From an optimization exercise on the open Yosys and OpenROAD flow, aimed at small area; shortcuts taken in it are not production practice. RTL that was checked went through simulation tests only; none was proved equivalent to the original. Not every run is shown, and edits may drop behaviour that the tests do not exercise. Function not checked in runs 7 to 9: the RTL went through the layout flow alone. No driver is modelled on the clock port, so clocking that relies on it looks cheaper here than on a real chip.

## flow/constraint.sdc

```tcl
create_clock -name core_clock -period 8.0 [get_ports {clk}]
set_input_delay 1.6000 -clock core_clock [delete_from_list [all_inputs] [get_ports {clk}]]
set_output_delay 1.6000 -clock core_clock [all_outputs]
set_load 0.01 [all_outputs]
```

## flow/run.sh

```bash
#!/bin/bash
# synth_recipe.tcl (not shown) runs the flow's synth.tcl, then flattens the netlist and writes it again
# the make line also repeats each setting of config.mk as NAME=value (left out here)
make -C /OpenROAD-flow-scripts/flow DESIGN_CONFIG=/design/flow/config.mk WORK_HOME=/design/flow/orfs CLKGATE_MAP_FILE= SYNTH_SCRIPT=/design/flow/synth_recipe.tcl finish
```

## flow/config.mk

```make
export PLATFORM = sky130hd
export DESIGN_NAME = BusHarness
export DESIGN_NICKNAME = BusHarness
export VERILOG_FILES = /design/flow/design.v
export SDC_FILE = /design/flow/constraint.sdc
export NUM_CORES = 4
export LEC_CHECK = 0
export CAP_MARGIN = 20
export CORE_AREA = 4 4 276 276
export DIE_AREA = 0 0 280 280
export PLACE_DENSITY = 0.6
export SLEW_MARGIN = 20
```

## flow/design.v

```verilog
module BusHarness(input clk, input reset,
    input [31:0] io_jtag_haddr,
    input  io_jtag_hwrite,
    input [2:0] io_jtag_hsize,
    input [2:0] io_jtag_hburst,
    input [3:0] io_jtag_hprot,
    input [1:0] io_jtag_htrans,
    input  io_jtag_hmastlock,
    input [31:0] io_jtag_hwdata,
    output[31:0] io_jtag_hrdata,
    output io_jtag_hready,
    output io_jtag_hresp,
    input [31:0] io_dmem_haddr,
    input  io_dmem_hwrite,
    input [2:0] io_dmem_hsize,
    input [2:0] io_dmem_hburst,
    input [3:0] io_dmem_hprot,
    input [1:0] io_dmem_htrans,
    input  io_dmem_hmastlock,
    input [31:0] io_dmem_hwdata,
    output[31:0] io_dmem_hrdata,
    output io_dmem_hready,
    output io_dmem_hresp,
    input [31:0] io_imem_haddr,
    input  io_imem_hwrite,
    input [2:0] io_imem_hsize,
    input [2:0] io_imem_hburst,
    input [3:0] io_imem_hprot,
    input [1:0] io_imem_htrans,
    input  io_imem_hmastlock,
    input [31:0] io_imem_hwdata,
    output[31:0] io_imem_hrdata,
    output io_imem_hready,
    output io_imem_hresp,
    output[31:0] io_uart_paddr,
    output io_uart_pwrite,
    output io_uart_psel,
    output io_uart_penable,
    output[31:0] io_uart_pwdata,
    input [31:0] io_uart_prdata,
    input  io_uart_pready,
    input  io_uart_pslverr,
    output[31:0] io_spi_paddr,
    output io_spi_pwrite,
    output io_spi_psel,
    output io_spi_penable,
    output[31:0] io_spi_pwdata,
    input [31:0] io_spi_prdata,
    input  io_spi_pready,
    input  io_spi_pslverr,
    output[31:0] io_i2c_paddr,
    output io_i2c_pwrite,
    output io_i2c_psel,
    output io_i2c_penable,
    output[31:0] io_i2c_pwdata,
    input [31:0] io_i2c_prdata,
    input  io_i2c_pready,
    input  io_i2c_pslverr,
    output[31:0] io_datamem_haddr,
    output io_datamem_hwrite,
    output[2:0] io_datamem_hsize,
    output[2:0] io_datamem_hburst,
    output[3:0] io_datamem_hprot,
    output[1:0] io_datamem_htrans,
    output io_datamem_hmastlock,
    output[31:0] io_datamem_hwdata,
    input [31:0] io_datamem_hrdata,
    output io_datamem_hsel,
    output io_datamem_hreadyin,
    input  io_datamem_hreadyout,
    input  io_datamem_hresp,
    output[31:0] io_codemem_haddr,
    output io_codemem_hwrite,
    output[2:0] io_codemem_hsize,
    output[2:0] io_codemem_hburst,
    output[3:0] io_codemem_hprot,
    output[1:0] io_codemem_htrans,
    output io_codemem_hmastlock,
    output[31:0] io_codemem_hwdata,
    input [31:0] io_codemem_hrdata,
    output io_codemem_hsel,
    output io_codemem_hreadyin,
    input  io_codemem_hreadyout,
    input  io_codemem_hresp
);
  localparam W = 46;
  wire [31:0] m_hrdata_w [0:2];
  wire [2:0]  m_hresp_w;
  wire [W-1:0] io_m [0:2];
  assign io_m[0] = {io_jtag_hmastlock, io_jtag_hprot, io_jtag_hburst, io_jtag_hsize, io_jtag_hwrite, io_jtag_htrans, io_jtag_haddr};
  assign io_m[1] = {io_dmem_hmastlock, io_dmem_hprot, io_dmem_hburst, io_dmem_hsize, io_dmem_hwrite, io_dmem_htrans, io_dmem_haddr};
  assign io_m[2] = {io_imem_hmastlock, io_imem_hprot, io_imem_hburst, io_imem_hsize, io_imem_hwrite, io_imem_htrans, io_imem_haddr};
  wire [31:0] hw_m [0:2];
  assign hw_m[0] = io_jtag_hwdata;
  assign hw_m[1] = io_dmem_hwdata;
  assign hw_m[2] = io_imem_hwdata;
  wire [2:0]  s_rdy;
  wire [2:0]  s_resp;
  wire [31:0] s_rdata [0:2];
  reg  [2:0]   skb_valid;
  reg  [2:0]   dph [0:2];       
  reg  [W-1:0] buf_q [0:2];     
  reg  [2:0] hold [0:2];
  reg  [2:0] own  [0:2];
  wire [2:0] hold_any;
  assign hold_any[0] = hold[0][0] | hold[1][0] | hold[2][0];
  assign hold_any[1] = hold[0][1] | hold[1][1] | hold[2][1];
  assign hold_any[2] = hold[0][2] | hold[1][2] | hold[2][2];
  wire [W-1:0] req_m [0:2];     
  wire [2:0]   sel   [0:2];     
  wire [2:0]   rdy_ms [0:2];    
  wire [2:0]   mrdy;            
  wire [2:0]   skid;
  wire [2:0]   hrdyin;
  genvar m, s;
  generate
    for (m = 0; m < 3; m = m + 1) begin : g_m
      wire use_buf = skb_valid[m] | hold_any[m];
      assign req_m[m] = use_buf ? buf_q[m] : io_m[m];
      wire [3:0] rgn = skb_valid[m] ? buf_q[m][31:28] : io_m[m][31:28];
      wire [1:0] trn = skb_valid[m] ? buf_q[m][33:32] : io_m[m][33:32];
      wire act = trn != 2'b00;
      assign sel[m][0] = act & (rgn == 4'h3);
      assign sel[m][1] = act & (rgn == 4'h2);
      assign sel[m][2] = act & (rgn == 4'h0);
      for (s = 0; s < 3; s = s + 1) begin : g_s
        assign rdy_ms[m][s] = s_rdy[s] & (~hold[s][m] | own[s][m]);
      end
      assign mrdy[m] = ~(|dph[m]) | (|(dph[m] & rdy_ms[m]));
      assign skid[m] = (|dph[m]) & (|(sel[m] & ~rdy_ms[m]));
      assign hrdyin[m] = skb_valid[m] | mrdy[m];
      always @(posedge clk) begin
        buf_q[m] <= req_m[m];
        if (reset) begin
          skb_valid[m] <= 1'b0;
          dph[m] <= 3'b000;
        end else if (mrdy[m]) begin
          skb_valid[m] <= skid[m];
          dph[m] <= sel[m];
        end
      end
    end
  endgenerate
  wire [2:0] m_hready = ~skb_valid & mrdy;
  wire [2:0]   grant [0:2];     
  wire [W-1:0] s_req [0:2];
  wire [31:0]  s_hwdata [0:2];
  generate
    for (s = 0; s < 3; s = s + 1) begin : g_p
      wire [2:0] rq;
      assign rq[0] = (sel[0][s] & hrdyin[0]) | hold[s][0];
      assign rq[1] = (sel[1][s] & hrdyin[1]) | hold[s][1];
      assign rq[2] = (sel[2][s] & hrdyin[2]) | hold[s][2];
      assign grant[s][0] = rq[0];
      assign grant[s][1] = ~rq[0] & rq[1];
      assign grant[s][2] = ~rq[0] & ~rq[1] & rq[2];
      assign s_req[s] = rq[0] ? req_m[0] : rq[1] ? req_m[1] : req_m[2];
      assign s_hwdata[s] = own[s][0] ? hw_m[0] : own[s][1] ? hw_m[1] : hw_m[2];
      always @(posedge clk) begin
        if (reset) begin
          hold[s] <= 3'b000;
          own[s]  <= 3'b111;
        end else if (s_rdy[s]) begin
          hold[s] <= rq & ~grant[s];
          own[s]  <= grant[s];
        end
      end
    end
  endgenerate
  wire [2:0] s_hsel;
  assign s_hsel[0] = |grant[0];
  assign s_hsel[1] = |grant[1];
  assign s_hsel[2] = |grant[2];
  generate
    for (m = 0; m < 3; m = m + 1) begin : g_r
      wire [2:0] rs = dph[m] & {own[2][m], own[1][m], own[0][m]};
      assign m_hrdata_w[m] = ({32{rs[0]}} & s_rdata[0]) | ({32{rs[1]}} & s_rdata[1]) | ({32{rs[2]}} & s_rdata[2]);
      assign m_hresp_w[m] = |(rs & s_resp);
    end
  endgenerate
  reg  [1:0]  state;
  reg  [31:0] paddr_q;
  reg         pwrite_q;
  wire transfer = s_hsel[0] & s_rdy[0] & s_req[0][33];
  wire psel = state != 2'd0;
  wire penable = state == 2'd2;
  wire [2:0] ps;
  assign ps[0] = psel & (paddr_q[27:24] == 4'h2);
  assign ps[1] = psel & (paddr_q[27:24] == 4'h1);
  assign ps[2] = psel & (paddr_q[27:24] == 4'h0);
  wire pready = (ps[0] & io_uart_pready) | (ps[1] & io_spi_pready) | (ps[2] & io_i2c_pready);
  assign s_resp[0] = (ps[0] & io_uart_pslverr) | (ps[1] & io_spi_pslverr) | (ps[2] & io_i2c_pslverr);
  assign s_rdata[0] = ({32{ps[0]}} & io_uart_prdata) | ({32{ps[1]}} & io_spi_prdata) | ({32{ps[2]}} & io_i2c_prdata);
  assign s_rdy[0] = (state == 2'd0) | (penable & pready);
  always @(posedge clk) begin
    if (reset) state <= 2'd0;
    else if (state == 2'd2) state <= pready ? (transfer ? 2'd1 : 2'd0) : 2'd2;
    else if (state == 2'd1) state <= 2'd2;
    else if (transfer) state <= 2'd1;
    if (transfer) begin
      paddr_q  <= s_req[0][31:0];
      pwrite_q <= s_req[0][34];
    end
  end
  assign io_uart_paddr = paddr_q;
  assign io_spi_paddr  = paddr_q;
  assign io_i2c_paddr  = paddr_q;
  assign io_uart_pwrite = pwrite_q;
  assign io_spi_pwrite  = pwrite_q;
  assign io_i2c_pwrite  = pwrite_q;
  assign io_uart_psel = ps[0];
  assign io_spi_psel  = ps[1];
  assign io_i2c_psel  = ps[2];
  assign io_uart_penable = penable & ps[0];
  assign io_spi_penable  = penable & ps[1];
  assign io_i2c_penable  = penable & ps[2];
  assign io_uart_pwdata = s_hwdata[0];
  assign io_spi_pwdata  = s_hwdata[0];
  assign io_i2c_pwdata  = s_hwdata[0];
  assign s_rdy[1] = io_datamem_hreadyout;
  assign s_resp[1] = io_datamem_hresp;
  assign s_rdata[1] = io_datamem_hrdata;
  assign s_rdy[2] = io_codemem_hreadyout;
  assign s_resp[2] = io_codemem_hresp;
  assign s_rdata[2] = io_codemem_hrdata;
  assign {io_datamem_hmastlock, io_datamem_hprot, io_datamem_hburst, io_datamem_hsize, io_datamem_hwrite, io_datamem_htrans, io_datamem_haddr} = s_req[1];
  assign io_datamem_hwdata = s_hwdata[1];
  assign io_datamem_hsel = s_hsel[1];
  assign io_datamem_hreadyin = io_datamem_hreadyout;
  assign {io_codemem_hmastlock, io_codemem_hprot, io_codemem_hburst, io_codemem_hsize, io_codemem_hwrite, io_codemem_htrans, io_codemem_haddr} = s_req[2];
  assign io_codemem_hwdata = s_hwdata[2];
  assign io_codemem_hsel = s_hsel[2];
  assign io_codemem_hreadyin = io_codemem_hreadyout;
  assign io_jtag_hready = m_hready[0];
  assign io_dmem_hready = m_hready[1];
  assign io_imem_hready = m_hready[2];
  assign io_jtag_hresp = m_hresp_w[0];
  assign io_dmem_hresp = m_hresp_w[1];
  assign io_imem_hresp = m_hresp_w[2];
  assign io_jtag_hrdata = m_hrdata_w[0];
  assign io_dmem_hrdata = m_hrdata_w[1];
  assign io_imem_hrdata = m_hrdata_w[2];
endmodule
```

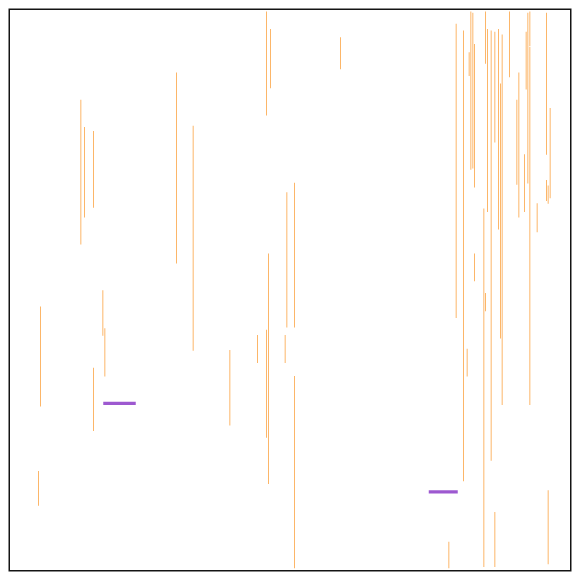
Fig. 1. Signal wires by layer (run 1).
Drawn at 2 px/um. Two of the layers only.
orange -> M4  # wire length 3410 um
purple -> M5  # wire length 27.6 um

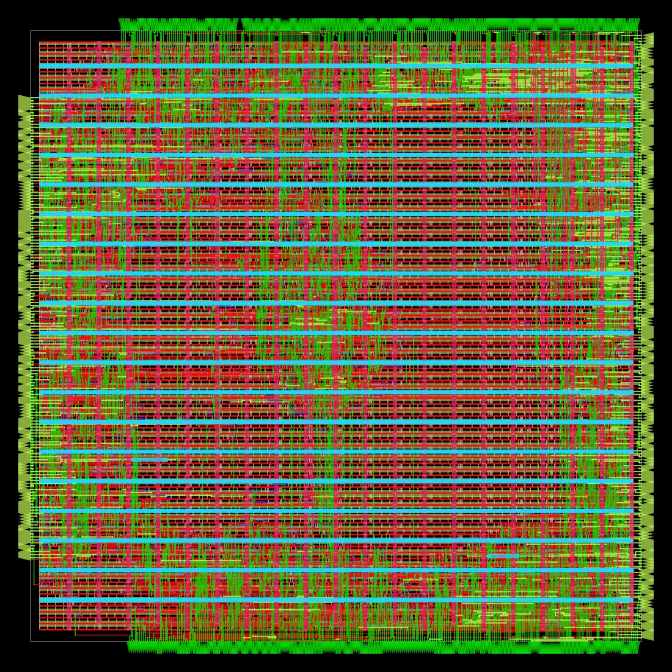
Fig. 2. Final layout (run 1).
final non-filler cell total: 3701
Util after Layout: 0.348
die width: 280 um

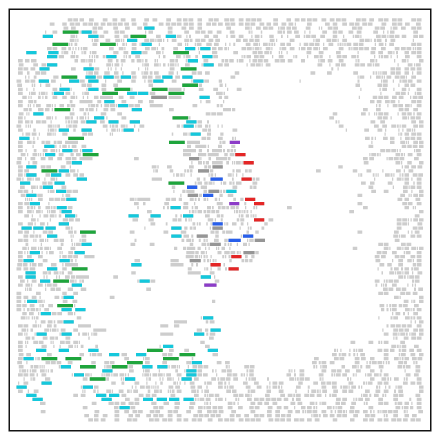
Fig. 3. Register map, names as in the netlist (run 1).
Drawn at 1.5 px/um.
green -> paddr_q  # flops 32
cyan -> buf_q  # flops 138
blue -> hold  # flops 6, where centre
red -> dph  # flops 9, where centre
purple -> skb_valid  # flops 3

==> summary.txt, run 1 <==
* Share of layout cells above drive strength 1 at 0.0602
* Starting density of the core at 0.221
* Critical Path Most Common Cell: clkdlybuf4s50_1
* Routed met2 length at 43.1 mm
* Drt pass-1 iters at 13
* Grt total ovfl at 0
* R2R depth at 9
* Ys flop type: dfxtp_1
* Post-Place Cell Area at 24900 sq um
* Number of non-clock inverters in the layout at 198
* Clk tree area frac at 0.0235
* Multi-input gate share of total cell area at 0.373
* Pre-CTS setup slack at 1.17 ns
* CLK BUF at 18
* Type of destination of the critical path: output pin
* Die ar. at 78400 sq um
* Slew @ Worst Pin at 1.13 ns
* Vias in the first global route at 17286
* Non-clock buffers at 913
* Via count at 18304
* Crit-path cells: clkdlybuf4s50_1, and3_1, nor4_4, nor3_4, buf_12, or3_1, a41o_1, clkdlybuf4s50_1
* Hold_ws at 0.488 ns
* First-pass GRT wire length at 126 mm
* Clock Tree Buf Depth at 2
* Worst reg2reg setup slack at 4.31 ns
* Post-synth ARST share at 0
* XOR/XNOR Fraction of Synth Area at 0
* Sequential Area at 4350 sq um
* Commonest cells post-synth: nand2_1, mux2i_1, inv_1
* Hpwl dp at 70.1 mm
* Post-Syn Instances at 2087
* Unique masters post-synth at 64
* Multi-input gate area at 9500 sq um
* Fillcell total at 7642
* Buf/Inv on CP at 3
* Slowest Stage Delay on Critical Path at 0.95 ns
* Largest family of logic cells by synthesized area: multiplexers
* Biggest registers after layout: buf_q: 138 flops, paddr_q: 32 flops
* Endpoints failing setup at 0
* DRC errors left at 0
* Final instance area at 25500 sq um
* Largest register FFs at 138
* Nets at 3119
* Register share of the cell area at 0.171
* Placed insts at 3653
* Commonest non-fill, non-tap cell in the layout: clkdlybuf4s50_1
* Required time of the critical path at 6.40 ns
* CP Max Fanout at 44
* Hold path startpoint: buf_q[0][31]
* Met3 GRT Util at 0.0570
* Critical path origin: io_codemem_hreadyout
* Slew margin rel. at 0.242
* Met3 wire length at 7.76 mm
* Worst min-delay path category: flip-flop to flip-flop
* Minimum clock period at 6.84 ns
* Flop and latch count out of synthesis at 200
* Post-synth EDFFs at 33
* CTS tree: yes
* Diode count at 16
* Buffering overhead at 0.355
* Root Driver: clkbuf_16
* Final period util at 0.855
* Top class by area: multi-input gates
* Mux share of post-synthesis cell area at 0.211
* Final worst slack at 1.16 ns
* Initial DRC Count at 1861
* Highest metal used: met5
* Yosys top cell area share at 0.207
* Hold Fails Final Rpt at 0
* Avg Cell Area, Syn at 7.76 sq um
* CP arrival at 5.24 ns
* Skew final at 0.0157 ns
* Synth Area in Adders at 0
* Most flops, register: buf_q
* Crit path capture: io_codemem_haddr[4]
* Max H-tree Level at 4
* Status: finished clean
* Worst r2r src: skb_valid[0]
* Setup TNS at 0 ns
* Worst path top cell family by delay: buffers and inverters
* Cts hold-fix bufs at 0
* Drt wl/cell at 24.6 um
* Capturing point of the worst reg2reg path: paddr_q[10]
* Final ANT Viol Nets at 0
* CTS resizes at 0
* Number of tapcells at 959
* Total CTS buffers at 17
* Vias per std cell at 4.95
* Total routed wirelength at 91.1 mm
* Worst setup SP type: input port
* Compound-Gate Fraction of Synth Area at 0.195
* Most numerous cell in the Yosys netlist: nand2_1
* Buffers on Ports at 868
* Reg clk slew, reported paths at 0.08 ns
* Area leader, netlist: dfxtp_1
* Gpl congestion at 0.911
* Setup bufs post-CTS at 0
* GRT Util Overall at 0.216
* WP depth at 8
* Slew Viols, Final at 0
* Floorplan row count at 99
* WHS Endpoint: buf_q[0][31]
* Largest net degree at the start of global routing at 96
* Met1 wire length at 36.8 mm
* FF+latch count at 200
* Synth-to-layout area growth at 57.5%
Fig. 4: run 1, local utilization
Drawn at 1.5 px/um. 28 x 28 tiles, from dark blue (low) to red (high), 0 to 100% covered.
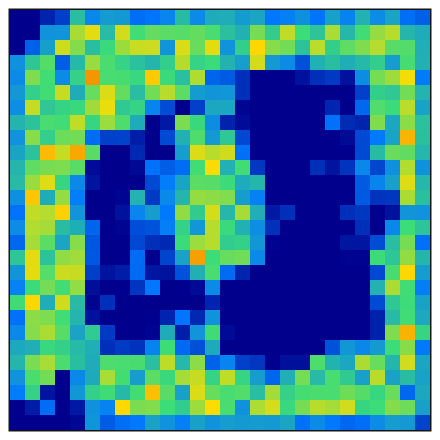

--- run 2 (diff from run 1) ---
==> flow/flow/run.sh (new file) <==
#!/bin/bash
# Standard ORFS layout, except that the port buffers are the smallest buffer cell
# (buf_1) instead of the cell buffer_ports picks by default.
set -euo pipefail
export BUFFER_PORTS_ARGS="-buffer_cell sky130_fd_sc_hd__buf_1"
bash standard.sh finish > flow_make.log 2>&1
==> flow/standard.sh (new file) <==
#!/bin/bash
# synth_recipe.tcl (not shown) runs the flow's synth.tcl, then flattens the netlist and writes it again
# the make line also repeats each setting of config.mk as NAME=value (left out here)
make -C /OpenROAD-flow-scripts/flow DESIGN_CONFIG=/design/flow/config.mk WORK_HOME=/design/flow/orfs CLKGATE_MAP_FILE= SYNTH_SCRIPT=/design/flow/synth_recipe.tcl "${@:-finish}"
removed: flow/run.sh
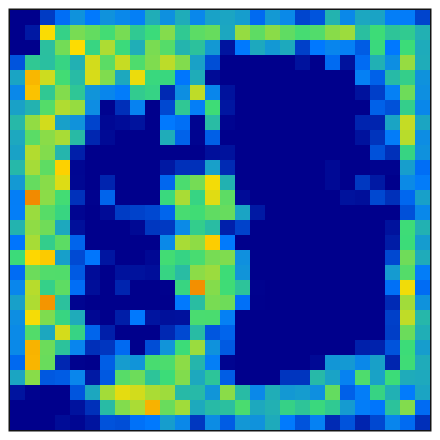
Fig. 5. Local utilization (run 2).
Drawn at 1.5 px/um. 28 x 28 tiles, from dark blue (low) to red (high), 0 to 100% covered.
densest ninth of the die = north-west
mean over tiles = 24%
tiles over 75% full = 1.5%

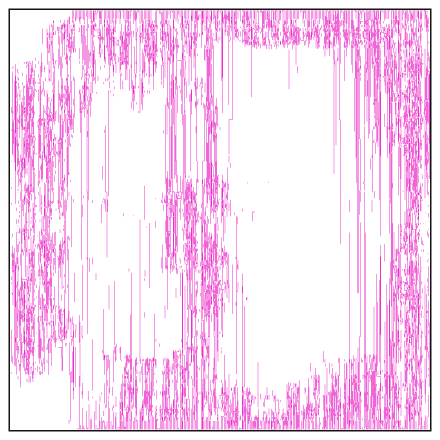
Fig. 6. Signal wires on met2 (run 2).
Drawn at 1.5 px/um.
nets with wire on the layer = 2660
share of all routed wire = 47%

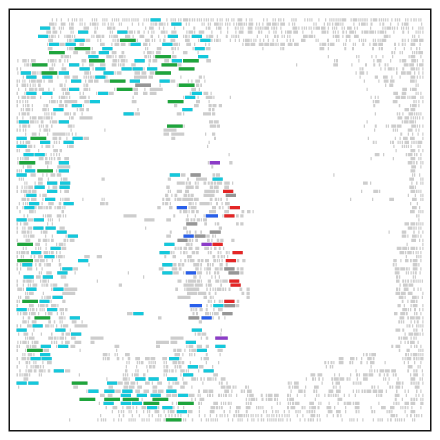
Fig. 7. Register map, names as in the netlist (run 2).
Drawn at 1.5 px/um.
blue -> hold  # flops 6, where centre
green -> paddr_q  # flops 32
purple -> skb_valid  # flops 3
cyan -> buf_q  # flops 138
red -> dph  # flops 9, where centre
not coloured = 12

==> summary.txt, run 2 <==
* Status: finished clean
* Initial DRC Count at 1885
* Synth Area in Adders at 0
* Crit path capture: io_codemem_haddr[19]
* Setup TNS at 0 ns
* First-pass GRT wire length at 121 mm
* GRT Util Overall at 0.207
* Worst path top cell family by delay: simple AND/OR/NAND/NOR gates
* Fillcell total at 8179
* WHS Endpoint: own[0][0]
* Worst setup SP type: input port
* Commonest cells post-synth: nand2_1, mux2i_1, inv_1
* Setup bufs post-CTS at 0
* DRC errors left at 0
* Clock Tree Buf Depth at 2
* CLK BUF at 22
* CP arrival at 4.20 ns
* Grt total ovfl at 0
* Buf/Inv on CP at 3
* Hold path startpoint: own[0][0]
* Post-synth ARST share at 0
* Register share of the cell area at 0.217
* Die width at 280 um
* R2R depth at 7
* Routed met2 length at 41.4 mm
* Top class by area: multi-input gates
* Met3 GRT Util at 0.0533
* Most flops, register: buf_q
* Type of destination of the critical path: output pin
* Required time of the critical path at 6.40 ns
* Sequential Area at 4350 sq um
* Vias in the first global route at 17149
* Largest register FFs at 138
* Area leader, netlist: dfxtp_1
* Gpl congestion at 0.922
* Placed insts at 3652
* Most numerous cell in the Yosys netlist: nand2_1
* Hpwl dp at 67.5 mm
* Mux share of post-synthesis cell area at 0.211
* Starting density of the core at 0.221
* Diode count at 8
* Reg clk slew, reported paths at 0.07 ns
* Endpoints failing setup at 0
* Skew final at 0.0157 ns
* Clk tree area frac at 0.0283
* CTS tree: yes
* Number of non-clock inverters in the layout at 198
* Pre-CTS setup slack at 2.13 ns
* Final non-filler cell total at 3692
* Die ar. at 78400 sq um
* Non-clock buffers at 912
* Commonest non-fill, non-tap cell in the layout: buf_1
* Highest metal used: met5
* Slew margin rel. at 0.263
* Buffers on Ports at 868
* Total routed wirelength at 87.3 mm
* Buffering overhead at 0.182
* Share of layout cells above drive strength 1 at 0.0591
* Drt wl/cell at 23.6 um
* Slew Viols, Final at 0
* Drt pass-1 iters at 19
* Unique masters post-synth at 64
* FF+latch count at 200
* Final period util at 0.725
* Compound-Gate Fraction of Synth Area at 0.195
* Biggest registers after layout: buf_q: 138 flops, paddr_q: 32 flops
* Worst min-delay path category: flip-flop to flip-flop
* Hold_ws at 0.459 ns
* Worst reg2reg setup slack at 4.04 ns
* CP Max Fanout at 70
* Util after Layout at 0.274
* Worst r2r src: hold[2][1]
* Critical path origin: io_dmem_haddr[28]
* Largest family of logic cells by synthesized area: multiplexers
* Final worst slack at 2.20 ns
* Critical Path Most Common Cell: buf_1
* Multi-input gate share of total cell area at 0.475
* XOR/XNOR Fraction of Synth Area at 0
* Slowest Stage Delay on Critical Path at 0.61 ns
* Final instance area at 20000 sq um
* Slew @ Worst Pin at 1.09 ns
* CTS resizes at 0
* Minimum clock period at 5.80 ns
* Floorplan row count at 99
* Cts hold-fix bufs at 0
* Post-Place Cell Area at 19400 sq um
* Ys flop type: dfxtp_1
* Post-Syn Instances at 2087
* Final ANT Viol Nets at 0
* Root Driver: clkbuf_16
* Flop and latch count out of synthesis at 200
* Post-synth EDFFs at 33
* Synth-to-layout area growth at 23.7%
* Hold Fails Final Rpt at 0
* Avg Cell Area, Syn at 7.76 sq um
* Largest net degree at the start of global routing at 96
* WP depth at 9
* Yosys top cell area share at 0.207
* Multi-input gate area at 9500 sq um
Fig. 8: run 2, signal wires by layer
Drawn at 2 px/um. Two of the layers only.
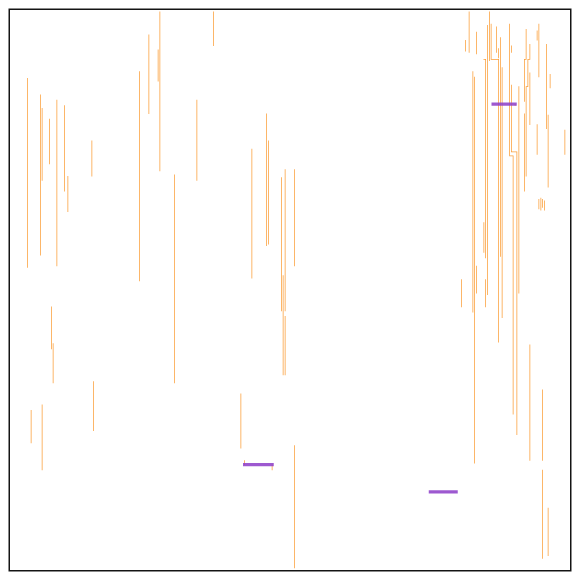

--- run 3 (diff from run 2) ---
--- a/flow/config.mk
+++ b/flow/config.mk
@@ -5,6 +5,7 @@
 export SDC_FILE = /design/flow/constraint.sdc
 export NUM_CORES = 4
 export LEC_CHECK = 0
+export ABC_AREA = 1
 export CAP_MARGIN = 20
 export CORE_AREA = 4 4 276 276
 export DIE_AREA = 0 0 280 280
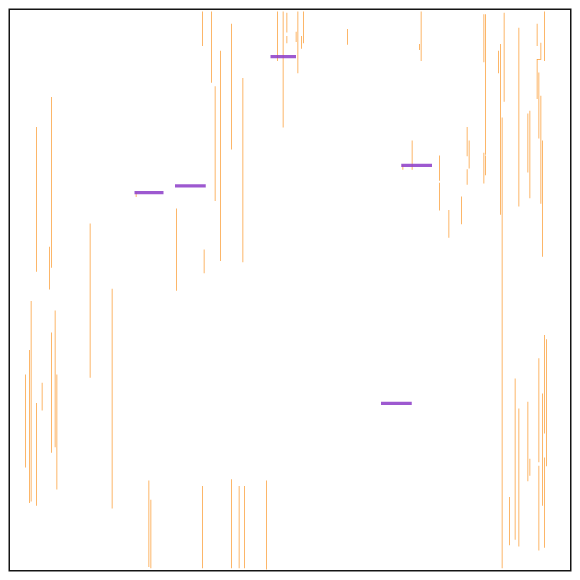
Fig. 9. Signal wires by layer (run 3).
Drawn at 2 px/um. Two of the layers only.
purple -> M5  # wire length 65.3 um
orange -> M4  # wire length 3220 um

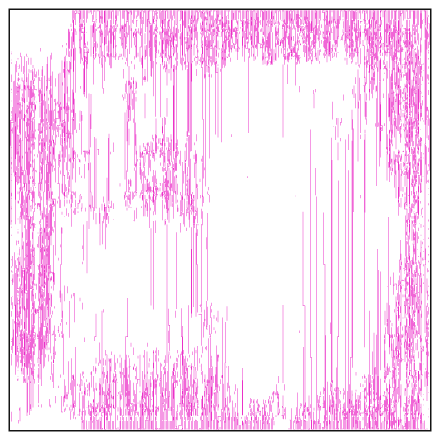
Fig. 10. Signal wires on met2 (run 3).
Drawn at 1.5 px/um.
met2 Use GR: 0.325
via count: 18927

==> summary.txt, run 3 <==
* Status: finished clean
* Clock Latency Late Sink at 0.46 ns
* FF+latch count at 200
* Initial antenna violation count at 28
* WP depth at 13
* Buf/Inv on CP at 5
* Setup bufs post-CTS at 0
* Register share of the cell area at 0.227
* Post-Place Cell Area at 18500 sq um
* Final instance area at 19100 sq um
* Critical path origin: skb_valid[0]
* Largest register FFs at 138
* Reg clk slew, reported paths at 0.09 ns
* Starting density of the core at 0.211
* Number of tapcells at 959
* GRT busiest layer: met2
* Gpl congestion at 0.949
* RSZ-0062 raised after global routing: false
* Hold path cells at 2
* Most flops, register: buf_q
* Capturing point of the worst reg2reg path: paddr_q[11]
* Max H-tree Level at 4
* CP arrival at 4.28 ns
* Avg Cell Area, Syn at 6.36 sq um
* Ys flop type: dfxtp_1
* Hold path startpoint: buf_q[0][31]
* Multi-input gate share of total cell area at 0.443
* Placed insts at 4013
* Critical Path Most Common Cell: inv_4
* Largest family of logic cells by synthesized area: simple AND/OR/NAND/NOR gates
* Total CTS buffers at 17
* Compound-Gate Fraction of Synth Area at 0.206
* Buffers on Ports at 868
* Fmax at 170 MHz
* Final worst slack at 2.12 ns
* Synth area leaders: nand2_1, dfxtp_1, o21ai_0, buf_4, edfxtp_1
* R2R depth at 8
* Highest metal used: met5
* #MultiIn Comb at 1688
* Diode count at 16
* Type of destination of the critical path: output pin
* Drt pass-1 iters at 5
* Yosys top cell area share at 0.243
* Buffering overhead at 0.183
* XOR/XNOR Fraction of Synth Area at 0
* Nets at 3479
* Pre-CTS setup slack at 2.11 ns
* Met3 GRT Util at 0.0711
* Die width at 280 um
* Mux share of post-synthesis cell area at 0.0146
* Setup TNS at 0 ns
* CP Max Fanout at 42
* Biggest registers after layout: buf_q: 138 flops, paddr_q: 32 flops
* Met3 wire length at 8.59 mm
* Flop and latch count out of synthesis at 200
* Unique masters post-synth at 47
* Final period util at 0.735
* Largest net degree at the start of global routing at 75
* Worst path top cell family by delay: buffers and inverters
* Commonest cells post-synth: nand2_1, inv_1, o21ai_0
* Slew @ Worst Pin at 0.978 ns
* Clk tree area frac at 0.0292
* Worst min-delay path category: flip-flop to flip-flop
* Clock sink count at 200
* CTS resizes at 0
* Routed met2 length at 38.1 mm
* Worst setup SP type: flip-flop
* Slew Viols, Final at 0
* WHS Endpoint: buf_q[0][31]
* Met1 wire length at 32.4 mm
* Root Driver: clkbuf_16
* Initial DRC Count at 1547
* Crit path capture: io_codemem_haddr[2]
* Vias per std cell at 4.66
* CTS tree: yes
* Worst r2r src: skb_valid[2]
* Clock Tree Buf Depth at 2
* Post-Syn Area at 15500 sq um
* Core Area at 73200 sq um
* Post-synthesis simple-gate area fraction at 0.326
* Post-Syn Instances at 2430
* Number of non-clock inverters in the layout at 268
* Crit-path cells: inv_2, buf_4, or2_0, o21ai_1, nand2_1, nand3_1, nor2_2, nand2_4, inv_4, nor2_8, inv_4, o221ai_1, buf_1
* Required time of the critical path at 6.40 ns
* Cts hold-fix bufs at 0
* Slowest Stage Delay on Critical Path at 0.48 ns
* Util after Layout at 0.261
* Post-synth ARST share at 0
* Minimum clock period at 5.88 ns
* Synth-to-layout area growth at 23.4%
* Final ANT Viol Nets at 0
* Non-clock buffers at 898
* Sequential Area at 4340 sq um
* Met1 Use GR at 0.236
* Most numerous cell in the Yosys netlist: nand2_1
* Endpoints failing setup at 0
* Grt total ovfl at 0
* Hold Fails Final Rpt at 0
* Share of layout cells above drive strength 1 at 0.0629
* Worst reg2reg setup slack at 4.15 ns
* CLK BUF at 20
* Slowest stage cell on the critical path: buf_4
* Hold_ws at 0.462 ns
* Critical path type: flip-flop to output pin
* Drt wl/cell at 20.3 um
* Final non-filler cell total at 4061
* Skew final at 0.0274 ns
* Most frequent cells in the layout: nand2_1, buf_1, inv_1
* Die ar. at 78400 sq um
* Hpwl dp at 65.3 mm
* Yosys warnings at 5
* GRT Util Overall at 0.197
* Synth Area in Adders at 0
* Register area share after synthesis at 0.280
* Multi-input gate area at 8450 sq um
* Top class by area: multi-input gates
* Slew margin rel. at 0.348
* Fillcell total at 8378
* Vias in the first global route at 17439
* Post-synth EDFFs at 33
* Max-Cap Viols at 0
* Commonest non-fill, non-tap cell in the layout: nand2_1
* First-pass GRT wire length at 116 mm
* Area leader, netlist: nand2_1
* DRC errors left at 0
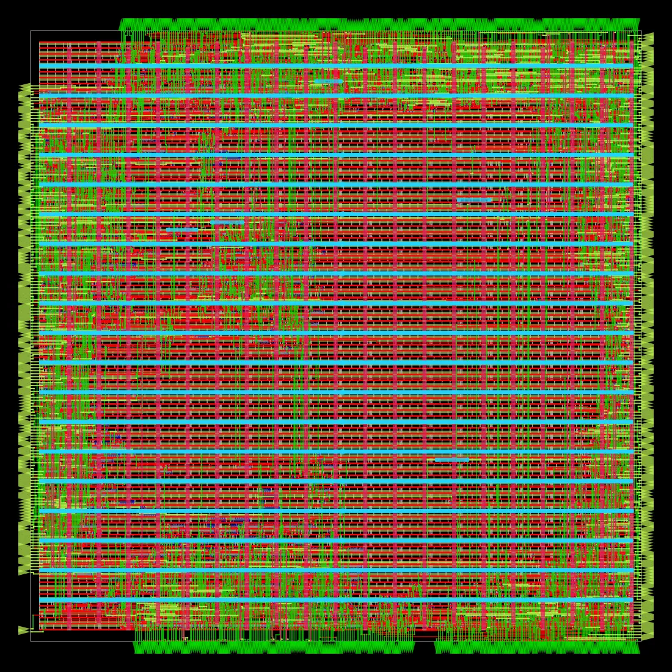
Fig. 11. Final layout (run 3).
total routed wirelength: 82.4 mm
Die Ht: 280 um
floorplan row count: 99
IO Pins: 869

--- run 4 (diff from run 3) ---
--- a/flow/design.v
+++ b/flow/design.v
@@ -111,11 +111,12 @@
   wire [2:0]   rdy_ms [0:2];    
   wire [2:0]   mrdy;            
   wire [2:0]   skid;
+  wire         apb_hold;
   wire [2:0]   hrdyin;
   genvar m, s;
   generate
     for (m = 0; m < 3; m = m + 1) begin : g_m
-      wire use_buf = skb_valid[m] | hold_any[m];
+      wire use_buf = skb_valid[m] | hold_any[m] | (apb_hold & own[0][m]);
       assign req_m[m] = use_buf ? buf_q[m] : io_m[m];
       wire [3:0] rgn = skb_valid[m] ? buf_q[m][31:28] : io_m[m][31:28];
       wire [1:0] trn = skb_valid[m] ? buf_q[m][33:32] : io_m[m][33:32];
@@ -154,8 +155,8 @@
       assign grant[s][0] = rq[0];
       assign grant[s][1] = ~rq[0] & rq[1];
       assign grant[s][2] = ~rq[0] & ~rq[1] & rq[2];
-      assign s_req[s] = rq[0] ? req_m[0] : rq[1] ? req_m[1] : req_m[2];
-      assign s_hwdata[s] = own[s][0] ? hw_m[0] : own[s][1] ? hw_m[1] : hw_m[2];
+      assign s_req[s] = ({W{grant[s][0]}} & req_m[0]) | ({W{grant[s][1]}} & req_m[1]) | ({W{grant[s][2]}} & req_m[2]);
+      assign s_hwdata[s] = ({32{own[s][0]}} & hw_m[0]) | ({32{own[s][1]}} & hw_m[1]) | ({32{own[s][2]}} & hw_m[2]);
       always @(posedge clk) begin
         if (reset) begin
           hold[s] <= 3'b000;
@@ -179,11 +180,12 @@
     end
   endgenerate
   reg  [1:0]  state;
-  reg  [31:0] paddr_q;
-  reg         pwrite_q;
   wire transfer = s_hsel[0] & s_rdy[0] & s_req[0][33];
   wire psel = state != 2'd0;
   wire penable = state == 2'd2;
+  assign apb_hold = psel & ~s_rdy[0];
+  wire [31:0] paddr_q = ({32{own[0][0]}} & buf_q[0][31:0]) | ({32{own[0][1]}} & buf_q[1][31:0]) | ({32{own[0][2]}} & buf_q[2][31:0]);
+  wire pwrite_q = (own[0][0] & buf_q[0][34]) | (own[0][1] & buf_q[1][34]) | (own[0][2] & buf_q[2][34]);
   wire [2:0] ps;
   assign ps[0] = psel & (paddr_q[27:24] == 4'h2);
   assign ps[1] = psel & (paddr_q[27:24] == 4'h1);
@@ -197,10 +199,6 @@
     else if (state == 2'd2) state <= pready ? (transfer ? 2'd1 : 2'd0) : 2'd2;
     else if (state == 2'd1) state <= 2'd2;
     else if (transfer) state <= 2'd1;
-    if (transfer) begin
-      paddr_q  <= s_req[0][31:0];
-      pwrite_q <= s_req[0][34];
-    end
   end
   assign io_uart_paddr = paddr_q;
   assign io_spi_paddr  = paddr_q;
==> flow/flow/run.sh (replaced) <==
#!/bin/bash
# Standard ORFS layout with two changes:
#  - ABC maps the logic with an area-oriented script (flow/abc_area.script, used in
#    place of ORFS's abc_area.script; flip-flop mapping is untouched),
#  - port buffers use the smallest buffer cell (buf_1).
set -euo pipefail
W=$(pwd)
rm -rf "$W/orfs_scripts"
cp -r "$FLOW_HOME/scripts" "$W/orfs_scripts"
cp "$W/flow/abc_area.script" "$W/orfs_scripts/abc_area.script"
export SCRIPTS_DIR="$W/orfs_scripts"
export BUFFER_PORTS_ARGS="-buffer_cell sky130_fd_sc_hd__buf_1"
bash standard.sh finish > flow_make.log 2>&1
==> flow/flow/abc_area.script (new file) <==
strash
dch
amap
strash
dch
amap
topo
--- a/flow/config.mk
+++ b/flow/config.mk
@@ -7,7 +7,10 @@
 export LEC_CHECK = 0
 export ABC_AREA = 1
 export CAP_MARGIN = 20
-export CORE_AREA = 4 4 276 276
-export DIE_AREA = 0 0 280 280
+export CELL_PAD_IN_SITES_DETAIL_PLACEMENT = 1
+export CELL_PAD_IN_SITES_GLOBAL_PLACEMENT = 1
+export CORE_AREA = 4 4 206 206
+export CTS_BUF_LIST = sky130_fd_sc_hd__clkbuf_4
+export DIE_AREA = 0 0 210 210
 export PLACE_DENSITY = 0.6
 export SLEW_MARGIN = 20
==> summary.txt, run 4 <==
* Post-Syn Area at 11500 sq um
* Area leader, netlist: dfxtp_1
* Status: stopped before the end
* Yosys top cell area share at 0.290
* Floorplan row count at 73
* Starting density of the core at 0.288
* Mux share of post-synthesis cell area at 0
* Compound-Gate Fraction of Synth Area at 0.487
* Die width at 210 um
* Yosys warnings at 5
* Post-synthesis simple-gate area fraction at 0.0445
* Unique masters post-synth at 27
* Die Ht at 210 um
* Synth Area in Adders at 0
* Last stage: 3_2_place_iop
* Post-synth EDFFs at 0
* Largest family of logic cells by synthesized area: compound AO/OA/AOI/OAI gates
* Avg Cell Area, Syn at 8.01 sq um
* Post-Syn Instances at 1439
* Most numerous cell in the Yosys netlist: clkinv_1
* Flop and latch count out of synthesis at 167
* Ys flop type: dfxtp_1
* XOR/XNOR Fraction of Synth Area at 0
* Register area share after synthesis at 0.290
* Error msg: [ERROR PPL-0024] Number of IO pins (869) exceeds maximum number of available positions (754). Increase the die perimeter from 840.00um to 1181.84um.
* Commonest cells post-synth: clkinv_1, o21ai_0, dfxtp_1
* Synth area leaders: dfxtp_1, a222oi_1, clkinv_1, o21ai_0, buf_4
* Post-synth ARST share at 0
--- run 5 (diff from run 4) ---
==> flow/config.mk (replaced) <==
export PLATFORM = sky130hd
export DESIGN_NAME = BusHarness
export DESIGN_NICKNAME = BusHarness
export VERILOG_FILES = /design/flow/design.v
export SDC_FILE = /design/flow/constraint.sdc
export NUM_CORES = 4
export LEC_CHECK = 0
export ABC_AREA = 1
export CAP_MARGIN = 20
export CORE_AREA = 4 4 276 276
export CTS_BUF_LIST = sky130_fd_sc_hd__clkbuf_8
export DIE_AREA = 0 0 280 280
export PLACE_DENSITY = 0.6
export SLEW_MARGIN = 20
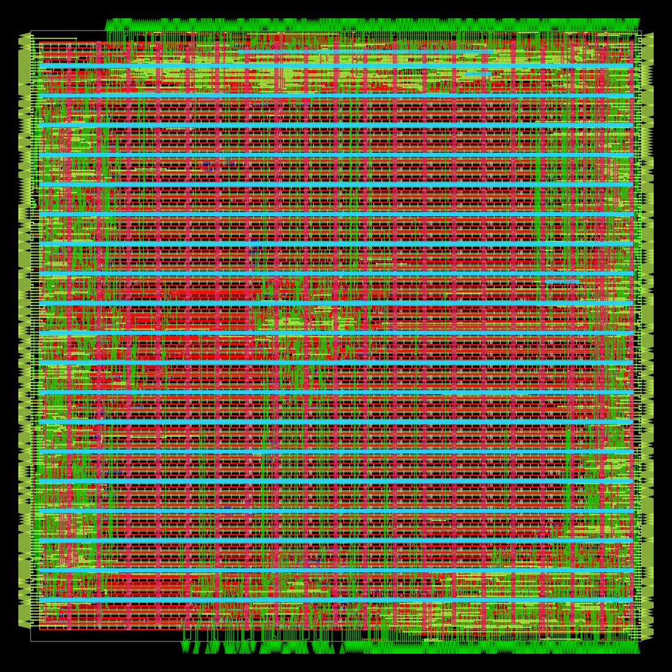
Fig. 12. Final layout (run 5).
Util after Layout: 0.216
final instance area: 15800 sq um
Die ar.: 78400 sq um

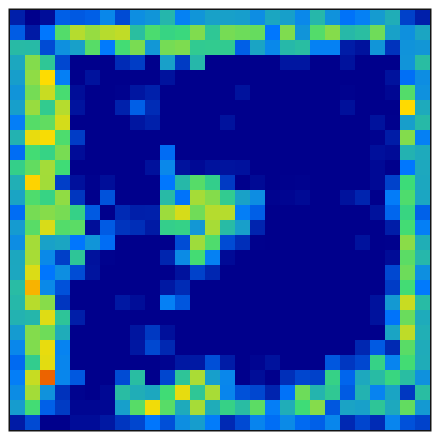
Fig. 13. Local utilization (run 5).
Drawn at 1.5 px/um. 28 x 28 tiles, from dark blue (low) to red (high), 0 to 100% covered.
emptiest ninth of the die = east
densest ninth of the die = north-west
tiles over 75% full = 0.50%

==> summary.txt, run 5 <==
* Max H-tree Level at 4
* Yosys warnings at 5
* Capturing point of the worst reg2reg path: state[0]
* Hold path cells at 2
* Met3 GRT Util at 0.0584
* GRT busiest layer: met2
* Gpl congestion at 0.980
* Final worst slack at 0.452 ns
* Vias per std cell at 5.21
* Sequential Area at 3350 sq um
* Mux share of post-synthesis cell area at 0
* Fillcell total at 8434
* Met1 Use GR at 0.242
* Clk tree area frac at 0.0261
* Worst r2r src: own[0][1]
* Buffers on Ports at 868
* IO Pins at 869
* Diode count at 11
* Initial antenna violation count at 27
* Final period util at 0.944
* Register area share after synthesis at 0.290
* Placed insts at 3172
* CLK BUF at 17
* Final ANT Viol Nets at 0
* Clock Tree Buf Depth at 2
* Post-synthesis simple-gate area fraction at 0.0445
* Slowest Stage Delay on Critical Path at 0.62 ns
* Post-Place Cell Area at 15400 sq um
* Number of tapcells at 959
* Biggest registers after layout: buf_q: 138 flops, dph: 9 flops, own: 9 flops
* Commonest non-fill, non-tap cell in the layout: buf_1
* Share of layout cells above drive strength 1 at 0.0396
* WHS Endpoint: buf_q[1][45]
* Core Area at 73200 sq um
* Starting density of the core at 0.157
* Max-Cap Viols at 0
* CP Max Fanout at 31
* Synth-to-layout area growth at 37.1%
* Most flops, register: buf_q
* Synth area leaders: dfxtp_1, a222oi_1, clkinv_1, o21ai_0, buf_4
* Setup bufs post-CTS at 0
* Worst min-delay path category: flip-flop to flip-flop
* Minimum clock period at 7.55 ns
* DRC errors left at 0
* Top class by area: multi-input gates
* Commonest cells post-synth: clkinv_1, o21ai_0, dfxtp_1
* Routed met2 length at 40.5 mm
* Worst path top cell family by delay: compound AO/OA/AOI/OAI gates
* Fmax at 132 MHz
* Post-synth ARST share at 0
* Setup TNS at 0 ns
* Slew Viols, Final at 0
* Met3 wire length at 9.76 mm
* Post-Syn Instances at 1439
* Largest family of logic cells by synthesized area: compound AO/OA/AOI/OAI gates
* Avg Cell Area, Syn at 8.01 sq um
* Reg clk slew, reported paths at 0.12 ns
* CTS tree: yes
* Status: finished clean
* Worst reg2reg setup slack at 2.83 ns
* Slowest stage cell on the critical path: nand2_2
* Hpwl dp at 65.3 mm
* RSZ-0062 raised after global routing: false
* Final non-filler cell total at 3215
* Vias in the first global route at 15304
* Multi-input gate area at 6180 sq um
* Worst setup SP type: flip-flop
* Grt total ovfl at 0
* Drt wl/cell at 26.7 um
* Largest register FFs at 138
* Largest net degree at the start of global routing at 47
* Initial DRC Count at 2729
* Die Ht at 280 um
* Total routed wirelength at 85.8 mm
* First-pass GRT wire length at 115 mm
* Yosys top cell area share at 0.290
* R2R depth at 16
* FF+latch count at 167
* Synth Area in Adders at 0
* Met2 Use GR at 0.343
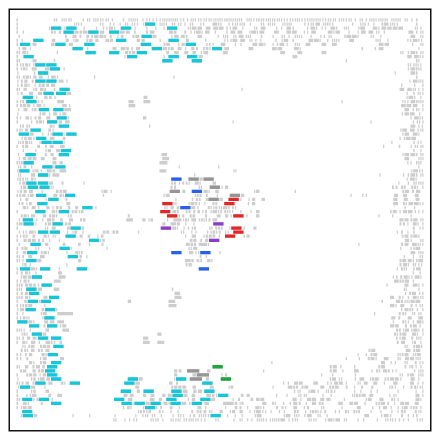
Fig. 14. Register map, names as in the netlist (run 5).
Drawn at 1.5 px/um.
red -> dph  # flops 9, where centre
purple -> skb_valid  # flops 3
green -> state  # flops 2
cyan -> buf_q  # flops 138
blue -> hold  # flops 6, where centre

Fig. 15: run 5, signal wires by layer
Drawn at 2 px/um. Two of the layers only.
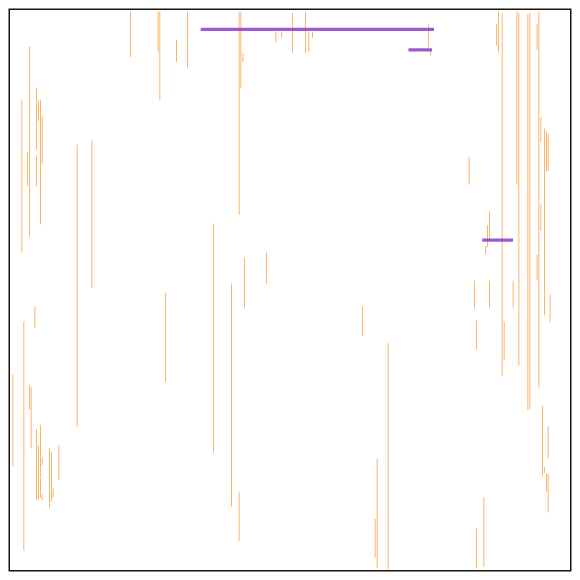

--- run 6 (diff from run 5) ---
--- a/flow/config.mk
+++ b/flow/config.mk
@@ -8,7 +8,6 @@
 export ABC_AREA = 1
 export CAP_MARGIN = 20
 export CORE_AREA = 4 4 276 276
-export CTS_BUF_LIST = sky130_fd_sc_hd__clkbuf_8
 export DIE_AREA = 0 0 280 280
 export PLACE_DENSITY = 0.6
 export SLEW_MARGIN = 20
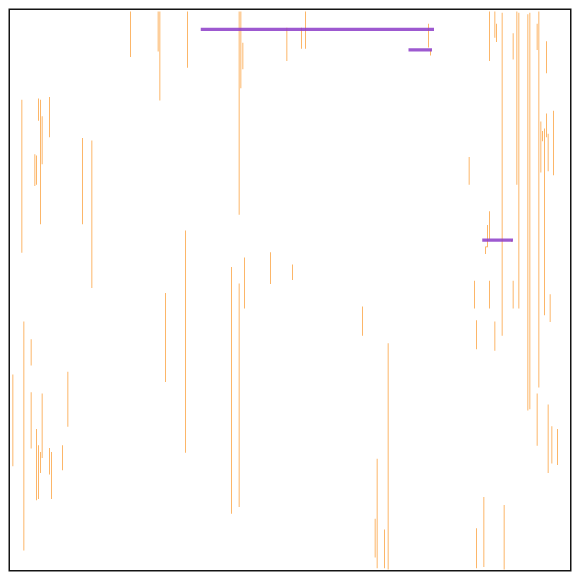
Fig. 16. Signal wires by layer (run 6).
Drawn at 2 px/um. Two of the layers only.
purple -> M5  # wire length 139 um
orange -> M4  # wire length 3260 um

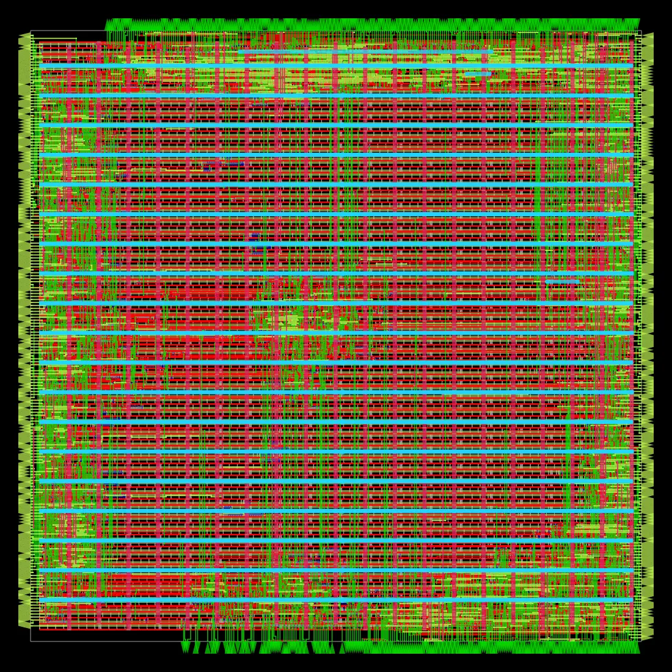
Fig. 17. Final layout (run 6).
final instance area: 16000 sq um
Util after Layout: 0.218
total routed wirelength: 85.8 mm
final non-filler cell total: 3215

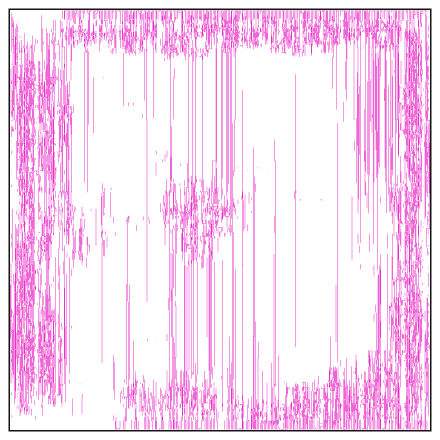
Fig. 18. Signal wires on met2 (run 6).
Drawn at 1.5 px/um.
nets with wire on the layer = 2334
share of all routed wire = 47%
longest straight run = 204 um
main direction = vertical
wire length on this layer = 40.5 mm

==> summary.txt, run 6 <==
* Status: finished clean
* Worst r2r src: own[0][1]
* GRT Util Overall at 0.201
* Largest register FFs at 138
* Compound-Gate Fraction of Synth Area at 0.487
* FF+latch count at 167
* Register share of the cell area at 0.210
* Critical path origin: own[0][1]
* Commonest cells post-synth: clkinv_1, o21ai_0, dfxtp_1
* Mux share of post-synthesis cell area at 0
* Non-clock buffers at 906
* Placed insts at 3172
* Initial DRC Count at 2643
* CTS resizes at 0
* Slew @ Worst Pin at 1.03 ns
* Critical Path Most Common Cell: o21ai_0
* Unique masters post-synth at 27
* Hpwl dp at 65.3 mm
* Required time of the critical path at 6.40 ns
* Hold path startpoint: buf_q[1][45]
* Number of non-clock inverters in the layout at 285
* Met1 Use GR at 0.243
* Crit-path cells: a222oi_1, clkinv_1, or3_1, nor3_1, a22oi_1, nand2_1, buf_4, o21ai_0, o221ai_1, nor2_1, o21ai_0, nand2_2, buf_4, o21ai_0, buf_1
* Post-synthesis simple-gate area fraction at 0.0445
* Synth-to-layout area growth at 38.7%
* Capturing point of the worst reg2reg path: state[0]
* Total CTS buffers at 17
* Die Ht at 280 um
* Floorplan row count at 99
* Clock Latency Late Sink at 0.45 ns
* CLK BUF at 17
* Diode count at 11
* Buf/Inv on CP at 4
* Biggest registers after layout: buf_q: 138 flops, dph: 9 flops, own: 9 flops
* Drt pass-1 iters at 14
* Post-Syn Area at 11500 sq um
* XOR/XNOR Fraction of Synth Area at 0
* DRC errors left at 0
* Starting density of the core at 0.157
* First-pass GRT wire length at 115 mm
* Minimum clock period at 7.49 ns
* Hold path cells at 2
* Multi-input gate share of total cell area at 0.387
* Slew Viols, Final at 0
* Worst reg2reg setup slack at 2.77 ns
* Share of layout cells above drive strength 1 at 0.0396
* Drt wl/cell at 26.7 um
* Largest net degree at the start of global routing at 47
* Skew final at 0.0165 ns
* Max H-tree Level at 4
* CP arrival at 5.89 ns
* Post-Syn Instances at 1439
* Vias in the first global route at 15302
* Die width at 280 um
* Avg Cell Area, Syn at 8.01 sq um
* Endpoints failing setup at 0
* Synth area leaders: dfxtp_1, a222oi_1, clkinv_1, o21ai_0, buf_4
* Core Area at 73200 sq um
* Post-synth ARST share at 0
* Hold Fails Final Rpt at 0
* Slowest stage cell on the critical path: nand2_2
* Met3 GRT Util at 0.0609
* Worst setup SP type: flip-flop
* Fillcell total at 8417
* Area leader, netlist: dfxtp_1
* Hold_ws at 0.493 ns
* Fmax at 134 MHz
* RSZ-0062 raised after global routing: false
* Slew margin rel. at 0.312
* Max-Cap Viols at 0
* Via count at 16703
* Initial antenna violation count at 27
* Final ANT Viol Nets at 0
* Sequential Area at 3350 sq um
* Post-Place Cell Area at 15400 sq um
Fig. 19: run 6, local utilization
Drawn at 1.5 px/um. 28 x 28 tiles, from dark blue (low) to red (high), 0 to 100% covered.
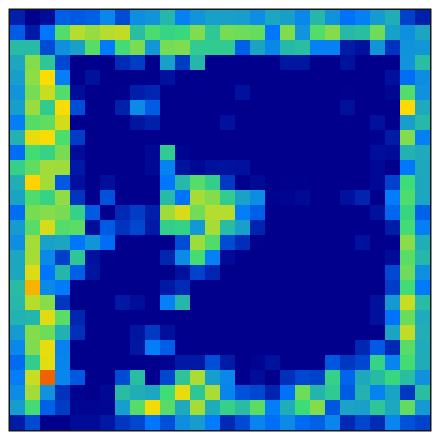

--- run 7 (diff from run 6) ---
--- a/flow/design.v
+++ b/flow/design.v
@@ -100,6 +100,7 @@
   reg  [2:0]   skb_valid;
   reg  [2:0]   dph [0:2];       
   reg  [W-1:0] buf_q [0:2];     
+  reg  [2:0]   tgt_q [0:2];     
   reg  [2:0] hold [0:2];
   reg  [2:0] own  [0:2];
   wire [2:0] hold_any;
@@ -118,12 +119,12 @@
     for (m = 0; m < 3; m = m + 1) begin : g_m
       wire use_buf = skb_valid[m] | hold_any[m] | (apb_hold & own[0][m]);
       assign req_m[m] = use_buf ? buf_q[m] : io_m[m];
-      wire [3:0] rgn = skb_valid[m] ? buf_q[m][31:28] : io_m[m][31:28];
-      wire [1:0] trn = skb_valid[m] ? buf_q[m][33:32] : io_m[m][33:32];
-      wire act = trn != 2'b00;
-      assign sel[m][0] = act & (rgn == 4'h3);
-      assign sel[m][1] = act & (rgn == 4'h2);
-      assign sel[m][2] = act & (rgn == 4'h0);
+      wire act = io_m[m][33:32] != 2'b00;
+      wire [2:0] dec_io;
+      assign dec_io[0] = act & (io_m[m][31:28] == 4'h3);
+      assign dec_io[1] = act & (io_m[m][31:28] == 4'h2);
+      assign dec_io[2] = act & (io_m[m][31:28] == 4'h0);
+      assign sel[m] = skb_valid[m] ? tgt_q[m] : dec_io;
       for (s = 0; s < 3; s = s + 1) begin : g_s
         assign rdy_ms[m][s] = s_rdy[s] & (~hold[s][m] | own[s][m]);
       end
@@ -132,6 +133,7 @@
       assign hrdyin[m] = skb_valid[m] | mrdy[m];
       always @(posedge clk) begin
         buf_q[m] <= req_m[m];
+        if (~use_buf) tgt_q[m] <= dec_io;
         if (reset) begin
           skb_valid[m] <= 1'b0;
           dph[m] <= 3'b000;
@@ -200,9 +202,9 @@
     else if (state == 2'd1) state <= 2'd2;
     else if (transfer) state <= 2'd1;
   end
-  assign io_uart_paddr = paddr_q;
-  assign io_spi_paddr  = paddr_q;
-  assign io_i2c_paddr  = paddr_q;
+  assign io_uart_paddr = {~ps[0], ~ps[0], ps[0], ps[0], ~ps[0], ~ps[0], ps[0], ~ps[0], paddr_q[23:0]};
+  assign io_spi_paddr  = {~ps[1], ~ps[1], ps[1], ps[1], ~ps[1], ~ps[1], ~ps[1], ps[1], paddr_q[23:0]};
+  assign io_i2c_paddr  = {~ps[2], ~ps[2], ps[2], ps[2], ~ps[2], ~ps[2], ~ps[2], ~ps[2], paddr_q[23:0]};
   assign io_uart_pwrite = pwrite_q;
   assign io_spi_pwrite  = pwrite_q;
   assign io_i2c_pwrite  = pwrite_q;
@@ -221,11 +223,13 @@
   assign s_rdy[2] = io_codemem_hreadyout;
   assign s_resp[2] = io_codemem_hresp;
   assign s_rdata[2] = io_codemem_hrdata;
-  assign {io_datamem_hmastlock, io_datamem_hprot, io_datamem_hburst, io_datamem_hsize, io_datamem_hwrite, io_datamem_htrans, io_datamem_haddr} = s_req[1];
+  assign {io_datamem_hmastlock, io_datamem_hprot, io_datamem_hburst, io_datamem_hsize, io_datamem_hwrite, io_datamem_htrans, io_datamem_haddr[27:0]} = {s_req[1][45:32], s_req[1][27:0]};
+  assign io_datamem_haddr[31:28] = {~s_hsel[1], ~s_hsel[1], s_hsel[1], ~s_hsel[1]};
   assign io_datamem_hwdata = s_hwdata[1];
   assign io_datamem_hsel = s_hsel[1];
   assign io_datamem_hreadyin = io_datamem_hreadyout;
-  assign {io_codemem_hmastlock, io_codemem_hprot, io_codemem_hburst, io_codemem_hsize, io_codemem_hwrite, io_codemem_htrans, io_codemem_haddr} = s_req[2];
+  assign {io_codemem_hmastlock, io_codemem_hprot, io_codemem_hburst, io_codemem_hsize, io_codemem_hwrite, io_codemem_htrans, io_codemem_haddr[27:0]} = {s_req[2][45:32], s_req[2][27:0]};
+  assign io_codemem_haddr[31:28] = {4{~s_hsel[2]}};
   assign io_codemem_hwdata = s_hwdata[2];
   assign io_codemem_hsel = s_hsel[2];
   assign io_codemem_hreadyin = io_codemem_hreadyout;
--- a/flow/config.mk
+++ b/flow/config.mk
@@ -7,7 +7,10 @@
 export LEC_CHECK = 0
 export ABC_AREA = 1
 export CAP_MARGIN = 20
+export CELL_PAD_IN_SITES_DETAIL_PLACEMENT = 1
+export CELL_PAD_IN_SITES_GLOBAL_PLACEMENT = 1
 export CORE_AREA = 4 4 276 276
+export CTS_BUF_LIST = sky130_fd_sc_hd__clkbuf_8 sky130_fd_sc_hd__clkbuf_16
 export DIE_AREA = 0 0 280 280
 export PLACE_DENSITY = 0.6
 export SLEW_MARGIN = 20
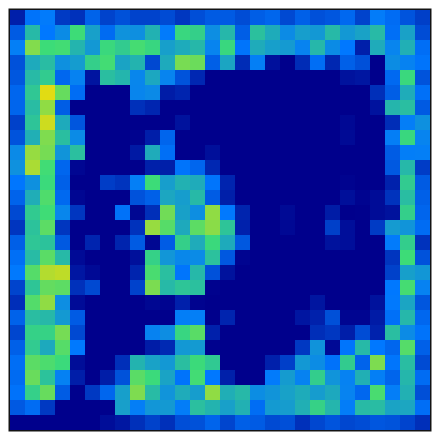
Fig. 20. Local utilization (run 7).
Drawn at 1.5 px/um. 28 x 28 tiles, from dark blue (low) to red (high), 0 to 100% covered.
fullest tile = 71%
mean over tiles = 18%
densest ninth of the die = north-west

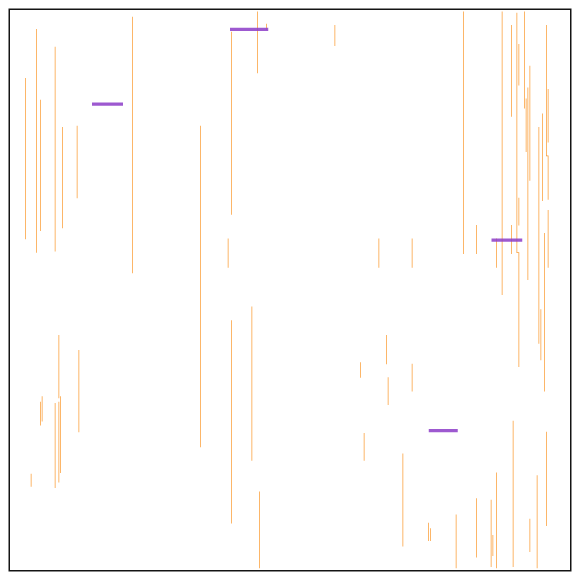
Fig. 21. Signal wires by layer (run 7).
Drawn at 2 px/um. Two of the layers only.
orange -> M4  # wire length 2990 um
purple -> M5  # wire length 58.0 um

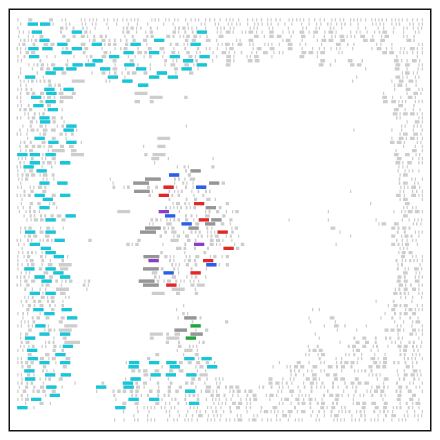
Fig. 22. Register map, names as in the netlist (run 7).
Drawn at 1.5 px/um.
cyan -> buf_q  # flops 126
purple -> skb_valid  # flops 3
blue -> hold  # flops 6, where centre
red -> dph  # flops 9, where centre
green -> state  # flops 2
not coloured = 18

==> summary.txt, run 7 <==
* Met1 wire length at 32.1 mm
* Endpoints failing setup at 0
* Largest family of logic cells by synthesized area: compound AO/OA/AOI/OAI gates
* Commonest cells post-synth: clkinv_1, o21ai_0, a222oi_1
* Die width at 280 um
* Non-clock buffers at 902
* Post-synthesis simple-gate area fraction at 0.0383
* Max-Cap Viols at 0
* Number of tapcells at 959
* WP depth at 20
* Multi-input gate share of total cell area at 0.379
* Initial antenna violation count at 25
* Largest register FFs at 126
* Die Ht at 280 um
* Buffers on Ports at 868
* Largest net degree at the start of global routing at 46
* Reg clk slew, reported paths at 0.08 ns
* Top class by area: multi-input gates
* Area leader, netlist: dfxtp_1
* Die ar. at 78400 sq um
* Synth area leaders: dfxtp_1, a222oi_1, buf_4, clkinv_1, o21ai_0
* Status: finished clean
* Cts hold-fix bufs at 0
* First-pass GRT wire length at 114 mm
* Worst setup SP type: flip-flop
* Hold path cells at 2
* Clk tree area frac at 0.0388
* WHS Endpoint: own[2][2]
* Final ANT Viol Nets at 0
* Final non-filler cell total at 3156
* Grt total ovfl at 0
* Required time of the critical path at 6.40 ns
* Total CTS buffers at 17
* Hold Fails Final Rpt at 0
* Most frequent cells in the layout: buf_1, clkinv_1, o21ai_0
* XOR/XNOR Fraction of Synth Area at 0
* Slowest stage cell on the critical path: dfxtp_4
* Worst r2r src: own[0][2]
* #MultiIn Comb at 821
* Compound-Gate Fraction of Synth Area at 0.478
* Unique masters post-synth at 26
* Util after Layout at 0.214
* Worst reg2reg setup slack at 3.07 ns
* GRT busiest layer: met2
* Capturing point of the worst reg2reg path: state[0]
* Post-synth ARST share at 0
* CP Max Fanout at 37
* GRT Util Overall at 0.196
* Post-Syn Instances at 1397
* Clock Tree Buf Depth at 2
* Clock sink count at 164
* Nets at 2581
* Met3 GRT Util at 0.0583
* Hold_ws at 0.490 ns
* Hold path startpoint: own[2][2]
* Drt pass-1 iters at 9
* Setup TNS at 0 ns
* Multi-input gate area at 5940 sq um
* Mux share of post-synthesis cell area at 0
* Drt wl/cell at 26.2 um
* Starting density of the core at 0.154
* Yosys warnings at 6
* Final instance area at 15700 sq um
Fig. 23: run 7, final layout
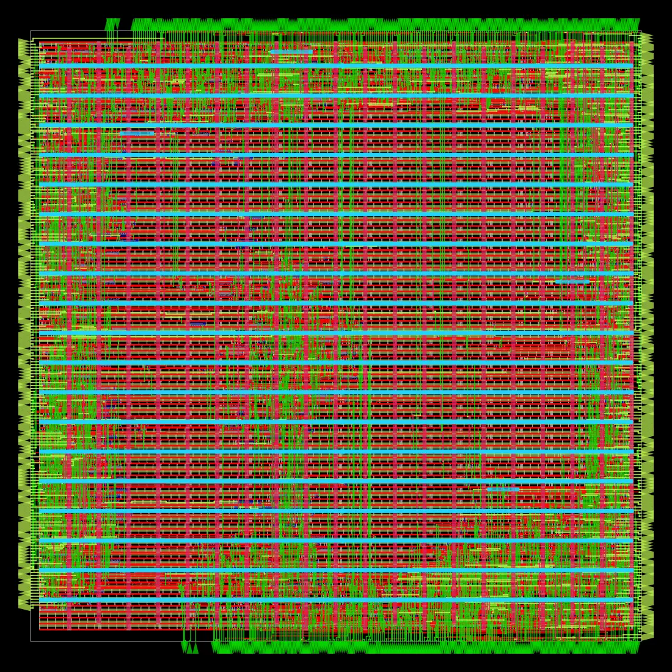

--- run 8 (diff from run 7) ---
==> flow/config.mk (replaced) <==
export PLATFORM = sky130hd
export DESIGN_NAME = BusHarness
export DESIGN_NICKNAME = BusHarness
export VERILOG_FILES = /design/flow/design.v
export SDC_FILE = /design/flow/constraint.sdc
export NUM_CORES = 4
export LEC_CHECK = 0
export ABC_AREA = 1
export CAP_MARGIN = 20
export CORE_AREA = 4 4 276 276
export DIE_AREA = 0 0 280 280
export PLACE_DENSITY = 0.35
export SLEW_MARGIN = 20
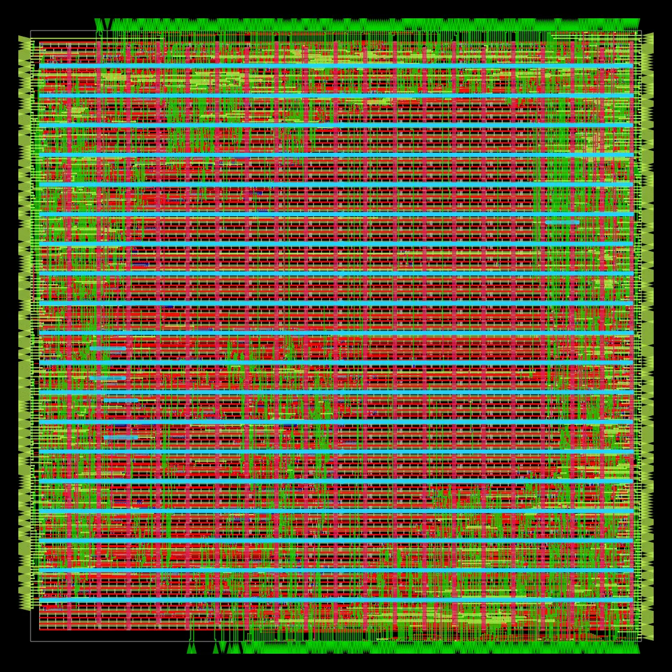
Fig. 24. Final layout (run 8).
final instance area: 15700 sq um
Util after Layout: 0.215
total routed wirelength: 89.2 mm
final non-filler cell total: 3162

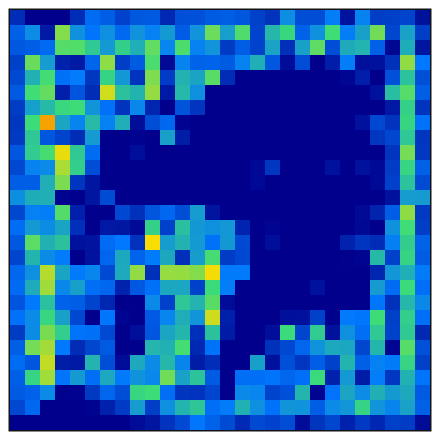
Fig. 25. Local utilization (run 8).
Drawn at 1.5 px/um. 28 x 28 tiles, from dark blue (low) to red (high), 0 to 100% covered.
mean over tiles = 19%
densest ninth of the die = north-west
tiles over 75% full = 0.10%
fullest tile = 82%
emptiest ninth of the die = east

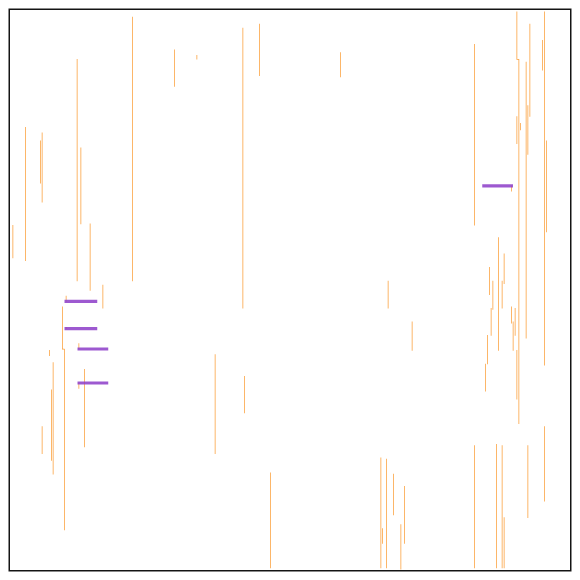
Fig. 26. Signal wires by layer (run 8).
Drawn at 2 px/um. Two of the layers only.
drt wl/cell: 28.2 um
GRT Util Overall: 0.211
via count: 16051

==> summary.txt, run 8 <==
* Minimum clock period at 7.17 ns
* Drt pass-1 iters at 12
* Max-Cap Viols at 0
* Commonest cells post-synth: clkinv_1, o21ai_0, a222oi_1
* Synth Area in Adders at 0
* Yosys top cell area share at 0.275
* Nets at 2583
* Hpwl dp at 68.2 mm
* RSZ-0062 raised after global routing: false
* Status: finished clean
* Clock Latency Late Sink at 0.46 ns
* Slowest stage cell on the critical path: nor2_4
* Worst setup SP type: flip-flop
* Die width at 280 um
* Worst reg2reg setup slack at 3.31 ns
* Type of destination of the critical path: output pin
* Post-synth EDFFs at 9
* Unique masters post-synth at 26
* Vias in the first global route at 15523
* Critical Path Most Common Cell: nor2_1
* Critical path type: flip-flop to output pin
* Setup bufs post-CTS at 0
* Gpl congestion at 1.00
* Synth-to-layout area growth at 39.2%
* Fmax at 140 MHz
* Endpoints failing setup at 0
* Met3 wire length at 8.99 mm
* Post-Place Cell Area at 15100 sq um
* Post-synthesis simple-gate area fraction at 0.0383
* CP arrival at 5.57 ns
* Starting density of the core at 0.154
* CTS tree: yes
* Placed insts at 3116
* Register share of the cell area at 0.215
* FF+latch count at 164
* Post-Syn Instances at 1397
* Capturing point of the worst reg2reg path: own[2][2]
* WHS Endpoint: own[2][2]
* Crit path capture: io_codemem_haddr[15]
* Initial antenna violation count at 35
* Critical path origin: own[0][0]
* Worst min-delay path category: flip-flop to flip-flop
* Worst path top cell family by delay: simple AND/OR/NAND/NOR gates
* Non-clock buffers at 904
* Required time of the critical path at 6.40 ns
* XOR/XNOR Fraction of Synth Area at 0
* WP depth at 20
* Clock sink count at 164
* Synth area leaders: dfxtp_1, a222oi_1, buf_4, clkinv_1, o21ai_0
* Fillcell total at 8514
* Grt total ovfl at 0
* Met3 GRT Util at 0.0667
* Slowest Stage Delay on Critical Path at 0.75 ns
* Vias per std cell at 5.08
* CTS resizes at 0
* Crit-path cells: a222oi_1, clkinv_1, nor2_4, clkinv_1, nor2_1, a221oi_1, nand2_1, buf_4, o21ai_0, o21ai_0, a21oi_1, clkinv_1, nor2_1, nor2_1, nor2_1, nor2_4, buf_4, a22oi_1, o21ai_0, buf_1
* Compound-Gate Fraction of Synth Area at 0.478
* Top class by area: multi-input gates
* Sequential Area at 3380 sq um
* Root Driver: clkbuf_16
* CLK BUF at 18
* Buf/Inv on CP at 6
* Pre-CTS setup slack at 1.30 ns
* Commonest non-fill, non-tap cell in the layout: buf_1
* Avg Cell Area, Syn at 8.08 sq um
* Max H-tree Level at 4
* Highest metal used: met5
* Worst r2r src: own[0][0]
* Ys flop type: dfxtp_1
* DRC errors left at 0
* Mux share of post-synthesis cell area at 0
Fig. 27: run 8, signal wires on met2
Drawn at 1.5 px/um.
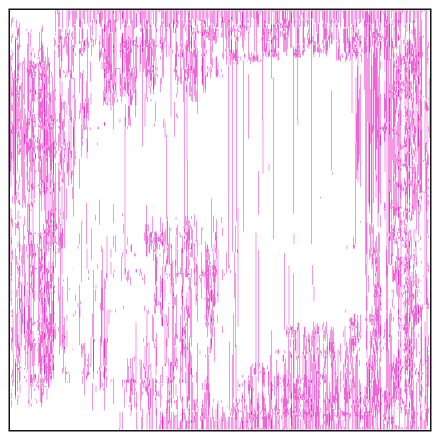

--- run 9 (diff from run 8) ---
==> flow/flow/run.sh (replaced) <==
#!/bin/bash
# Standard ORFS layout with three changes:
#  - ABC maps the logic with an area-oriented script (flow/abc_area.script, used in
#    place of ORFS's abc_area.script; flip-flop mapping is untouched),
#  - port buffers use the smallest buffer cell (buf_1),
#  - after CTS, each clock buffer that drives flip-flops is sized to the smallest
#    clkbuf that keeps its flip-flops' clock slew low (flow/post_cts.tcl).
set -euo pipefail
W=$(pwd)
rm -rf "$W/orfs_scripts"
cp -r "$FLOW_HOME/scripts" "$W/orfs_scripts"
cp "$W/flow/abc_area.script" "$W/orfs_scripts/abc_area.script"
export SCRIPTS_DIR="$W/orfs_scripts"
export BUFFER_PORTS_ARGS="-buffer_cell sky130_fd_sc_hd__buf_1"
export POST_CTS_TCL="$W/flow/post_cts.tcl"
bash standard.sh finish > flow_make.log 2>&1
==> flow/flow/post_cts.tcl (new file) <==
# Size each clock-tree buffer to the smallest clkbuf whose clock pins keep a low slew.
set clk_slew_target 0.105
set clk_cands {sky130_fd_sc_hd__clkbuf_4 sky130_fd_sc_hd__clkbuf_8 sky130_fd_sc_hd__clkbuf_16}
proc clk_sink_slew {inst} {
  set worst 0.0
  set out [get_pins -of_objects $inst -filter "direction == output"]
  foreach p [get_pins -of_objects [get_nets -of_objects $out] -filter "direction == input"] {
    set s [get_property $p slew_max]
    if {$s > $worst} { set worst $s }
  }
  return $worst
}
estimate_parasitics -placement
set leaves {}
foreach inst [get_cells clkbuf_*] {
  set out [get_pins -of_objects $inst -filter "direction == output"]
  set ff 0
  foreach p [get_pins -of_objects [get_nets -of_objects $out] -filter "direction == input"] {
    if {[get_property $p is_clock]} { incr ff }
  }
  # only buffers that drive flip-flops directly
  set is_leaf 1
  foreach p [get_pins -of_objects [get_nets -of_objects $out] -filter "direction == input"] {
    if {[string match "*clkbuf*" [get_property [get_cells -of_objects $p] ref_name]]} { set is_leaf 0 }
  }
  if {$is_leaf} { lappend leaves $inst }
}
foreach inst $leaves {
  set orig [get_property $inst ref_name]
  foreach c $clk_cands {
    replace_cell $inst $c
    estimate_parasitics -placement
    set s [clk_sink_slew $inst]
    if {$s <= $clk_slew_target || $c eq [lindex $clk_cands end]} {
      puts "clock buffer [get_full_name $inst]: $orig -> $c (sink slew [format %.3f $s])"
      break
    }
  }
}

# legalize after the size changes
detailed_placement
check_placement -verbose
--- a/flow/config.mk
+++ b/flow/config.mk
@@ -9,5 +9,5 @@
 export CAP_MARGIN = 20
 export CORE_AREA = 4 4 276 276
 export DIE_AREA = 0 0 280 280
-export PLACE_DENSITY = 0.35
+export PLACE_DENSITY = 0.6
 export SLEW_MARGIN = 20
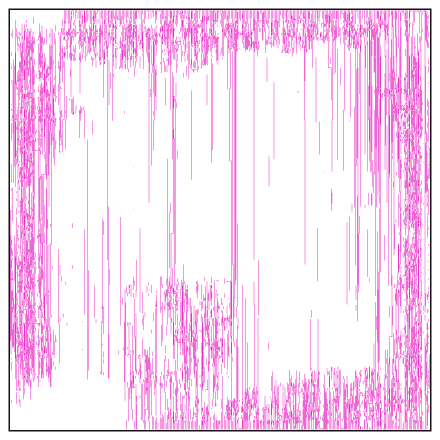
Fig. 28. Signal wires on met2 (run 9).
Drawn at 1.5 px/um.
longest straight run = 201 um
main direction = vertical
wire length on this layer = 39.5 mm

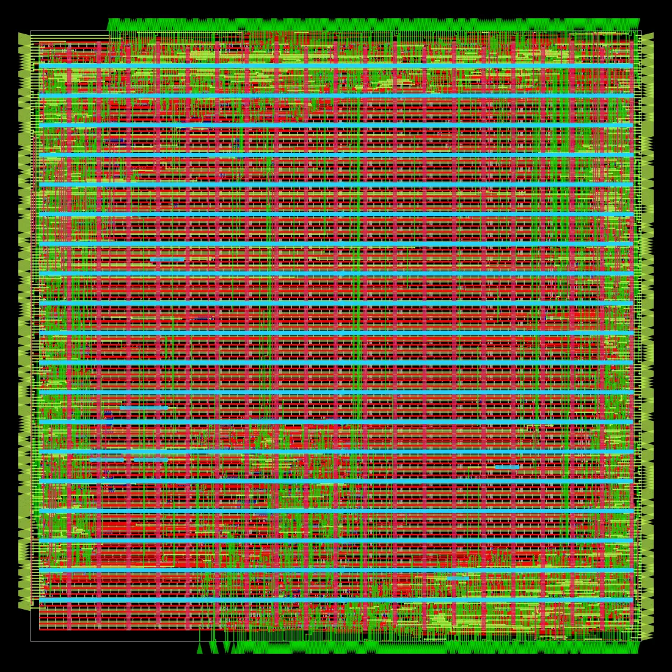
Fig. 29. Final layout (run 9).
Util after Layout: 0.212
final non-filler cell total: 3161
final instance area: 15600 sq um
total routed wirelength: 84.9 mm

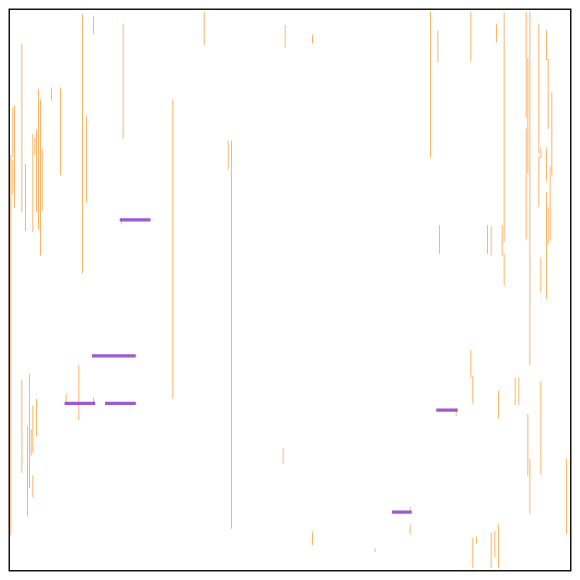
Fig. 30. Signal wires by layer (run 9).
Drawn at 2 px/um. Two of the layers only.
purple -> M5  # wire length 79.1 um
orange -> M4  # wire length 2890 um

==> summary.txt, run 9 <==
* Crit path capture: io_codemem_hsel
* Post-Syn Area at 11300 sq um
* Floorplan row count at 99
* Ys flop type: dfxtp_1
* Register area share after synthesis at 0.299
* Placed insts at 3118
* Hold Fails Final Rpt at 0
* XOR/XNOR Fraction of Synth Area at 0
* Hold path startpoint: own[2][2]
* Most frequent cells in the layout: buf_1, clkinv_1, o21ai_0
* Worst path top cell family by delay: simple AND/OR/NAND/NOR gates
* Yosys warnings at 6
* Largest register FFs at 126
* GRT busiest layer: met2
* Slowest Stage Delay on Critical Path at 0.75 ns
* Hold path cells at 2
* Die Ht at 280 um
* Buffering overhead at 0.227
* Buf/Inv on CP at 5
* Skew final at 0.0219 ns
* Status: finished clean
* Sequential Area at 3390 sq um
* Share of layout cells above drive strength 1 at 0.0406
* Yosys top cell area share at 0.275
* Commonest cells post-synth: clkinv_1, o21ai_0, a222oi_1
* Critical path type: flip-flop to output pin
* Grt total ovfl at 0
* Nets at 2584
* Mux share of post-synthesis cell area at 0
* Commonest non-fill, non-tap cell in the layout: buf_1
* Die ar. at 78400 sq um
* Worst reg2reg setup slack at 3.18 ns
* Met3 GRT Util at 0.0817
* Top class by area: multi-input gates
* Pre-CTS setup slack at 1.00 ns
* Highest metal used: met5
* Clk tree area frac at 0.0295
* Routed met2 length at 39.5 mm
* Die width at 280 um
* Slew margin rel. at 0.318
* Initial antenna violation count at 29
* RSZ-0062 raised after global routing: false
* GRT Util Overall at 0.200
* Fmax at 136 MHz
* Number of tapcells at 959
* Diode count at 11
* CTS tree: yes
* Met3 wire length at 10.8 mm
* Initial DRC Count at 2427
* CP arrival at 5.74 ns
* Largest family of logic cells by synthesized area: compound AO/OA/AOI/OAI gates
* Crit-path cells: a222oi_1, nand2b_1, nor2_4, clkinv_1, nor2_1, a221oi_1, nand2_1, o21ai_0, o221ai_1, nor2_1, o21ai_0, clkinv_1, nand2_1, nor2_4, buf_4, nor2_2, clkinv_1, buf_1
* Core Area at 73200 sq um
* Drt wl/cell at 26.9 um
* Slew @ Worst Pin at 1.02 ns
* Area leader, netlist: dfxtp_1
* Slew Viols, Final at 0
* Number of non-clock inverters in the layout at 269
* Type of destination of the critical path: output pin
* Final ANT Viol Nets at 0
* Hold_ws at 0.483 ns
* Post-synth EDFFs at 9
* Avg Cell Area, Syn at 8.08 sq um
* Most numerous cell in the Yosys netlist: clkinv_1
* Critical path origin: own[0][2]
* DRC errors left at 0
* Post-synthesis simple-gate area fraction at 0.0383
* Worst min-delay path category: flip-flop to flip-flop
* Reg clk slew, reported paths at 0.10 ns
* Met1 wire length at 31.6 mm
* Clock sink count at 164
* WHS Endpoint: own[2][2]
* Met2 Use GR at 0.329
* Most flops, register: buf_q
* IO Pins at 869
* Buffers on Ports at 868
* Post-Place Cell Area at 15100 sq um
* Gpl congestion at 0.991
* WP depth at 18
* Worst r2r src: own[0][2]
* Post-synth ARST share at 0
* Synth Area in Adders at 0
* Clock Latency Late Sink at 0.42 ns
* Met1 Use GR at 0.235
* Post-Syn Instances at 1397
* Register share of the cell area at 0.218
* Unique masters post-synth at 26
* Vias per std cell at 5.11
* Fillcell total at 8397
* Vias in the first global route at 14788
* Minimum clock period at 7.34 ns
* Compound-Gate Fraction of Synth Area at 0.478
* Setup TNS at 0 ns
* Flop and latch count out of synthesis at 164
* Max-Cap Viols at 0
* First-pass GRT wire length at 114 mm
* Final period util at 0.917
* Synth area leaders: dfxtp_1, a222oi_1, buf_4, clkinv_1, o21ai_0
* Multi-input gate share of total cell area at 0.382
* Worst setup SP type: flip-flop
* Hpwl dp at 66.7 mm
* Drt pass-1 iters at 14
Fig. 31: run 9, register map, names as in the netlist
Drawn at 1.5 px/um.
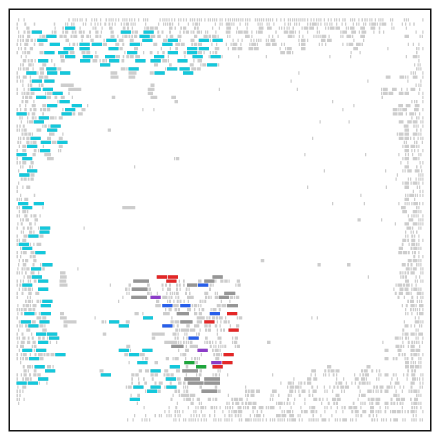

--- run 10 (diff from run 9) ---
--- a/flow/design.v
+++ b/flow/design.v
@@ -100,7 +100,6 @@
   reg  [2:0]   skb_valid;
   reg  [2:0]   dph [0:2];       
   reg  [W-1:0] buf_q [0:2];     
-  reg  [2:0]   tgt_q [0:2];     
   reg  [2:0] hold [0:2];
   reg  [2:0] own  [0:2];
   wire [2:0] hold_any;
@@ -124,7 +123,7 @@
       assign dec_io[0] = act & (io_m[m][31:28] == 4'h3);
       assign dec_io[1] = act & (io_m[m][31:28] == 4'h2);
       assign dec_io[2] = act & (io_m[m][31:28] == 4'h0);
-      assign sel[m] = skb_valid[m] ? tgt_q[m] : dec_io;
+      assign sel[m] = skb_valid[m] ? dph[m] : dec_io;
       for (s = 0; s < 3; s = s + 1) begin : g_s
         assign rdy_ms[m][s] = s_rdy[s] & (~hold[s][m] | own[s][m]);
       end
@@ -133,7 +132,6 @@
       assign hrdyin[m] = skb_valid[m] | mrdy[m];
       always @(posedge clk) begin
         buf_q[m] <= req_m[m];
-        if (~use_buf) tgt_q[m] <= dec_io;
         if (reset) begin
           skb_valid[m] <= 1'b0;
           dph[m] <= 3'b000;
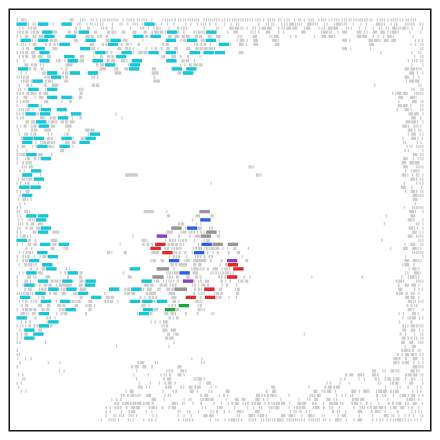
Fig. 32. Register map, names as in the netlist (run 10).
Drawn at 1.5 px/um.
red -> dph  # flops 9, where centre
green -> state  # flops 2
cyan -> buf_q  # flops 126
blue -> hold  # flops 6, where centre
purple -> skb_valid  # flops 3

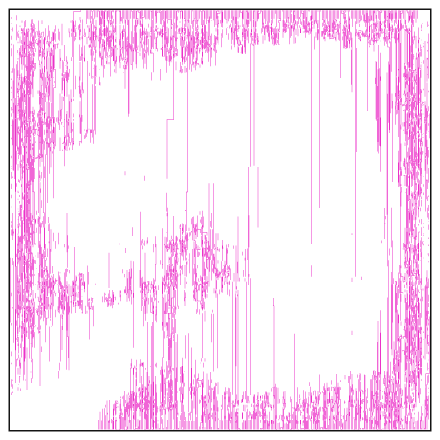
Fig. 33. Signal wires on met2 (run 10).
Drawn at 1.5 px/um.
total routed wirelength: 73.5 mm
met2 Use GR: 0.274

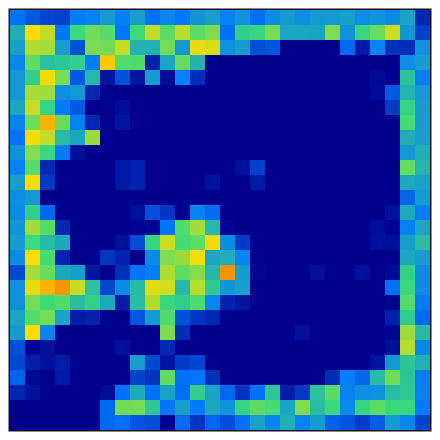
Fig. 34. Local utilization (run 10).
Drawn at 1.5 px/um. 28 x 28 tiles, from dark blue (low) to red (high), 0 to 100% covered.
nearly empty tiles = 48%
densest ninth of the die = north-west
fullest tile = 83%

==> summary.txt, run 10 <==
* Status: finished clean
* Largest register FFs at 126
* Largest family of logic cells by synthesized area: compound AO/OA/AOI/OAI gates
* Register share of the cell area at 0.205
* Worst reg2reg setup slack at 3.12 ns
* Post-Syn Area at 11000 sq um
* Flop and latch count out of synthesis at 155
* Buf/Inv on CP at 7
* WP depth at 17
* Minimum clock period at 7.36 ns
* CP arrival at 5.76 ns
* Starting density of the core at 0.150
* Clk tree area frac at 0.0243
* Die width at 280 um
* CTS tree: yes
* Final instance area at 15100 sq um
* Vias in the first global route at 14354
* Capturing point of the worst reg2reg path: own[2][1]
* Critical path type: flip-flop to output pin
* Slowest Stage Delay on Critical Path at 0.66 ns
* GRT Util Overall at 0.170
* Fmax at 136 MHz
* Yosys top cell area share at 0.282
* Post-Place Cell Area at 14800 sq um
* Die Ht at 280 um
* Largest net degree at the start of global routing at 49
* Skew final at 0.0235 ns
* Die ar. at 78400 sq um
* Core Area at 73200 sq um
* DRC errors left at 0
* Reg clk slew, reported paths at 0.08 ns
* Yosys warnings at 5
* CP Max Fanout at 43
* Biggest registers after layout: buf_q: 126 flops, dph: 9 flops, own: 9 flops
* Vias per std cell at 5.04
* Top class by area: multi-input gates
* Sequential Area at 3110 sq um
* Mux share of post-synthesis cell area at 0
* Worst setup SP type: flip-flop
* CLK BUF at 19
* Hold_ws at 0.496 ns
* Met3 GRT Util at 0.0510
* Hold path startpoint: buf_q[1][32]
* Nets at 2568
* Critical path origin: own[0][2]
* Slew @ Worst Pin at 1.15 ns
* Post-Syn Instances at 1383
* Met3 wire length at 8.38 mm
* Drt pass-1 iters at 14
* Hold Fails Final Rpt at 0
* Slew Viols, Final at 0
* XOR/XNOR Fraction of Synth Area at 0
* Post-synthesis simple-gate area fraction at 0.0372
* Register area share after synthesis at 0.282
* Pre-CTS setup slack at 0.874 ns
* Final worst slack at 0.637 ns
* Number of non-clock inverters in the layout at 270
* #MultiIn Comb at 815
* Crit-path cells: a222oi_1, clkinv_1, or3_1, nor2_4, a222oi_1, o22ai_1, buf_4, clkinv_1, o21ai_0, nor2_1, nor2_4, clkinv_1, nand3_1, inv_2, nor2_1, clkinv_1, buf_1
* First-pass GRT wire length at 101 mm
* Hpwl dp at 56.1 mm
* Util after Layout at 0.207
* Final non-filler cell total at 3141
* Final ANT Viol Nets at 0
Fig. 35: run 10, signal wires by layer
Drawn at 2 px/um. Two of the layers only.
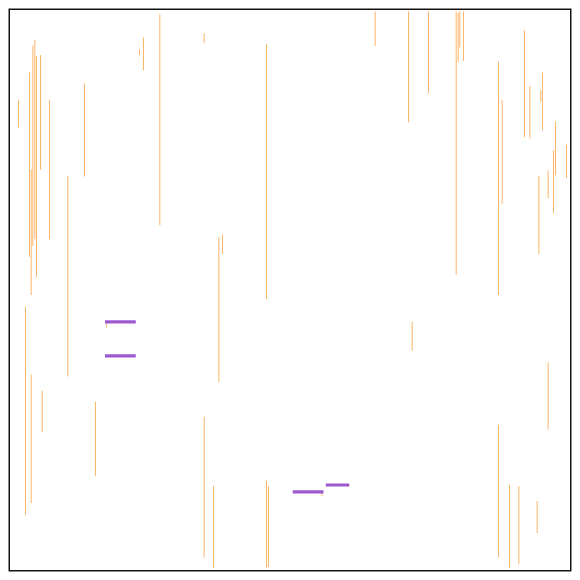

--- run 11 (diff from run 10) ---
--- a/flow/config.mk
+++ b/flow/config.mk
@@ -6,8 +6,8 @@
 export NUM_CORES = 4
 export LEC_CHECK = 0
 export ABC_AREA = 1
-export CAP_MARGIN = 20
+export CAP_MARGIN = 5
 export CORE_AREA = 4 4 276 276
 export DIE_AREA = 0 0 280 280
 export PLACE_DENSITY = 0.6
-export SLEW_MARGIN = 20
+export SLEW_MARGIN = 5
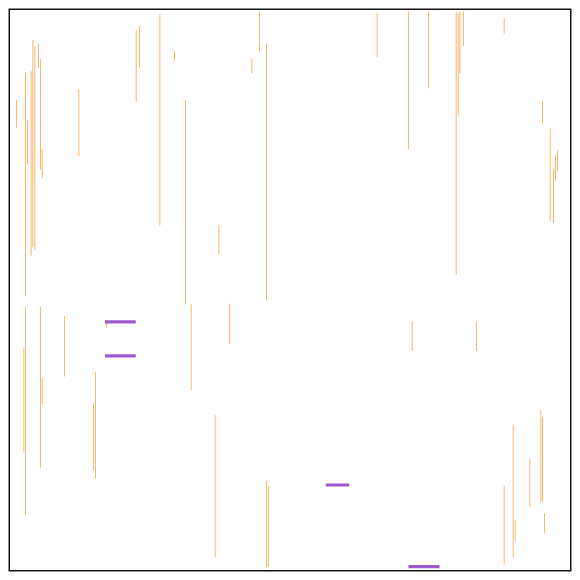
Fig. 36. Signal wires by layer (run 11).
Drawn at 2 px/um. Two of the layers only.
orange -> M4  # wire length 2320 um
purple -> M5  # wire length 51.5 um

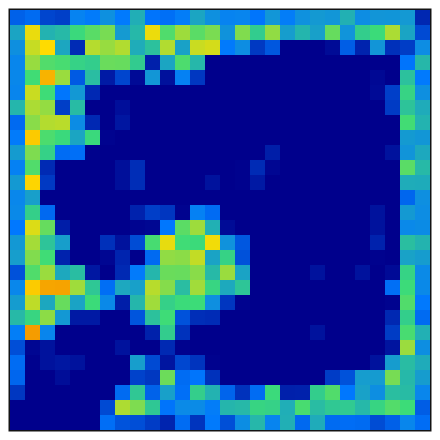
Fig. 37. Local utilization (run 11).
Drawn at 1.5 px/um. 28 x 28 tiles, from dark blue (low) to red (high), 0 to 100% covered.
tiles over 75% full = 1.0%
nearly empty tiles = 47%
fullest tile = 82%
emptiest ninth of the die = east
mean over tiles = 18%

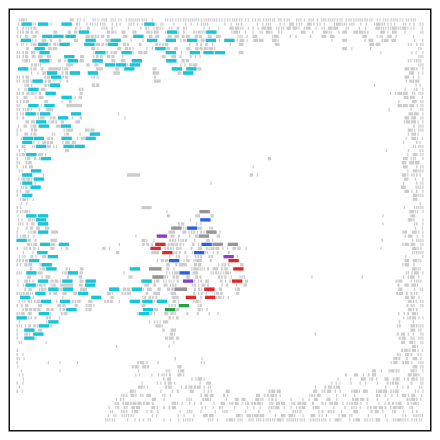
Fig. 38. Register map, names as in the netlist (run 11).
Drawn at 1.5 px/um.
Util after Layout: 0.207
Sequential Area: 3110 sq um
register share of the cell area: 0.205

==> summary.txt, run 11 <==
* WP depth at 19
* Synth-to-layout area growth at 37.7%
* Buffers on Ports at 868
* Area leader, netlist: dfxtp_1
* Flop and latch count out of synthesis at 155
* Initial antenna violation count at 12
* Hold path cells at 2
* Gpl congestion at 0.925
* Worst r2r src: own[0][2]
* Mux share of post-synthesis cell area at 0
* Clock sink count at 155
* Worst setup SP type: flip-flop
* Largest family of logic cells by synthesized area: compound AO/OA/AOI/OAI gates
* DRC errors left at 0
* Compound-Gate Fraction of Synth Area at 0.492
* CLK BUF at 19
* Commonest cells post-synth: clkinv_1, o21ai_0, a222oi_1
* Avg Cell Area, Syn at 7.96 sq um
* Die Ht at 280 um
* Synth Area in Adders at 0
* Critical path origin: own[0][2]
* Largest register FFs at 126
* Slew @ Worst Pin at 1.17 ns
* IO Pins at 869
* Most numerous cell in the Yosys netlist: clkinv_1
* Clock Latency Late Sink at 0.41 ns
* Initial DRC Count at 2267
* Reg clk slew, reported paths at 0.09 ns
* Yosys warnings at 5
* Non-clock buffers at 903
* Hold_ws at 0.495 ns
* Fillcell total at 8380
* FF+latch count at 155
* Pre-CTS setup slack at 0.852 ns
* Post-synth ARST share at 0
* Worst path top cell family by delay: buffers and inverters
* Final ANT Viol Nets at 0
* Worst reg2reg setup slack at 3.09 ns
* Hold path startpoint: buf_q[1][36]
* Nets at 2568
* Skew final at 0.0131 ns
* Met1 Use GR at 0.217
* Status: finished clean
* Met3 GRT Util at 0.0484
* GRT busiest layer: met2
* Buf/Inv on CP at 8
* Placed insts at 3102
* Post-Syn Area at 11000 sq um
* Yosys top cell area share at 0.282
* Vias in the first global route at 14250
* Highest metal used: met5
* Worst min-delay path category: flip-flop to flip-flop
* #MultiIn Comb at 815
* Vias per std cell at 5.07
* Critical path type: flip-flop to output pin
* Max-Cap Viols at 0
* Grt total ovfl at 0
* Met2 Use GR at 0.275
* Final period util at 0.929
* Slew margin rel. at 0.218
* Buffering overhead at 0.233
* Met3 wire length at 8.17 mm
* Post-synthesis simple-gate area fraction at 0.0372
* Final worst slack at 0.568 ns
* Routed met2 length at 34.0 mm
* Starting density of the core at 0.150
* Die width at 280 um
* Multi-input gate share of total cell area at 0.389
* Post-Syn Instances at 1383
* Share of layout cells above drive strength 1 at 0.0363
* Number of non-clock inverters in the layout at 270
* CP Max Fanout at 43
* Multi-input gate area at 5890 sq um
* WHS Endpoint: buf_q[1][36]
* Unique masters post-synth at 28
* Minimum clock period at 7.43 ns
* Type of destination of the critical path: output pin
* Floorplan row count at 99
* Drt wl/cell at 23.4 um
* Final instance area at 15200 sq um
* Core Area at 73200 sq um
* Most flops, register: buf_q
* Hold Fails Final Rpt at 0
* Crit path capture: io_codemem_hsel
* Diode count at 6
* Slowest stage cell on the critical path: nor2_1
* Post-Place Cell Area at 14800 sq um
* Commonest non-fill, non-tap cell in the layout: buf_1
* Clk tree area frac at 0.0259
* Register area share after synthesis at 0.282
* Fmax at 135 MHz
Fig. 39: run 11, signal wires on met2
Drawn at 1.5 px/um.
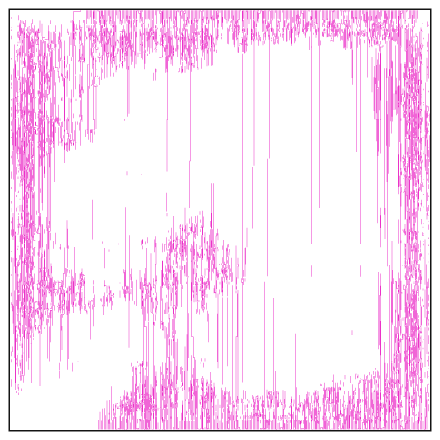

--- run 12 (diff from run 11) ---
--- a/flow/flow/run.sh
+++ b/flow/flow/run.sh
@@ -13,4 +13,6 @@
 export SCRIPTS_DIR="$W/orfs_scripts"
 export BUFFER_PORTS_ARGS="-buffer_cell sky130_fd_sc_hd__buf_1"
 export POST_CTS_TCL="$W/flow/post_cts.tcl"
+# at floorplan, remove the synthesis buffers instead of a timing repair on wire-load models
+export REMOVE_ABC_BUFFERS=1
 bash standard.sh finish > flow_make.log 2>&1
--- a/flow/config.mk
+++ b/flow/config.mk
@@ -6,8 +6,8 @@
 export NUM_CORES = 4
 export LEC_CHECK = 0
 export ABC_AREA = 1
-export CAP_MARGIN = 5
+export CAP_MARGIN = 20
 export CORE_AREA = 4 4 276 276
 export DIE_AREA = 0 0 280 280
 export PLACE_DENSITY = 0.6
-export SLEW_MARGIN = 5
+export SLEW_MARGIN = 20
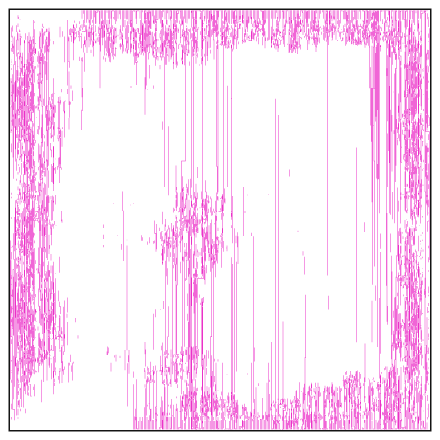
Fig. 40. Signal wires on met2 (run 12).
Drawn at 1.5 px/um.
main direction = vertical
nets with wire on the layer = 2279
wire length on this layer = 35.1 mm
share of all routed wire = 47%
longest straight run = 221 um

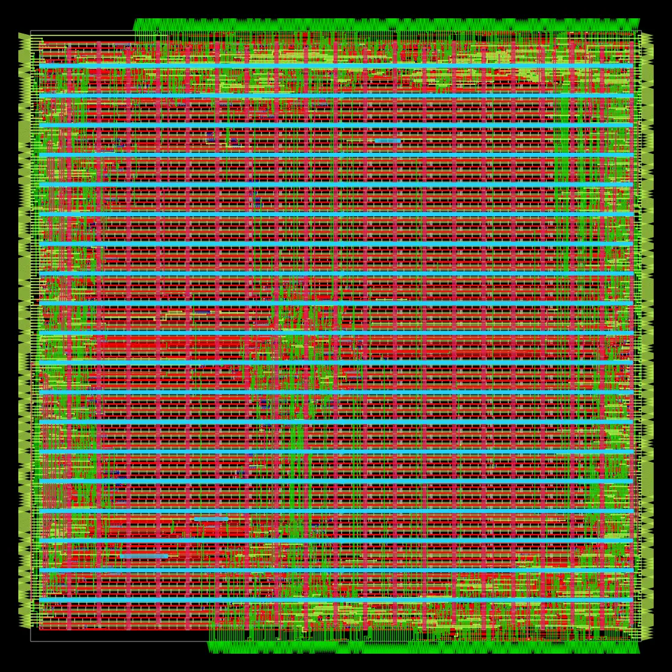
Fig. 41. Final layout (run 12).
final non-filler cell total: 3141
Util after Layout: 0.207
final instance area: 15200 sq um
total routed wirelength: 75.4 mm

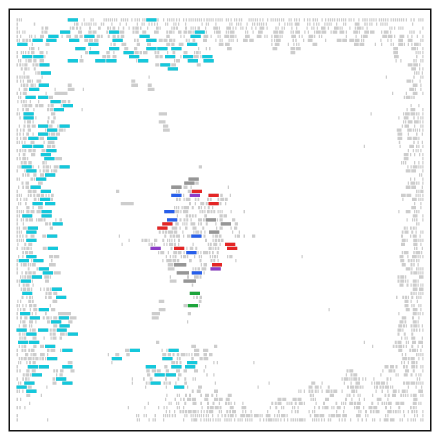
Fig. 42. Register map, names as in the netlist (run 12).
Drawn at 1.5 px/um.
cyan -> buf_q  # flops 126
red -> dph  # flops 9, where centre
green -> state  # flops 2
blue -> hold  # flops 6, where centre
purple -> skb_valid  # flops 3

==> summary.txt, run 12 <==
* Grt total ovfl at 0
* Multi-input gate area at 5890 sq um
* Yosys top cell area share at 0.282
* Worst r2r src: own[0][1]
* Clk tree area frac at 0.0276
* Largest register FFs at 126
* Routed met2 length at 35.1 mm
* Flop and latch count out of synthesis at 155
* XOR/XNOR Fraction of Synth Area at 0
* Met3 GRT Util at 0.0448
* Pre-CTS setup slack at 0.684 ns
* Register share of the cell area at 0.205
* Die ar. at 78400 sq um
* Hold Fails Final Rpt at 0
* Gpl congestion at 0.897
* Worst setup SP type: flip-flop
* Final period util at 0.939
* Synth-to-layout area growth at 37.7%
* Status: finished clean
* Number of tapcells at 959
* Most flops, register: buf_q
* Area leader, netlist: dfxtp_1
* GRT Util Overall at 0.176
* Crit-path cells: a222oi_1, clkinv_1, or3_1, nor2_4, a222oi_1, o22ai_1, clkinv_1, nor2_1, a21oi_1, o21ai_0, a21oi_1, clkinv_1, nor2_1, o21ai_0, and3_4, a22oi_1, o21ai_1, buf_1
* CP arrival at 5.91 ns
* CTS tree: yes
* Largest net degree at the start of global routing at 63
* Commonest cells post-synth: clkinv_1, o21ai_0, a222oi_1
* Post-Place Cell Area at 14700 sq um
* Starting density of the core at 0.150
* Avg Cell Area, Syn at 7.96 sq um
* FF+latch count at 155
* Slowest Stage Delay on Critical Path at 0.75 ns
* CLK BUF at 18
* Met1 wire length at 29.2 mm
* WHS Endpoint: buf_q[1][40]
* Post-synth EDFFs at 0
* Unique masters post-synth at 28
* Diode count at 9
* Met2 Use GR at 0.292
* Skew final at 0.0166 ns
* Ys flop type: dfxtp_1
* Capturing point of the worst reg2reg path: own[1][2]
* Type of destination of the critical path: output pin
* Critical path type: flip-flop to output pin
* Hold path cells at 2
* Fmax at 133 MHz
* Via count at 15848
* Vias per std cell at 5.05
* Met3 wire length at 8.21 mm
* Register area share after synthesis at 0.282
* Compound-Gate Fraction of Synth Area at 0.492
* Buffers on Ports at 868
* Floorplan row count at 99
* Hold_ws at 0.492 ns
* Drt pass-1 iters at 15
* Worst reg2reg setup slack at 2.76 ns
* Critical Path Most Common Cell: clkinv_1
* Slew Viols, Final at 0
* Slew @ Worst Pin at 1.09 ns
* Drt wl/cell at 24.0 um
* Initial DRC Count at 2639
* Largest family of logic cells by synthesized area: compound AO/OA/AOI/OAI gates
* GRT busiest layer: met2
* Post-Syn Area at 11000 sq um
* Final worst slack at 0.488 ns
* Slowest stage cell on the critical path: and3_4
* DRC errors left at 0
* Most frequent cells in the layout: buf_1, clkinv_1, o21ai_0
* Placed insts at 3100
* Slew margin rel. at 0.273
* Highest metal used: met5
* Share of layout cells above drive strength 1 at 0.0377
* Crit path capture: io_datamem_hprot[3]
* Non-clock buffers at 901
* Most numerous cell in the Yosys netlist: clkinv_1
* Hpwl dp at 56.7 mm
* Multi-input gate share of total cell area at 0.388
* CP Max Fanout at 62
* Final ANT Viol Nets at 0
* Mux share of post-synthesis cell area at 0
* Critical path origin: own[0][1]
* Die Ht at 280 um
* Nets at 2566
* RSZ-0062 raised after global routing: false
* Met1 Use GR at 0.217
* Post-synthesis simple-gate area fraction at 0.0372
* Max-Cap Viols at 0
Fig. 43: run 12, signal wires by layer
Drawn at 2 px/um. Two of the layers only.
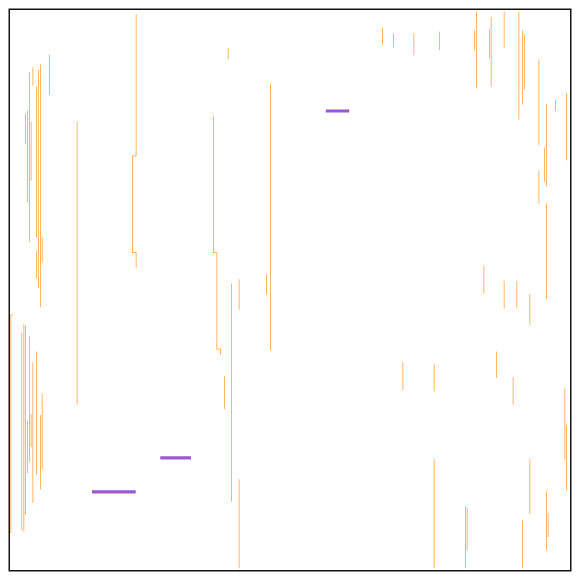

--- run 13 (diff from run 12) ---
--- a/flow/design.v
+++ b/flow/design.v
@@ -101,7 +101,8 @@
   reg  [2:0]   dph [0:2];       
   reg  [W-1:0] buf_q [0:2];     
   reg  [2:0] hold [0:2];
-  reg  [2:0] own  [0:2];
+  reg  [2:0] drop;               
+  wire [2:0] own [0:2];
   wire [2:0] hold_any;
   assign hold_any[0] = hold[0][0] | hold[1][0] | hold[2][0];
   assign hold_any[1] = hold[0][1] | hold[1][1] | hold[2][1];
@@ -125,7 +126,8 @@
       assign dec_io[2] = act & (io_m[m][31:28] == 4'h0);
       assign sel[m] = skb_valid[m] ? dph[m] : dec_io;
       for (s = 0; s < 3; s = s + 1) begin : g_s
-        assign rdy_ms[m][s] = s_rdy[s] & (~hold[s][m] | own[s][m]);
+        assign own[s][m] = dph[m][s] & ~hold[s][m] & ~skb_valid[m] & ~drop[m];
+        assign rdy_ms[m][s] = s_rdy[s] & ~hold[s][m];
       end
       assign mrdy[m] = ~(|dph[m]) | (|(dph[m] & rdy_ms[m]));
       assign skid[m] = (|dph[m]) & (|(sel[m] & ~rdy_ms[m]));
@@ -135,9 +137,11 @@
         if (reset) begin
           skb_valid[m] <= 1'b0;
           dph[m] <= 3'b000;
+          drop[m] <= 1'b0;
         end else if (mrdy[m]) begin
           skb_valid[m] <= skid[m];
           dph[m] <= sel[m];
+          drop[m] <= ~(|dph[m]) & (|(sel[m] & ~s_rdy));
         end
       end
     end
@@ -160,10 +164,8 @@
       always @(posedge clk) begin
         if (reset) begin
           hold[s] <= 3'b000;
-          own[s]  <= 3'b111;
         end else if (s_rdy[s]) begin
           hold[s] <= rq & ~grant[s];
-          own[s]  <= grant[s];
         end
       end
     end
--- a/flow/config.mk
+++ b/flow/config.mk
@@ -9,5 +9,6 @@
 export CAP_MARGIN = 20
 export CORE_AREA = 4 4 276 276
 export DIE_AREA = 0 0 280 280
+export GPL_TIMING_DRIVEN = 0
 export PLACE_DENSITY = 0.6
 export SLEW_MARGIN = 20
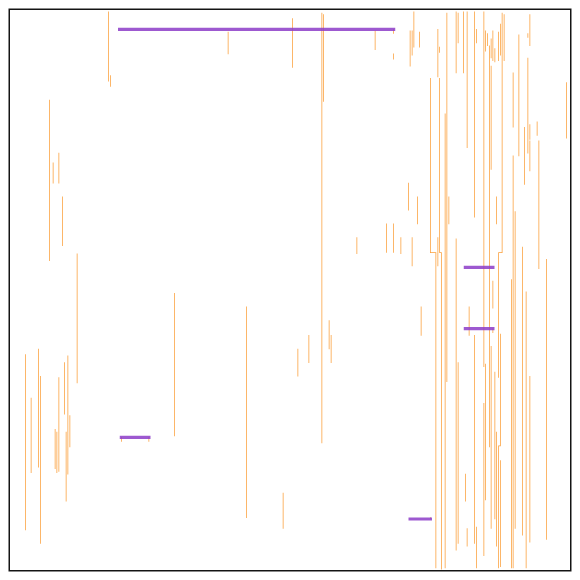
Fig. 44. Signal wires by layer (run 13).
Drawn at 2 px/um. Two of the layers only.
purple -> M5  # wire length 189 um
orange -> M4  # wire length 5660 um

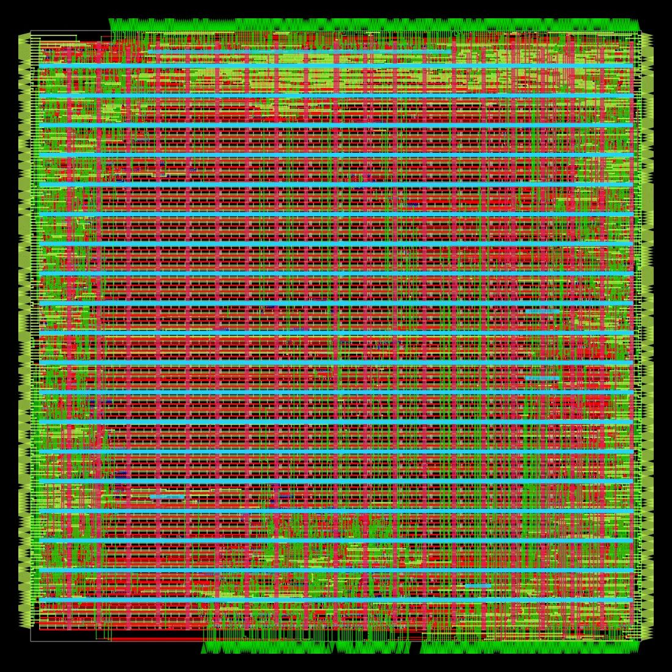
Fig. 45. Final layout (run 13).
Util after Layout: 0.216
total routed wirelength: 97.7 mm
final non-filler cell total: 3143
final instance area: 15800 sq um

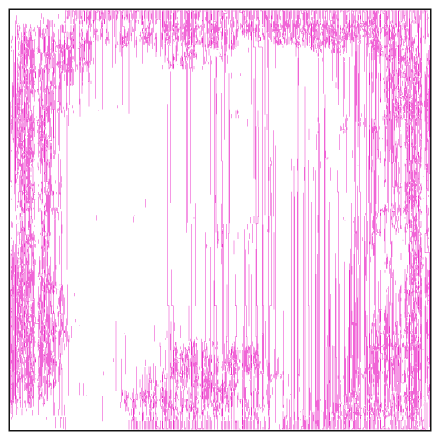
Fig. 46. Signal wires on met2 (run 13).
Drawn at 1.5 px/um.
met2 Use GR: 0.381
via count: 16361

==> summary.txt, run 13 <==
* Status: finished clean
* Synth area leaders: dfxtp_1, a222oi_1, a22oi_1, buf_4, o21ai_0
* Highest metal used: met5
* Register share of the cell area at 0.189
* Final ANT Viol Nets at 0
* Endpoints failing setup at 0
* Nets at 2553
* Post-Syn Area at 10500 sq um
* Synth-to-layout area growth at 50.5%
* Final worst slack at 0.413 ns
* Slew margin rel. at 0.220
* Gpl congestion at 0.950
* Clock Latency Late Sink at 0.41 ns
* Slowest Stage Delay on Critical Path at 0.39 ns
* Fillcell total at 8366
* Slew Viols, Final at 0
* Worst reg2reg setup slack at 2.32 ns
* Area leader, netlist: dfxtp_1
* Hold path startpoint: buf_q[1][32]
* Fmax at 132 MHz
* WHS Endpoint: buf_q[1][32]
* Largest net degree at the start of global routing at 36
* IO Pins at 869
* Buffers on Ports at 868
* Placed insts at 3064
* CP arrival at 5.99 ns
* CP Max Fanout at 35
* Skew final at 0.0218 ns
* Die ar. at 78400 sq um
* Hold path cells at 2
* Slowest stage cell on the critical path: dfxtp_2
* Number of tapcells at 959
* Clk tree area frac at 0.0265
* Yosys top cell area share at 0.284
* Biggest registers after layout: buf_q: 126 flops, dph: 9 flops, hold: 6 flops
* R2R depth at 25
* Final period util at 0.948
* Die width at 280 um
* First-pass GRT wire length at 128 mm
* Most flops, register: buf_q
* Commonest cells post-synth: clkinv_1, o21ai_0, a22oi_1
* Drt wl/cell at 31.1 um
* Unique masters post-synth at 29
* Ys flop type: dfxtp_1
* #MultiIn Comb at 811
* Hpwl dp at 78.7 mm
* Type of destination of the critical path: output pin
* Number of non-clock inverters in the layout at 207
* Crit path capture: io_datamem_hwrite
* Reg clk slew, reported paths at 0.10 ns
* Grt total ovfl at 0
* Mux share of post-synthesis cell area at 0
* Required time of the critical path at 6.40 ns
* Clock sink count at 149
* Yosys warnings at 4
* Met1 Use GR at 0.263
* Worst path top cell family by delay: buffers and inverters
* Compound-Gate Fraction of Synth Area at 0.495
* FF+latch count at 149
* Diode count at 24
* Die Ht at 280 um
* DRC errors left at 0
* Vias in the first global route at 15143
* Floorplan row count at 99
* Synth Area in Adders at 0
* Worst setup SP type: flip-flop
* Register area share after synthesis at 0.284
* Critical Path Most Common Cell: buf_4
* Top class by area: multi-input gates
* Vias per std cell at 5.21
* Post-synthesis simple-gate area fraction at 0.0449
* Slew @ Worst Pin at 1.17 ns
* Buffering overhead at 0.276
* Non-clock buffers at 961
* Critical path origin: skb_valid[1]
* GRT Util Overall at 0.231
* Minimum clock period at 7.59 ns
* CLK BUF at 18
* Largest family of logic cells by synthesized area: compound AO/OA/AOI/OAI gates
* Capturing point of the worst reg2reg path: state[0]
* Max-Cap Viols at 0
* Worst min-delay path category: flip-flop to flip-flop
* Met3 GRT Util at 0.0863
* Flop and latch count out of synthesis at 149
* Multi-input gate area at 5960 sq um
* Most numerous cell in the Yosys netlist: clkinv_1
* Share of layout cells above drive strength 1 at 0.0829
* Pre-CTS setup slack at -1.87 ns
* Most frequent cells in the layout: buf_1, clkinv_1, o21ai_0
* XOR/XNOR Fraction of Synth Area at 0
* Starting density of the core at 0.144
* Met3 wire length at 11.9 mm
* Post-synth EDFFs at 0
* Setup TNS at 0 ns
* Buf/Inv on CP at 12
* Post-synth ARST share at 0
* Sequential Area at 2990 sq um
* Post-Place Cell Area at 15000 sq um
* Hold Fails Final Rpt at 0
* Worst r2r src: skb_valid[1]
* Avg Cell Area, Syn at 8.03 sq um
* Drt pass-1 iters at 12
* WP depth at 29
* Multi-input gate share of total cell area at 0.377
Fig. 47: run 13, register map, names as in the netlist
Drawn at 1.5 px/um.
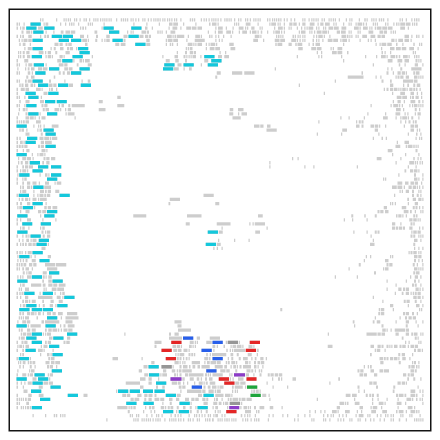

--- run 14 (diff from run 13) ---
--- a/flow/flow/run.sh
+++ b/flow/flow/run.sh
@@ -13,6 +13,4 @@
 export SCRIPTS_DIR="$W/orfs_scripts"
 export BUFFER_PORTS_ARGS="-buffer_cell sky130_fd_sc_hd__buf_1"
 export POST_CTS_TCL="$W/flow/post_cts.tcl"
-# at floorplan, remove the synthesis buffers instead of a timing repair on wire-load models
-export REMOVE_ABC_BUFFERS=1
 bash standard.sh finish > flow_make.log 2>&1
--- a/flow/config.mk
+++ b/flow/config.mk
@@ -9,6 +9,5 @@
 export CAP_MARGIN = 20
 export CORE_AREA = 4 4 276 276
 export DIE_AREA = 0 0 280 280
-export GPL_TIMING_DRIVEN = 0
 export PLACE_DENSITY = 0.6
 export SLEW_MARGIN = 20
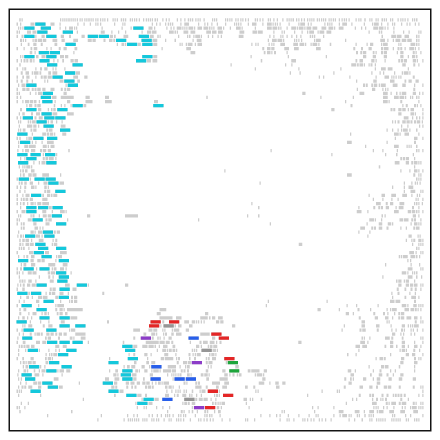
Fig. 48. Register map, names as in the netlist (run 14).
Drawn at 1.5 px/um.
register share of the cell area: 0.201
Sequential Area: 2980 sq um

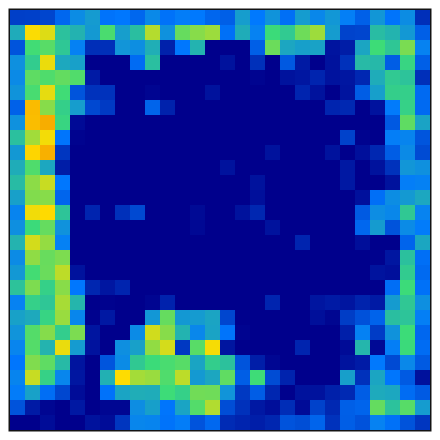
Fig. 49. Local utilization (run 14).
Drawn at 1.5 px/um. 28 x 28 tiles, from dark blue (low) to red (high), 0 to 100% covered.
Util after Layout: 0.203
starting density of the core: 0.144
Core Area: 73200 sq um

==> summary.txt, run 14 <==
* Status: finished clean
* Multi-input gate share of total cell area at 0.395
* Most flops, register: buf_q
* Required time of the critical path at 6.40 ns
* Post-synth ARST share at 0
* Yosys top cell area share at 0.284
* Hold Fails Final Rpt at 0
* Hpwl dp at 80.6 mm
* Placed insts at 3031
* Worst setup SP type: flip-flop
* Worst reg2reg setup slack at 2.42 ns
* Compound-Gate Fraction of Synth Area at 0.495
* Die ar. at 78400 sq um
* Synth Area in Adders at 0
* Largest register FFs at 126
* Die Ht at 280 um
* RSZ-0062 raised after global routing: false
* WP depth at 25
* Slowest stage cell on the critical path: dfxtp_1
* Floorplan row count at 99
* Fmax at 134 MHz
* Final non-filler cell total at 3081
* Buf/Inv on CP at 10
* Biggest registers after layout: buf_q: 126 flops, dph: 9 flops, hold: 6 flops
* Post-synthesis simple-gate area fraction at 0.0449
* Multi-input gate area at 5880 sq um
* #MultiIn Comb at 810
* DRC errors left at 0
* Hold path startpoint: buf_q[1][38]
* Capturing point of the worst reg2reg path: state[0]
* Final worst slack at 0.529 ns
* Final instance area at 14900 sq um
* Grt total ovfl at 0
* Commonest cells post-synth: clkinv_1, o21ai_0, a22oi_1
* Synth-to-layout area growth at 41.4%
* Routed met2 length at 46.3 mm
* Share of layout cells above drive strength 1 at 0.0490
* Pre-CTS setup slack at 0.745 ns
* Initial DRC Count at 2706
* Slowest Stage Delay on Critical Path at 0.46 ns
* Endpoints failing setup at 0
* XOR/XNOR Fraction of Synth Area at 0
* Clock sink count at 149
* Final period util at 0.934
* Non-clock buffers at 906
* Skew final at 0.0217 ns
* Post-Syn Area at 10500 sq um
* Unique masters post-synth at 29
* Met3 wire length at 11.6 mm
* Top class by area: multi-input gates
* Drt wl/cell at 32.5 um
* Slew @ Worst Pin at 1.09 ns
* Flop and latch count out of synthesis at 149
* Diode count at 18
* Slew Viols, Final at 0
* FF+latch count at 149
* Area leader, netlist: dfxtp_1
* Avg Cell Area, Syn at 8.03 sq um
* Number of tapcells at 959
* Most numerous cell in the Yosys netlist: clkinv_1
* Vias in the first global route at 14774
* Drt pass-1 iters at 14
* Met1 Use GR at 0.279
* Vias per std cell at 5.31
* Met1 wire length at 36.9 mm
* Most frequent cells in the layout: buf_1, clkinv_1, o21ai_0
* Total routed wirelength at 100 mm
* Via count at 16351
* Met3 GRT Util at 0.0813
* R2R depth at 20
* Critical Path Most Common Cell: clkinv_1
* Largest family of logic cells by synthesized area: compound AO/OA/AOI/OAI gates
* Critical path origin: skb_valid[2]
* Type of destination of the critical path: output pin
* Met2 Use GR at 0.390
* CP Max Fanout at 43
* CTS tree: yes
* WHS Endpoint: buf_q[1][38]
* Initial antenna violation count at 35
* Max-Cap Viols at 0
* Commonest non-fill, non-tap cell in the layout: buf_1
* Post-Syn Instances at 1309
* GRT busiest layer: met2
* Reg clk slew, reported paths at 0.08 ns
* Ys flop type: dfxtp_1
* Worst path top cell family by delay: buffers and inverters
* Gpl congestion at 0.985
* Clock Latency Late Sink at 0.41 ns
* CLK BUF at 18
* Buffers on Ports at 868
* Clk tree area frac at 0.0286
* Hold path cells at 2
* IO Pins at 869
* Worst r2r src: skb_valid[1]
* Buffering overhead at 0.239
* Hold_ws at 0.497 ns
* Nets at 2497
* Slew margin rel. at 0.274
* Number of non-clock inverters in the layout at 207
* Critical path type: flip-flop to output pin
* Post-Place Cell Area at 14400 sq um
* Register area share after synthesis at 0.284
* Largest net degree at the start of global routing at 66
* Synth area leaders: dfxtp_1, a222oi_1, a22oi_1, buf_4, o21ai_0
* First-pass GRT wire length at 130 mm
* Crit path capture: io_codemem_haddr[27]
* Setup TNS at 0 ns
* Post-synth EDFFs at 0
* Mux share of post-synthesis cell area at 0
* GRT Util Overall at 0.237
* Yosys warnings at 4
* CP arrival at 5.87 ns
* Minimum clock period at 7.47 ns
* Die width at 280 um
* Worst min-delay path category: flip-flop to flip-flop
* Final ANT Viol Nets at 0
* Highest metal used: met5
* Fillcell total at 8589
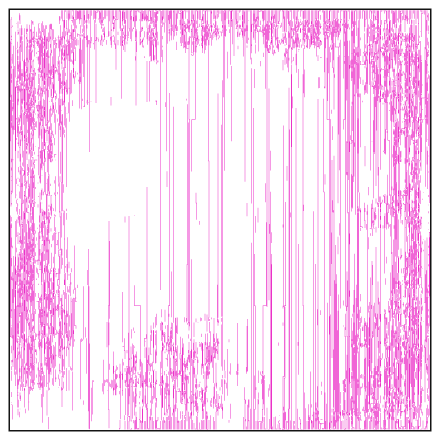
Fig. 50. Signal wires on met2 (run 14).
Drawn at 1.5 px/um.
share of all routed wire = 46%
main direction = vertical
nets with wire on the layer = 2264
longest straight run = 237 um
wire length on this layer = 46.3 mm


## Gallery

Final layout.
(a)
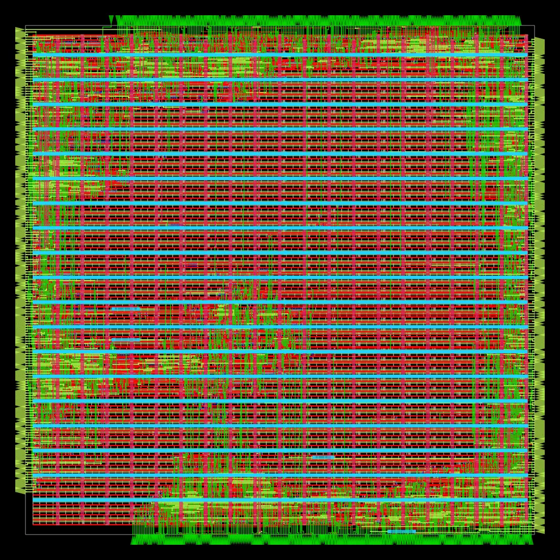
(b)
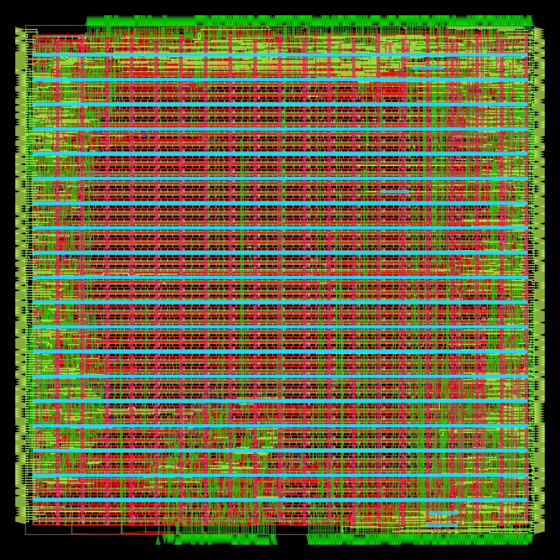
- most wire: (b)
(a) -> run 11
(b) -> run 14


## Gallery

Local utilization.
Drawn at 1.5 px/um. 28 x 28 tiles, from dark blue (low) to red (high), 0 to 100% covered.
panel A
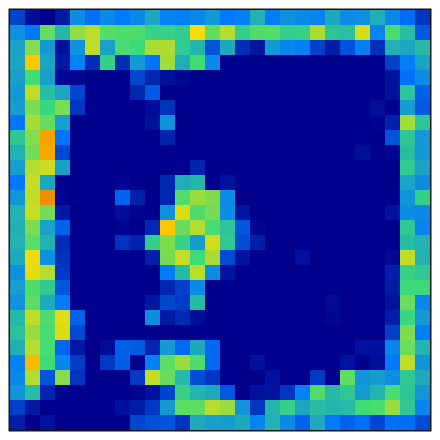
panel B
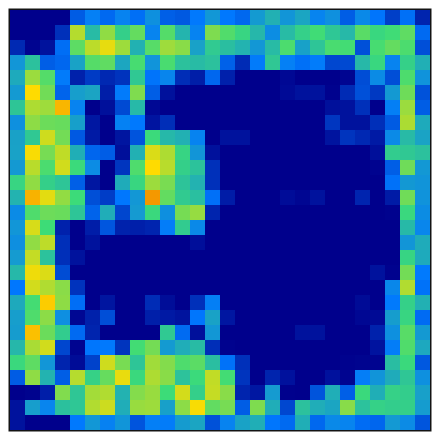
panel C
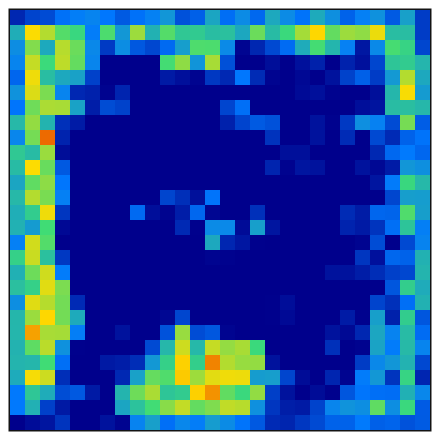
panel D
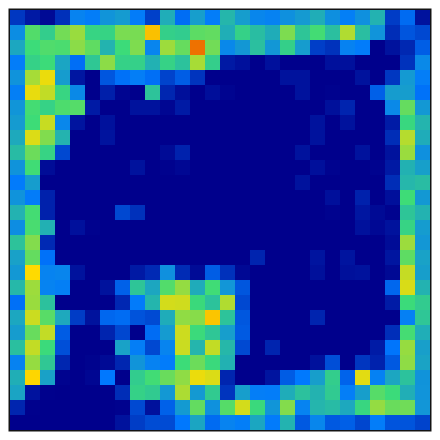
For run 13, see panel C.
For run 3, see panel B.
For run 12, see panel A.
For run 9, see panel D.
- highest utilization: panel B

Key to panel D:
tiles over 75% full = 0.60%
mean over tiles = 18%
emptiest ninth of the die = centre
nearly empty tiles = 43%
fullest tile = 87%

==> separate check: timing with driven ports <==
How much do the figures lean on ideal ports? The routed layouts below were timed once more, with nothing changed but the port constraints. Step 1 (the two cells are an assumption about what drives the block):
set clk [get_ports {clk}]
set_driving_cell -lib_cell sky130_fd_sc_hd__clkbuf_16 $clk
set_driving_cell -lib_cell sky130_fd_sc_hd__buf_2 [delete_from_list [all_inputs] $clk]
Step 2 adds t to the input delays and takes it off the output delays; t is the mean of the earliest and latest rising clock arrival at the registers after step 1. Input paths then give back, and output paths get back, about the clock's delay inside the block. a / b / c = ideal / step 1 / step 2; a / b = the first two.
run | t (ns) | setup WS [ns] | clock arrival spread, ns | worst slew at a driven data input, ns
run 1 | 0.497 | 1.164 / 1.135 / 1.135 | 0.019 / 0.019 | 0.27
run 2 | 0.495 | 2.200 / 2.152 / 2.152 | 0.016 / 0.016 | 0.19
run 3 | 0.492 | 2.118 / 2.068 / 2.102 | 0.027 / 0.028 | 0.22
run 5 | 0.536 | 0.452 / 0.414 / 0.950 | 0.028 / 0.027 | 0.22
run 6 | 0.483 | 0.513 / 0.471 / 0.954 | 0.018 / 0.018 | 0.22
run 7 | 0.492 | 0.667 / 0.616 / 1.108 | 0.018 / 0.018 | 0.24
run 8 | 0.499 | 0.832 / 0.779 / 1.215 | 0.024 / 0.024 | 0.24
run 9 | 0.459 | 0.663 / 0.611 / 1.070 | 0.022 / 0.022 | 0.22
run 10 | 0.448 | 0.637 / 0.589 / 1.037 | 0.023 / 0.024 | 0.17
run 11 | 0.449 | 0.568 / 0.518 / 0.967 | 0.020 / 0.020 | 0.17
run 12 | 0.450 | 0.488 / 0.437 / 0.887 | 0.018 / 0.018 | 0.24
run 13 | 0.445 | 0.413 / 0.366 / 0.811 | 0.022 / 0.021 | 0.23
run 14 | 0.448 | 0.529 / 0.482 / 0.929 | 0.021 / 0.021 | 0.25
After both steps every run listed still meets setup and hold. The setup slack of run 2, which loses most, moves by -0.048 ns with the drivers and by -0.048 ns with both steps.
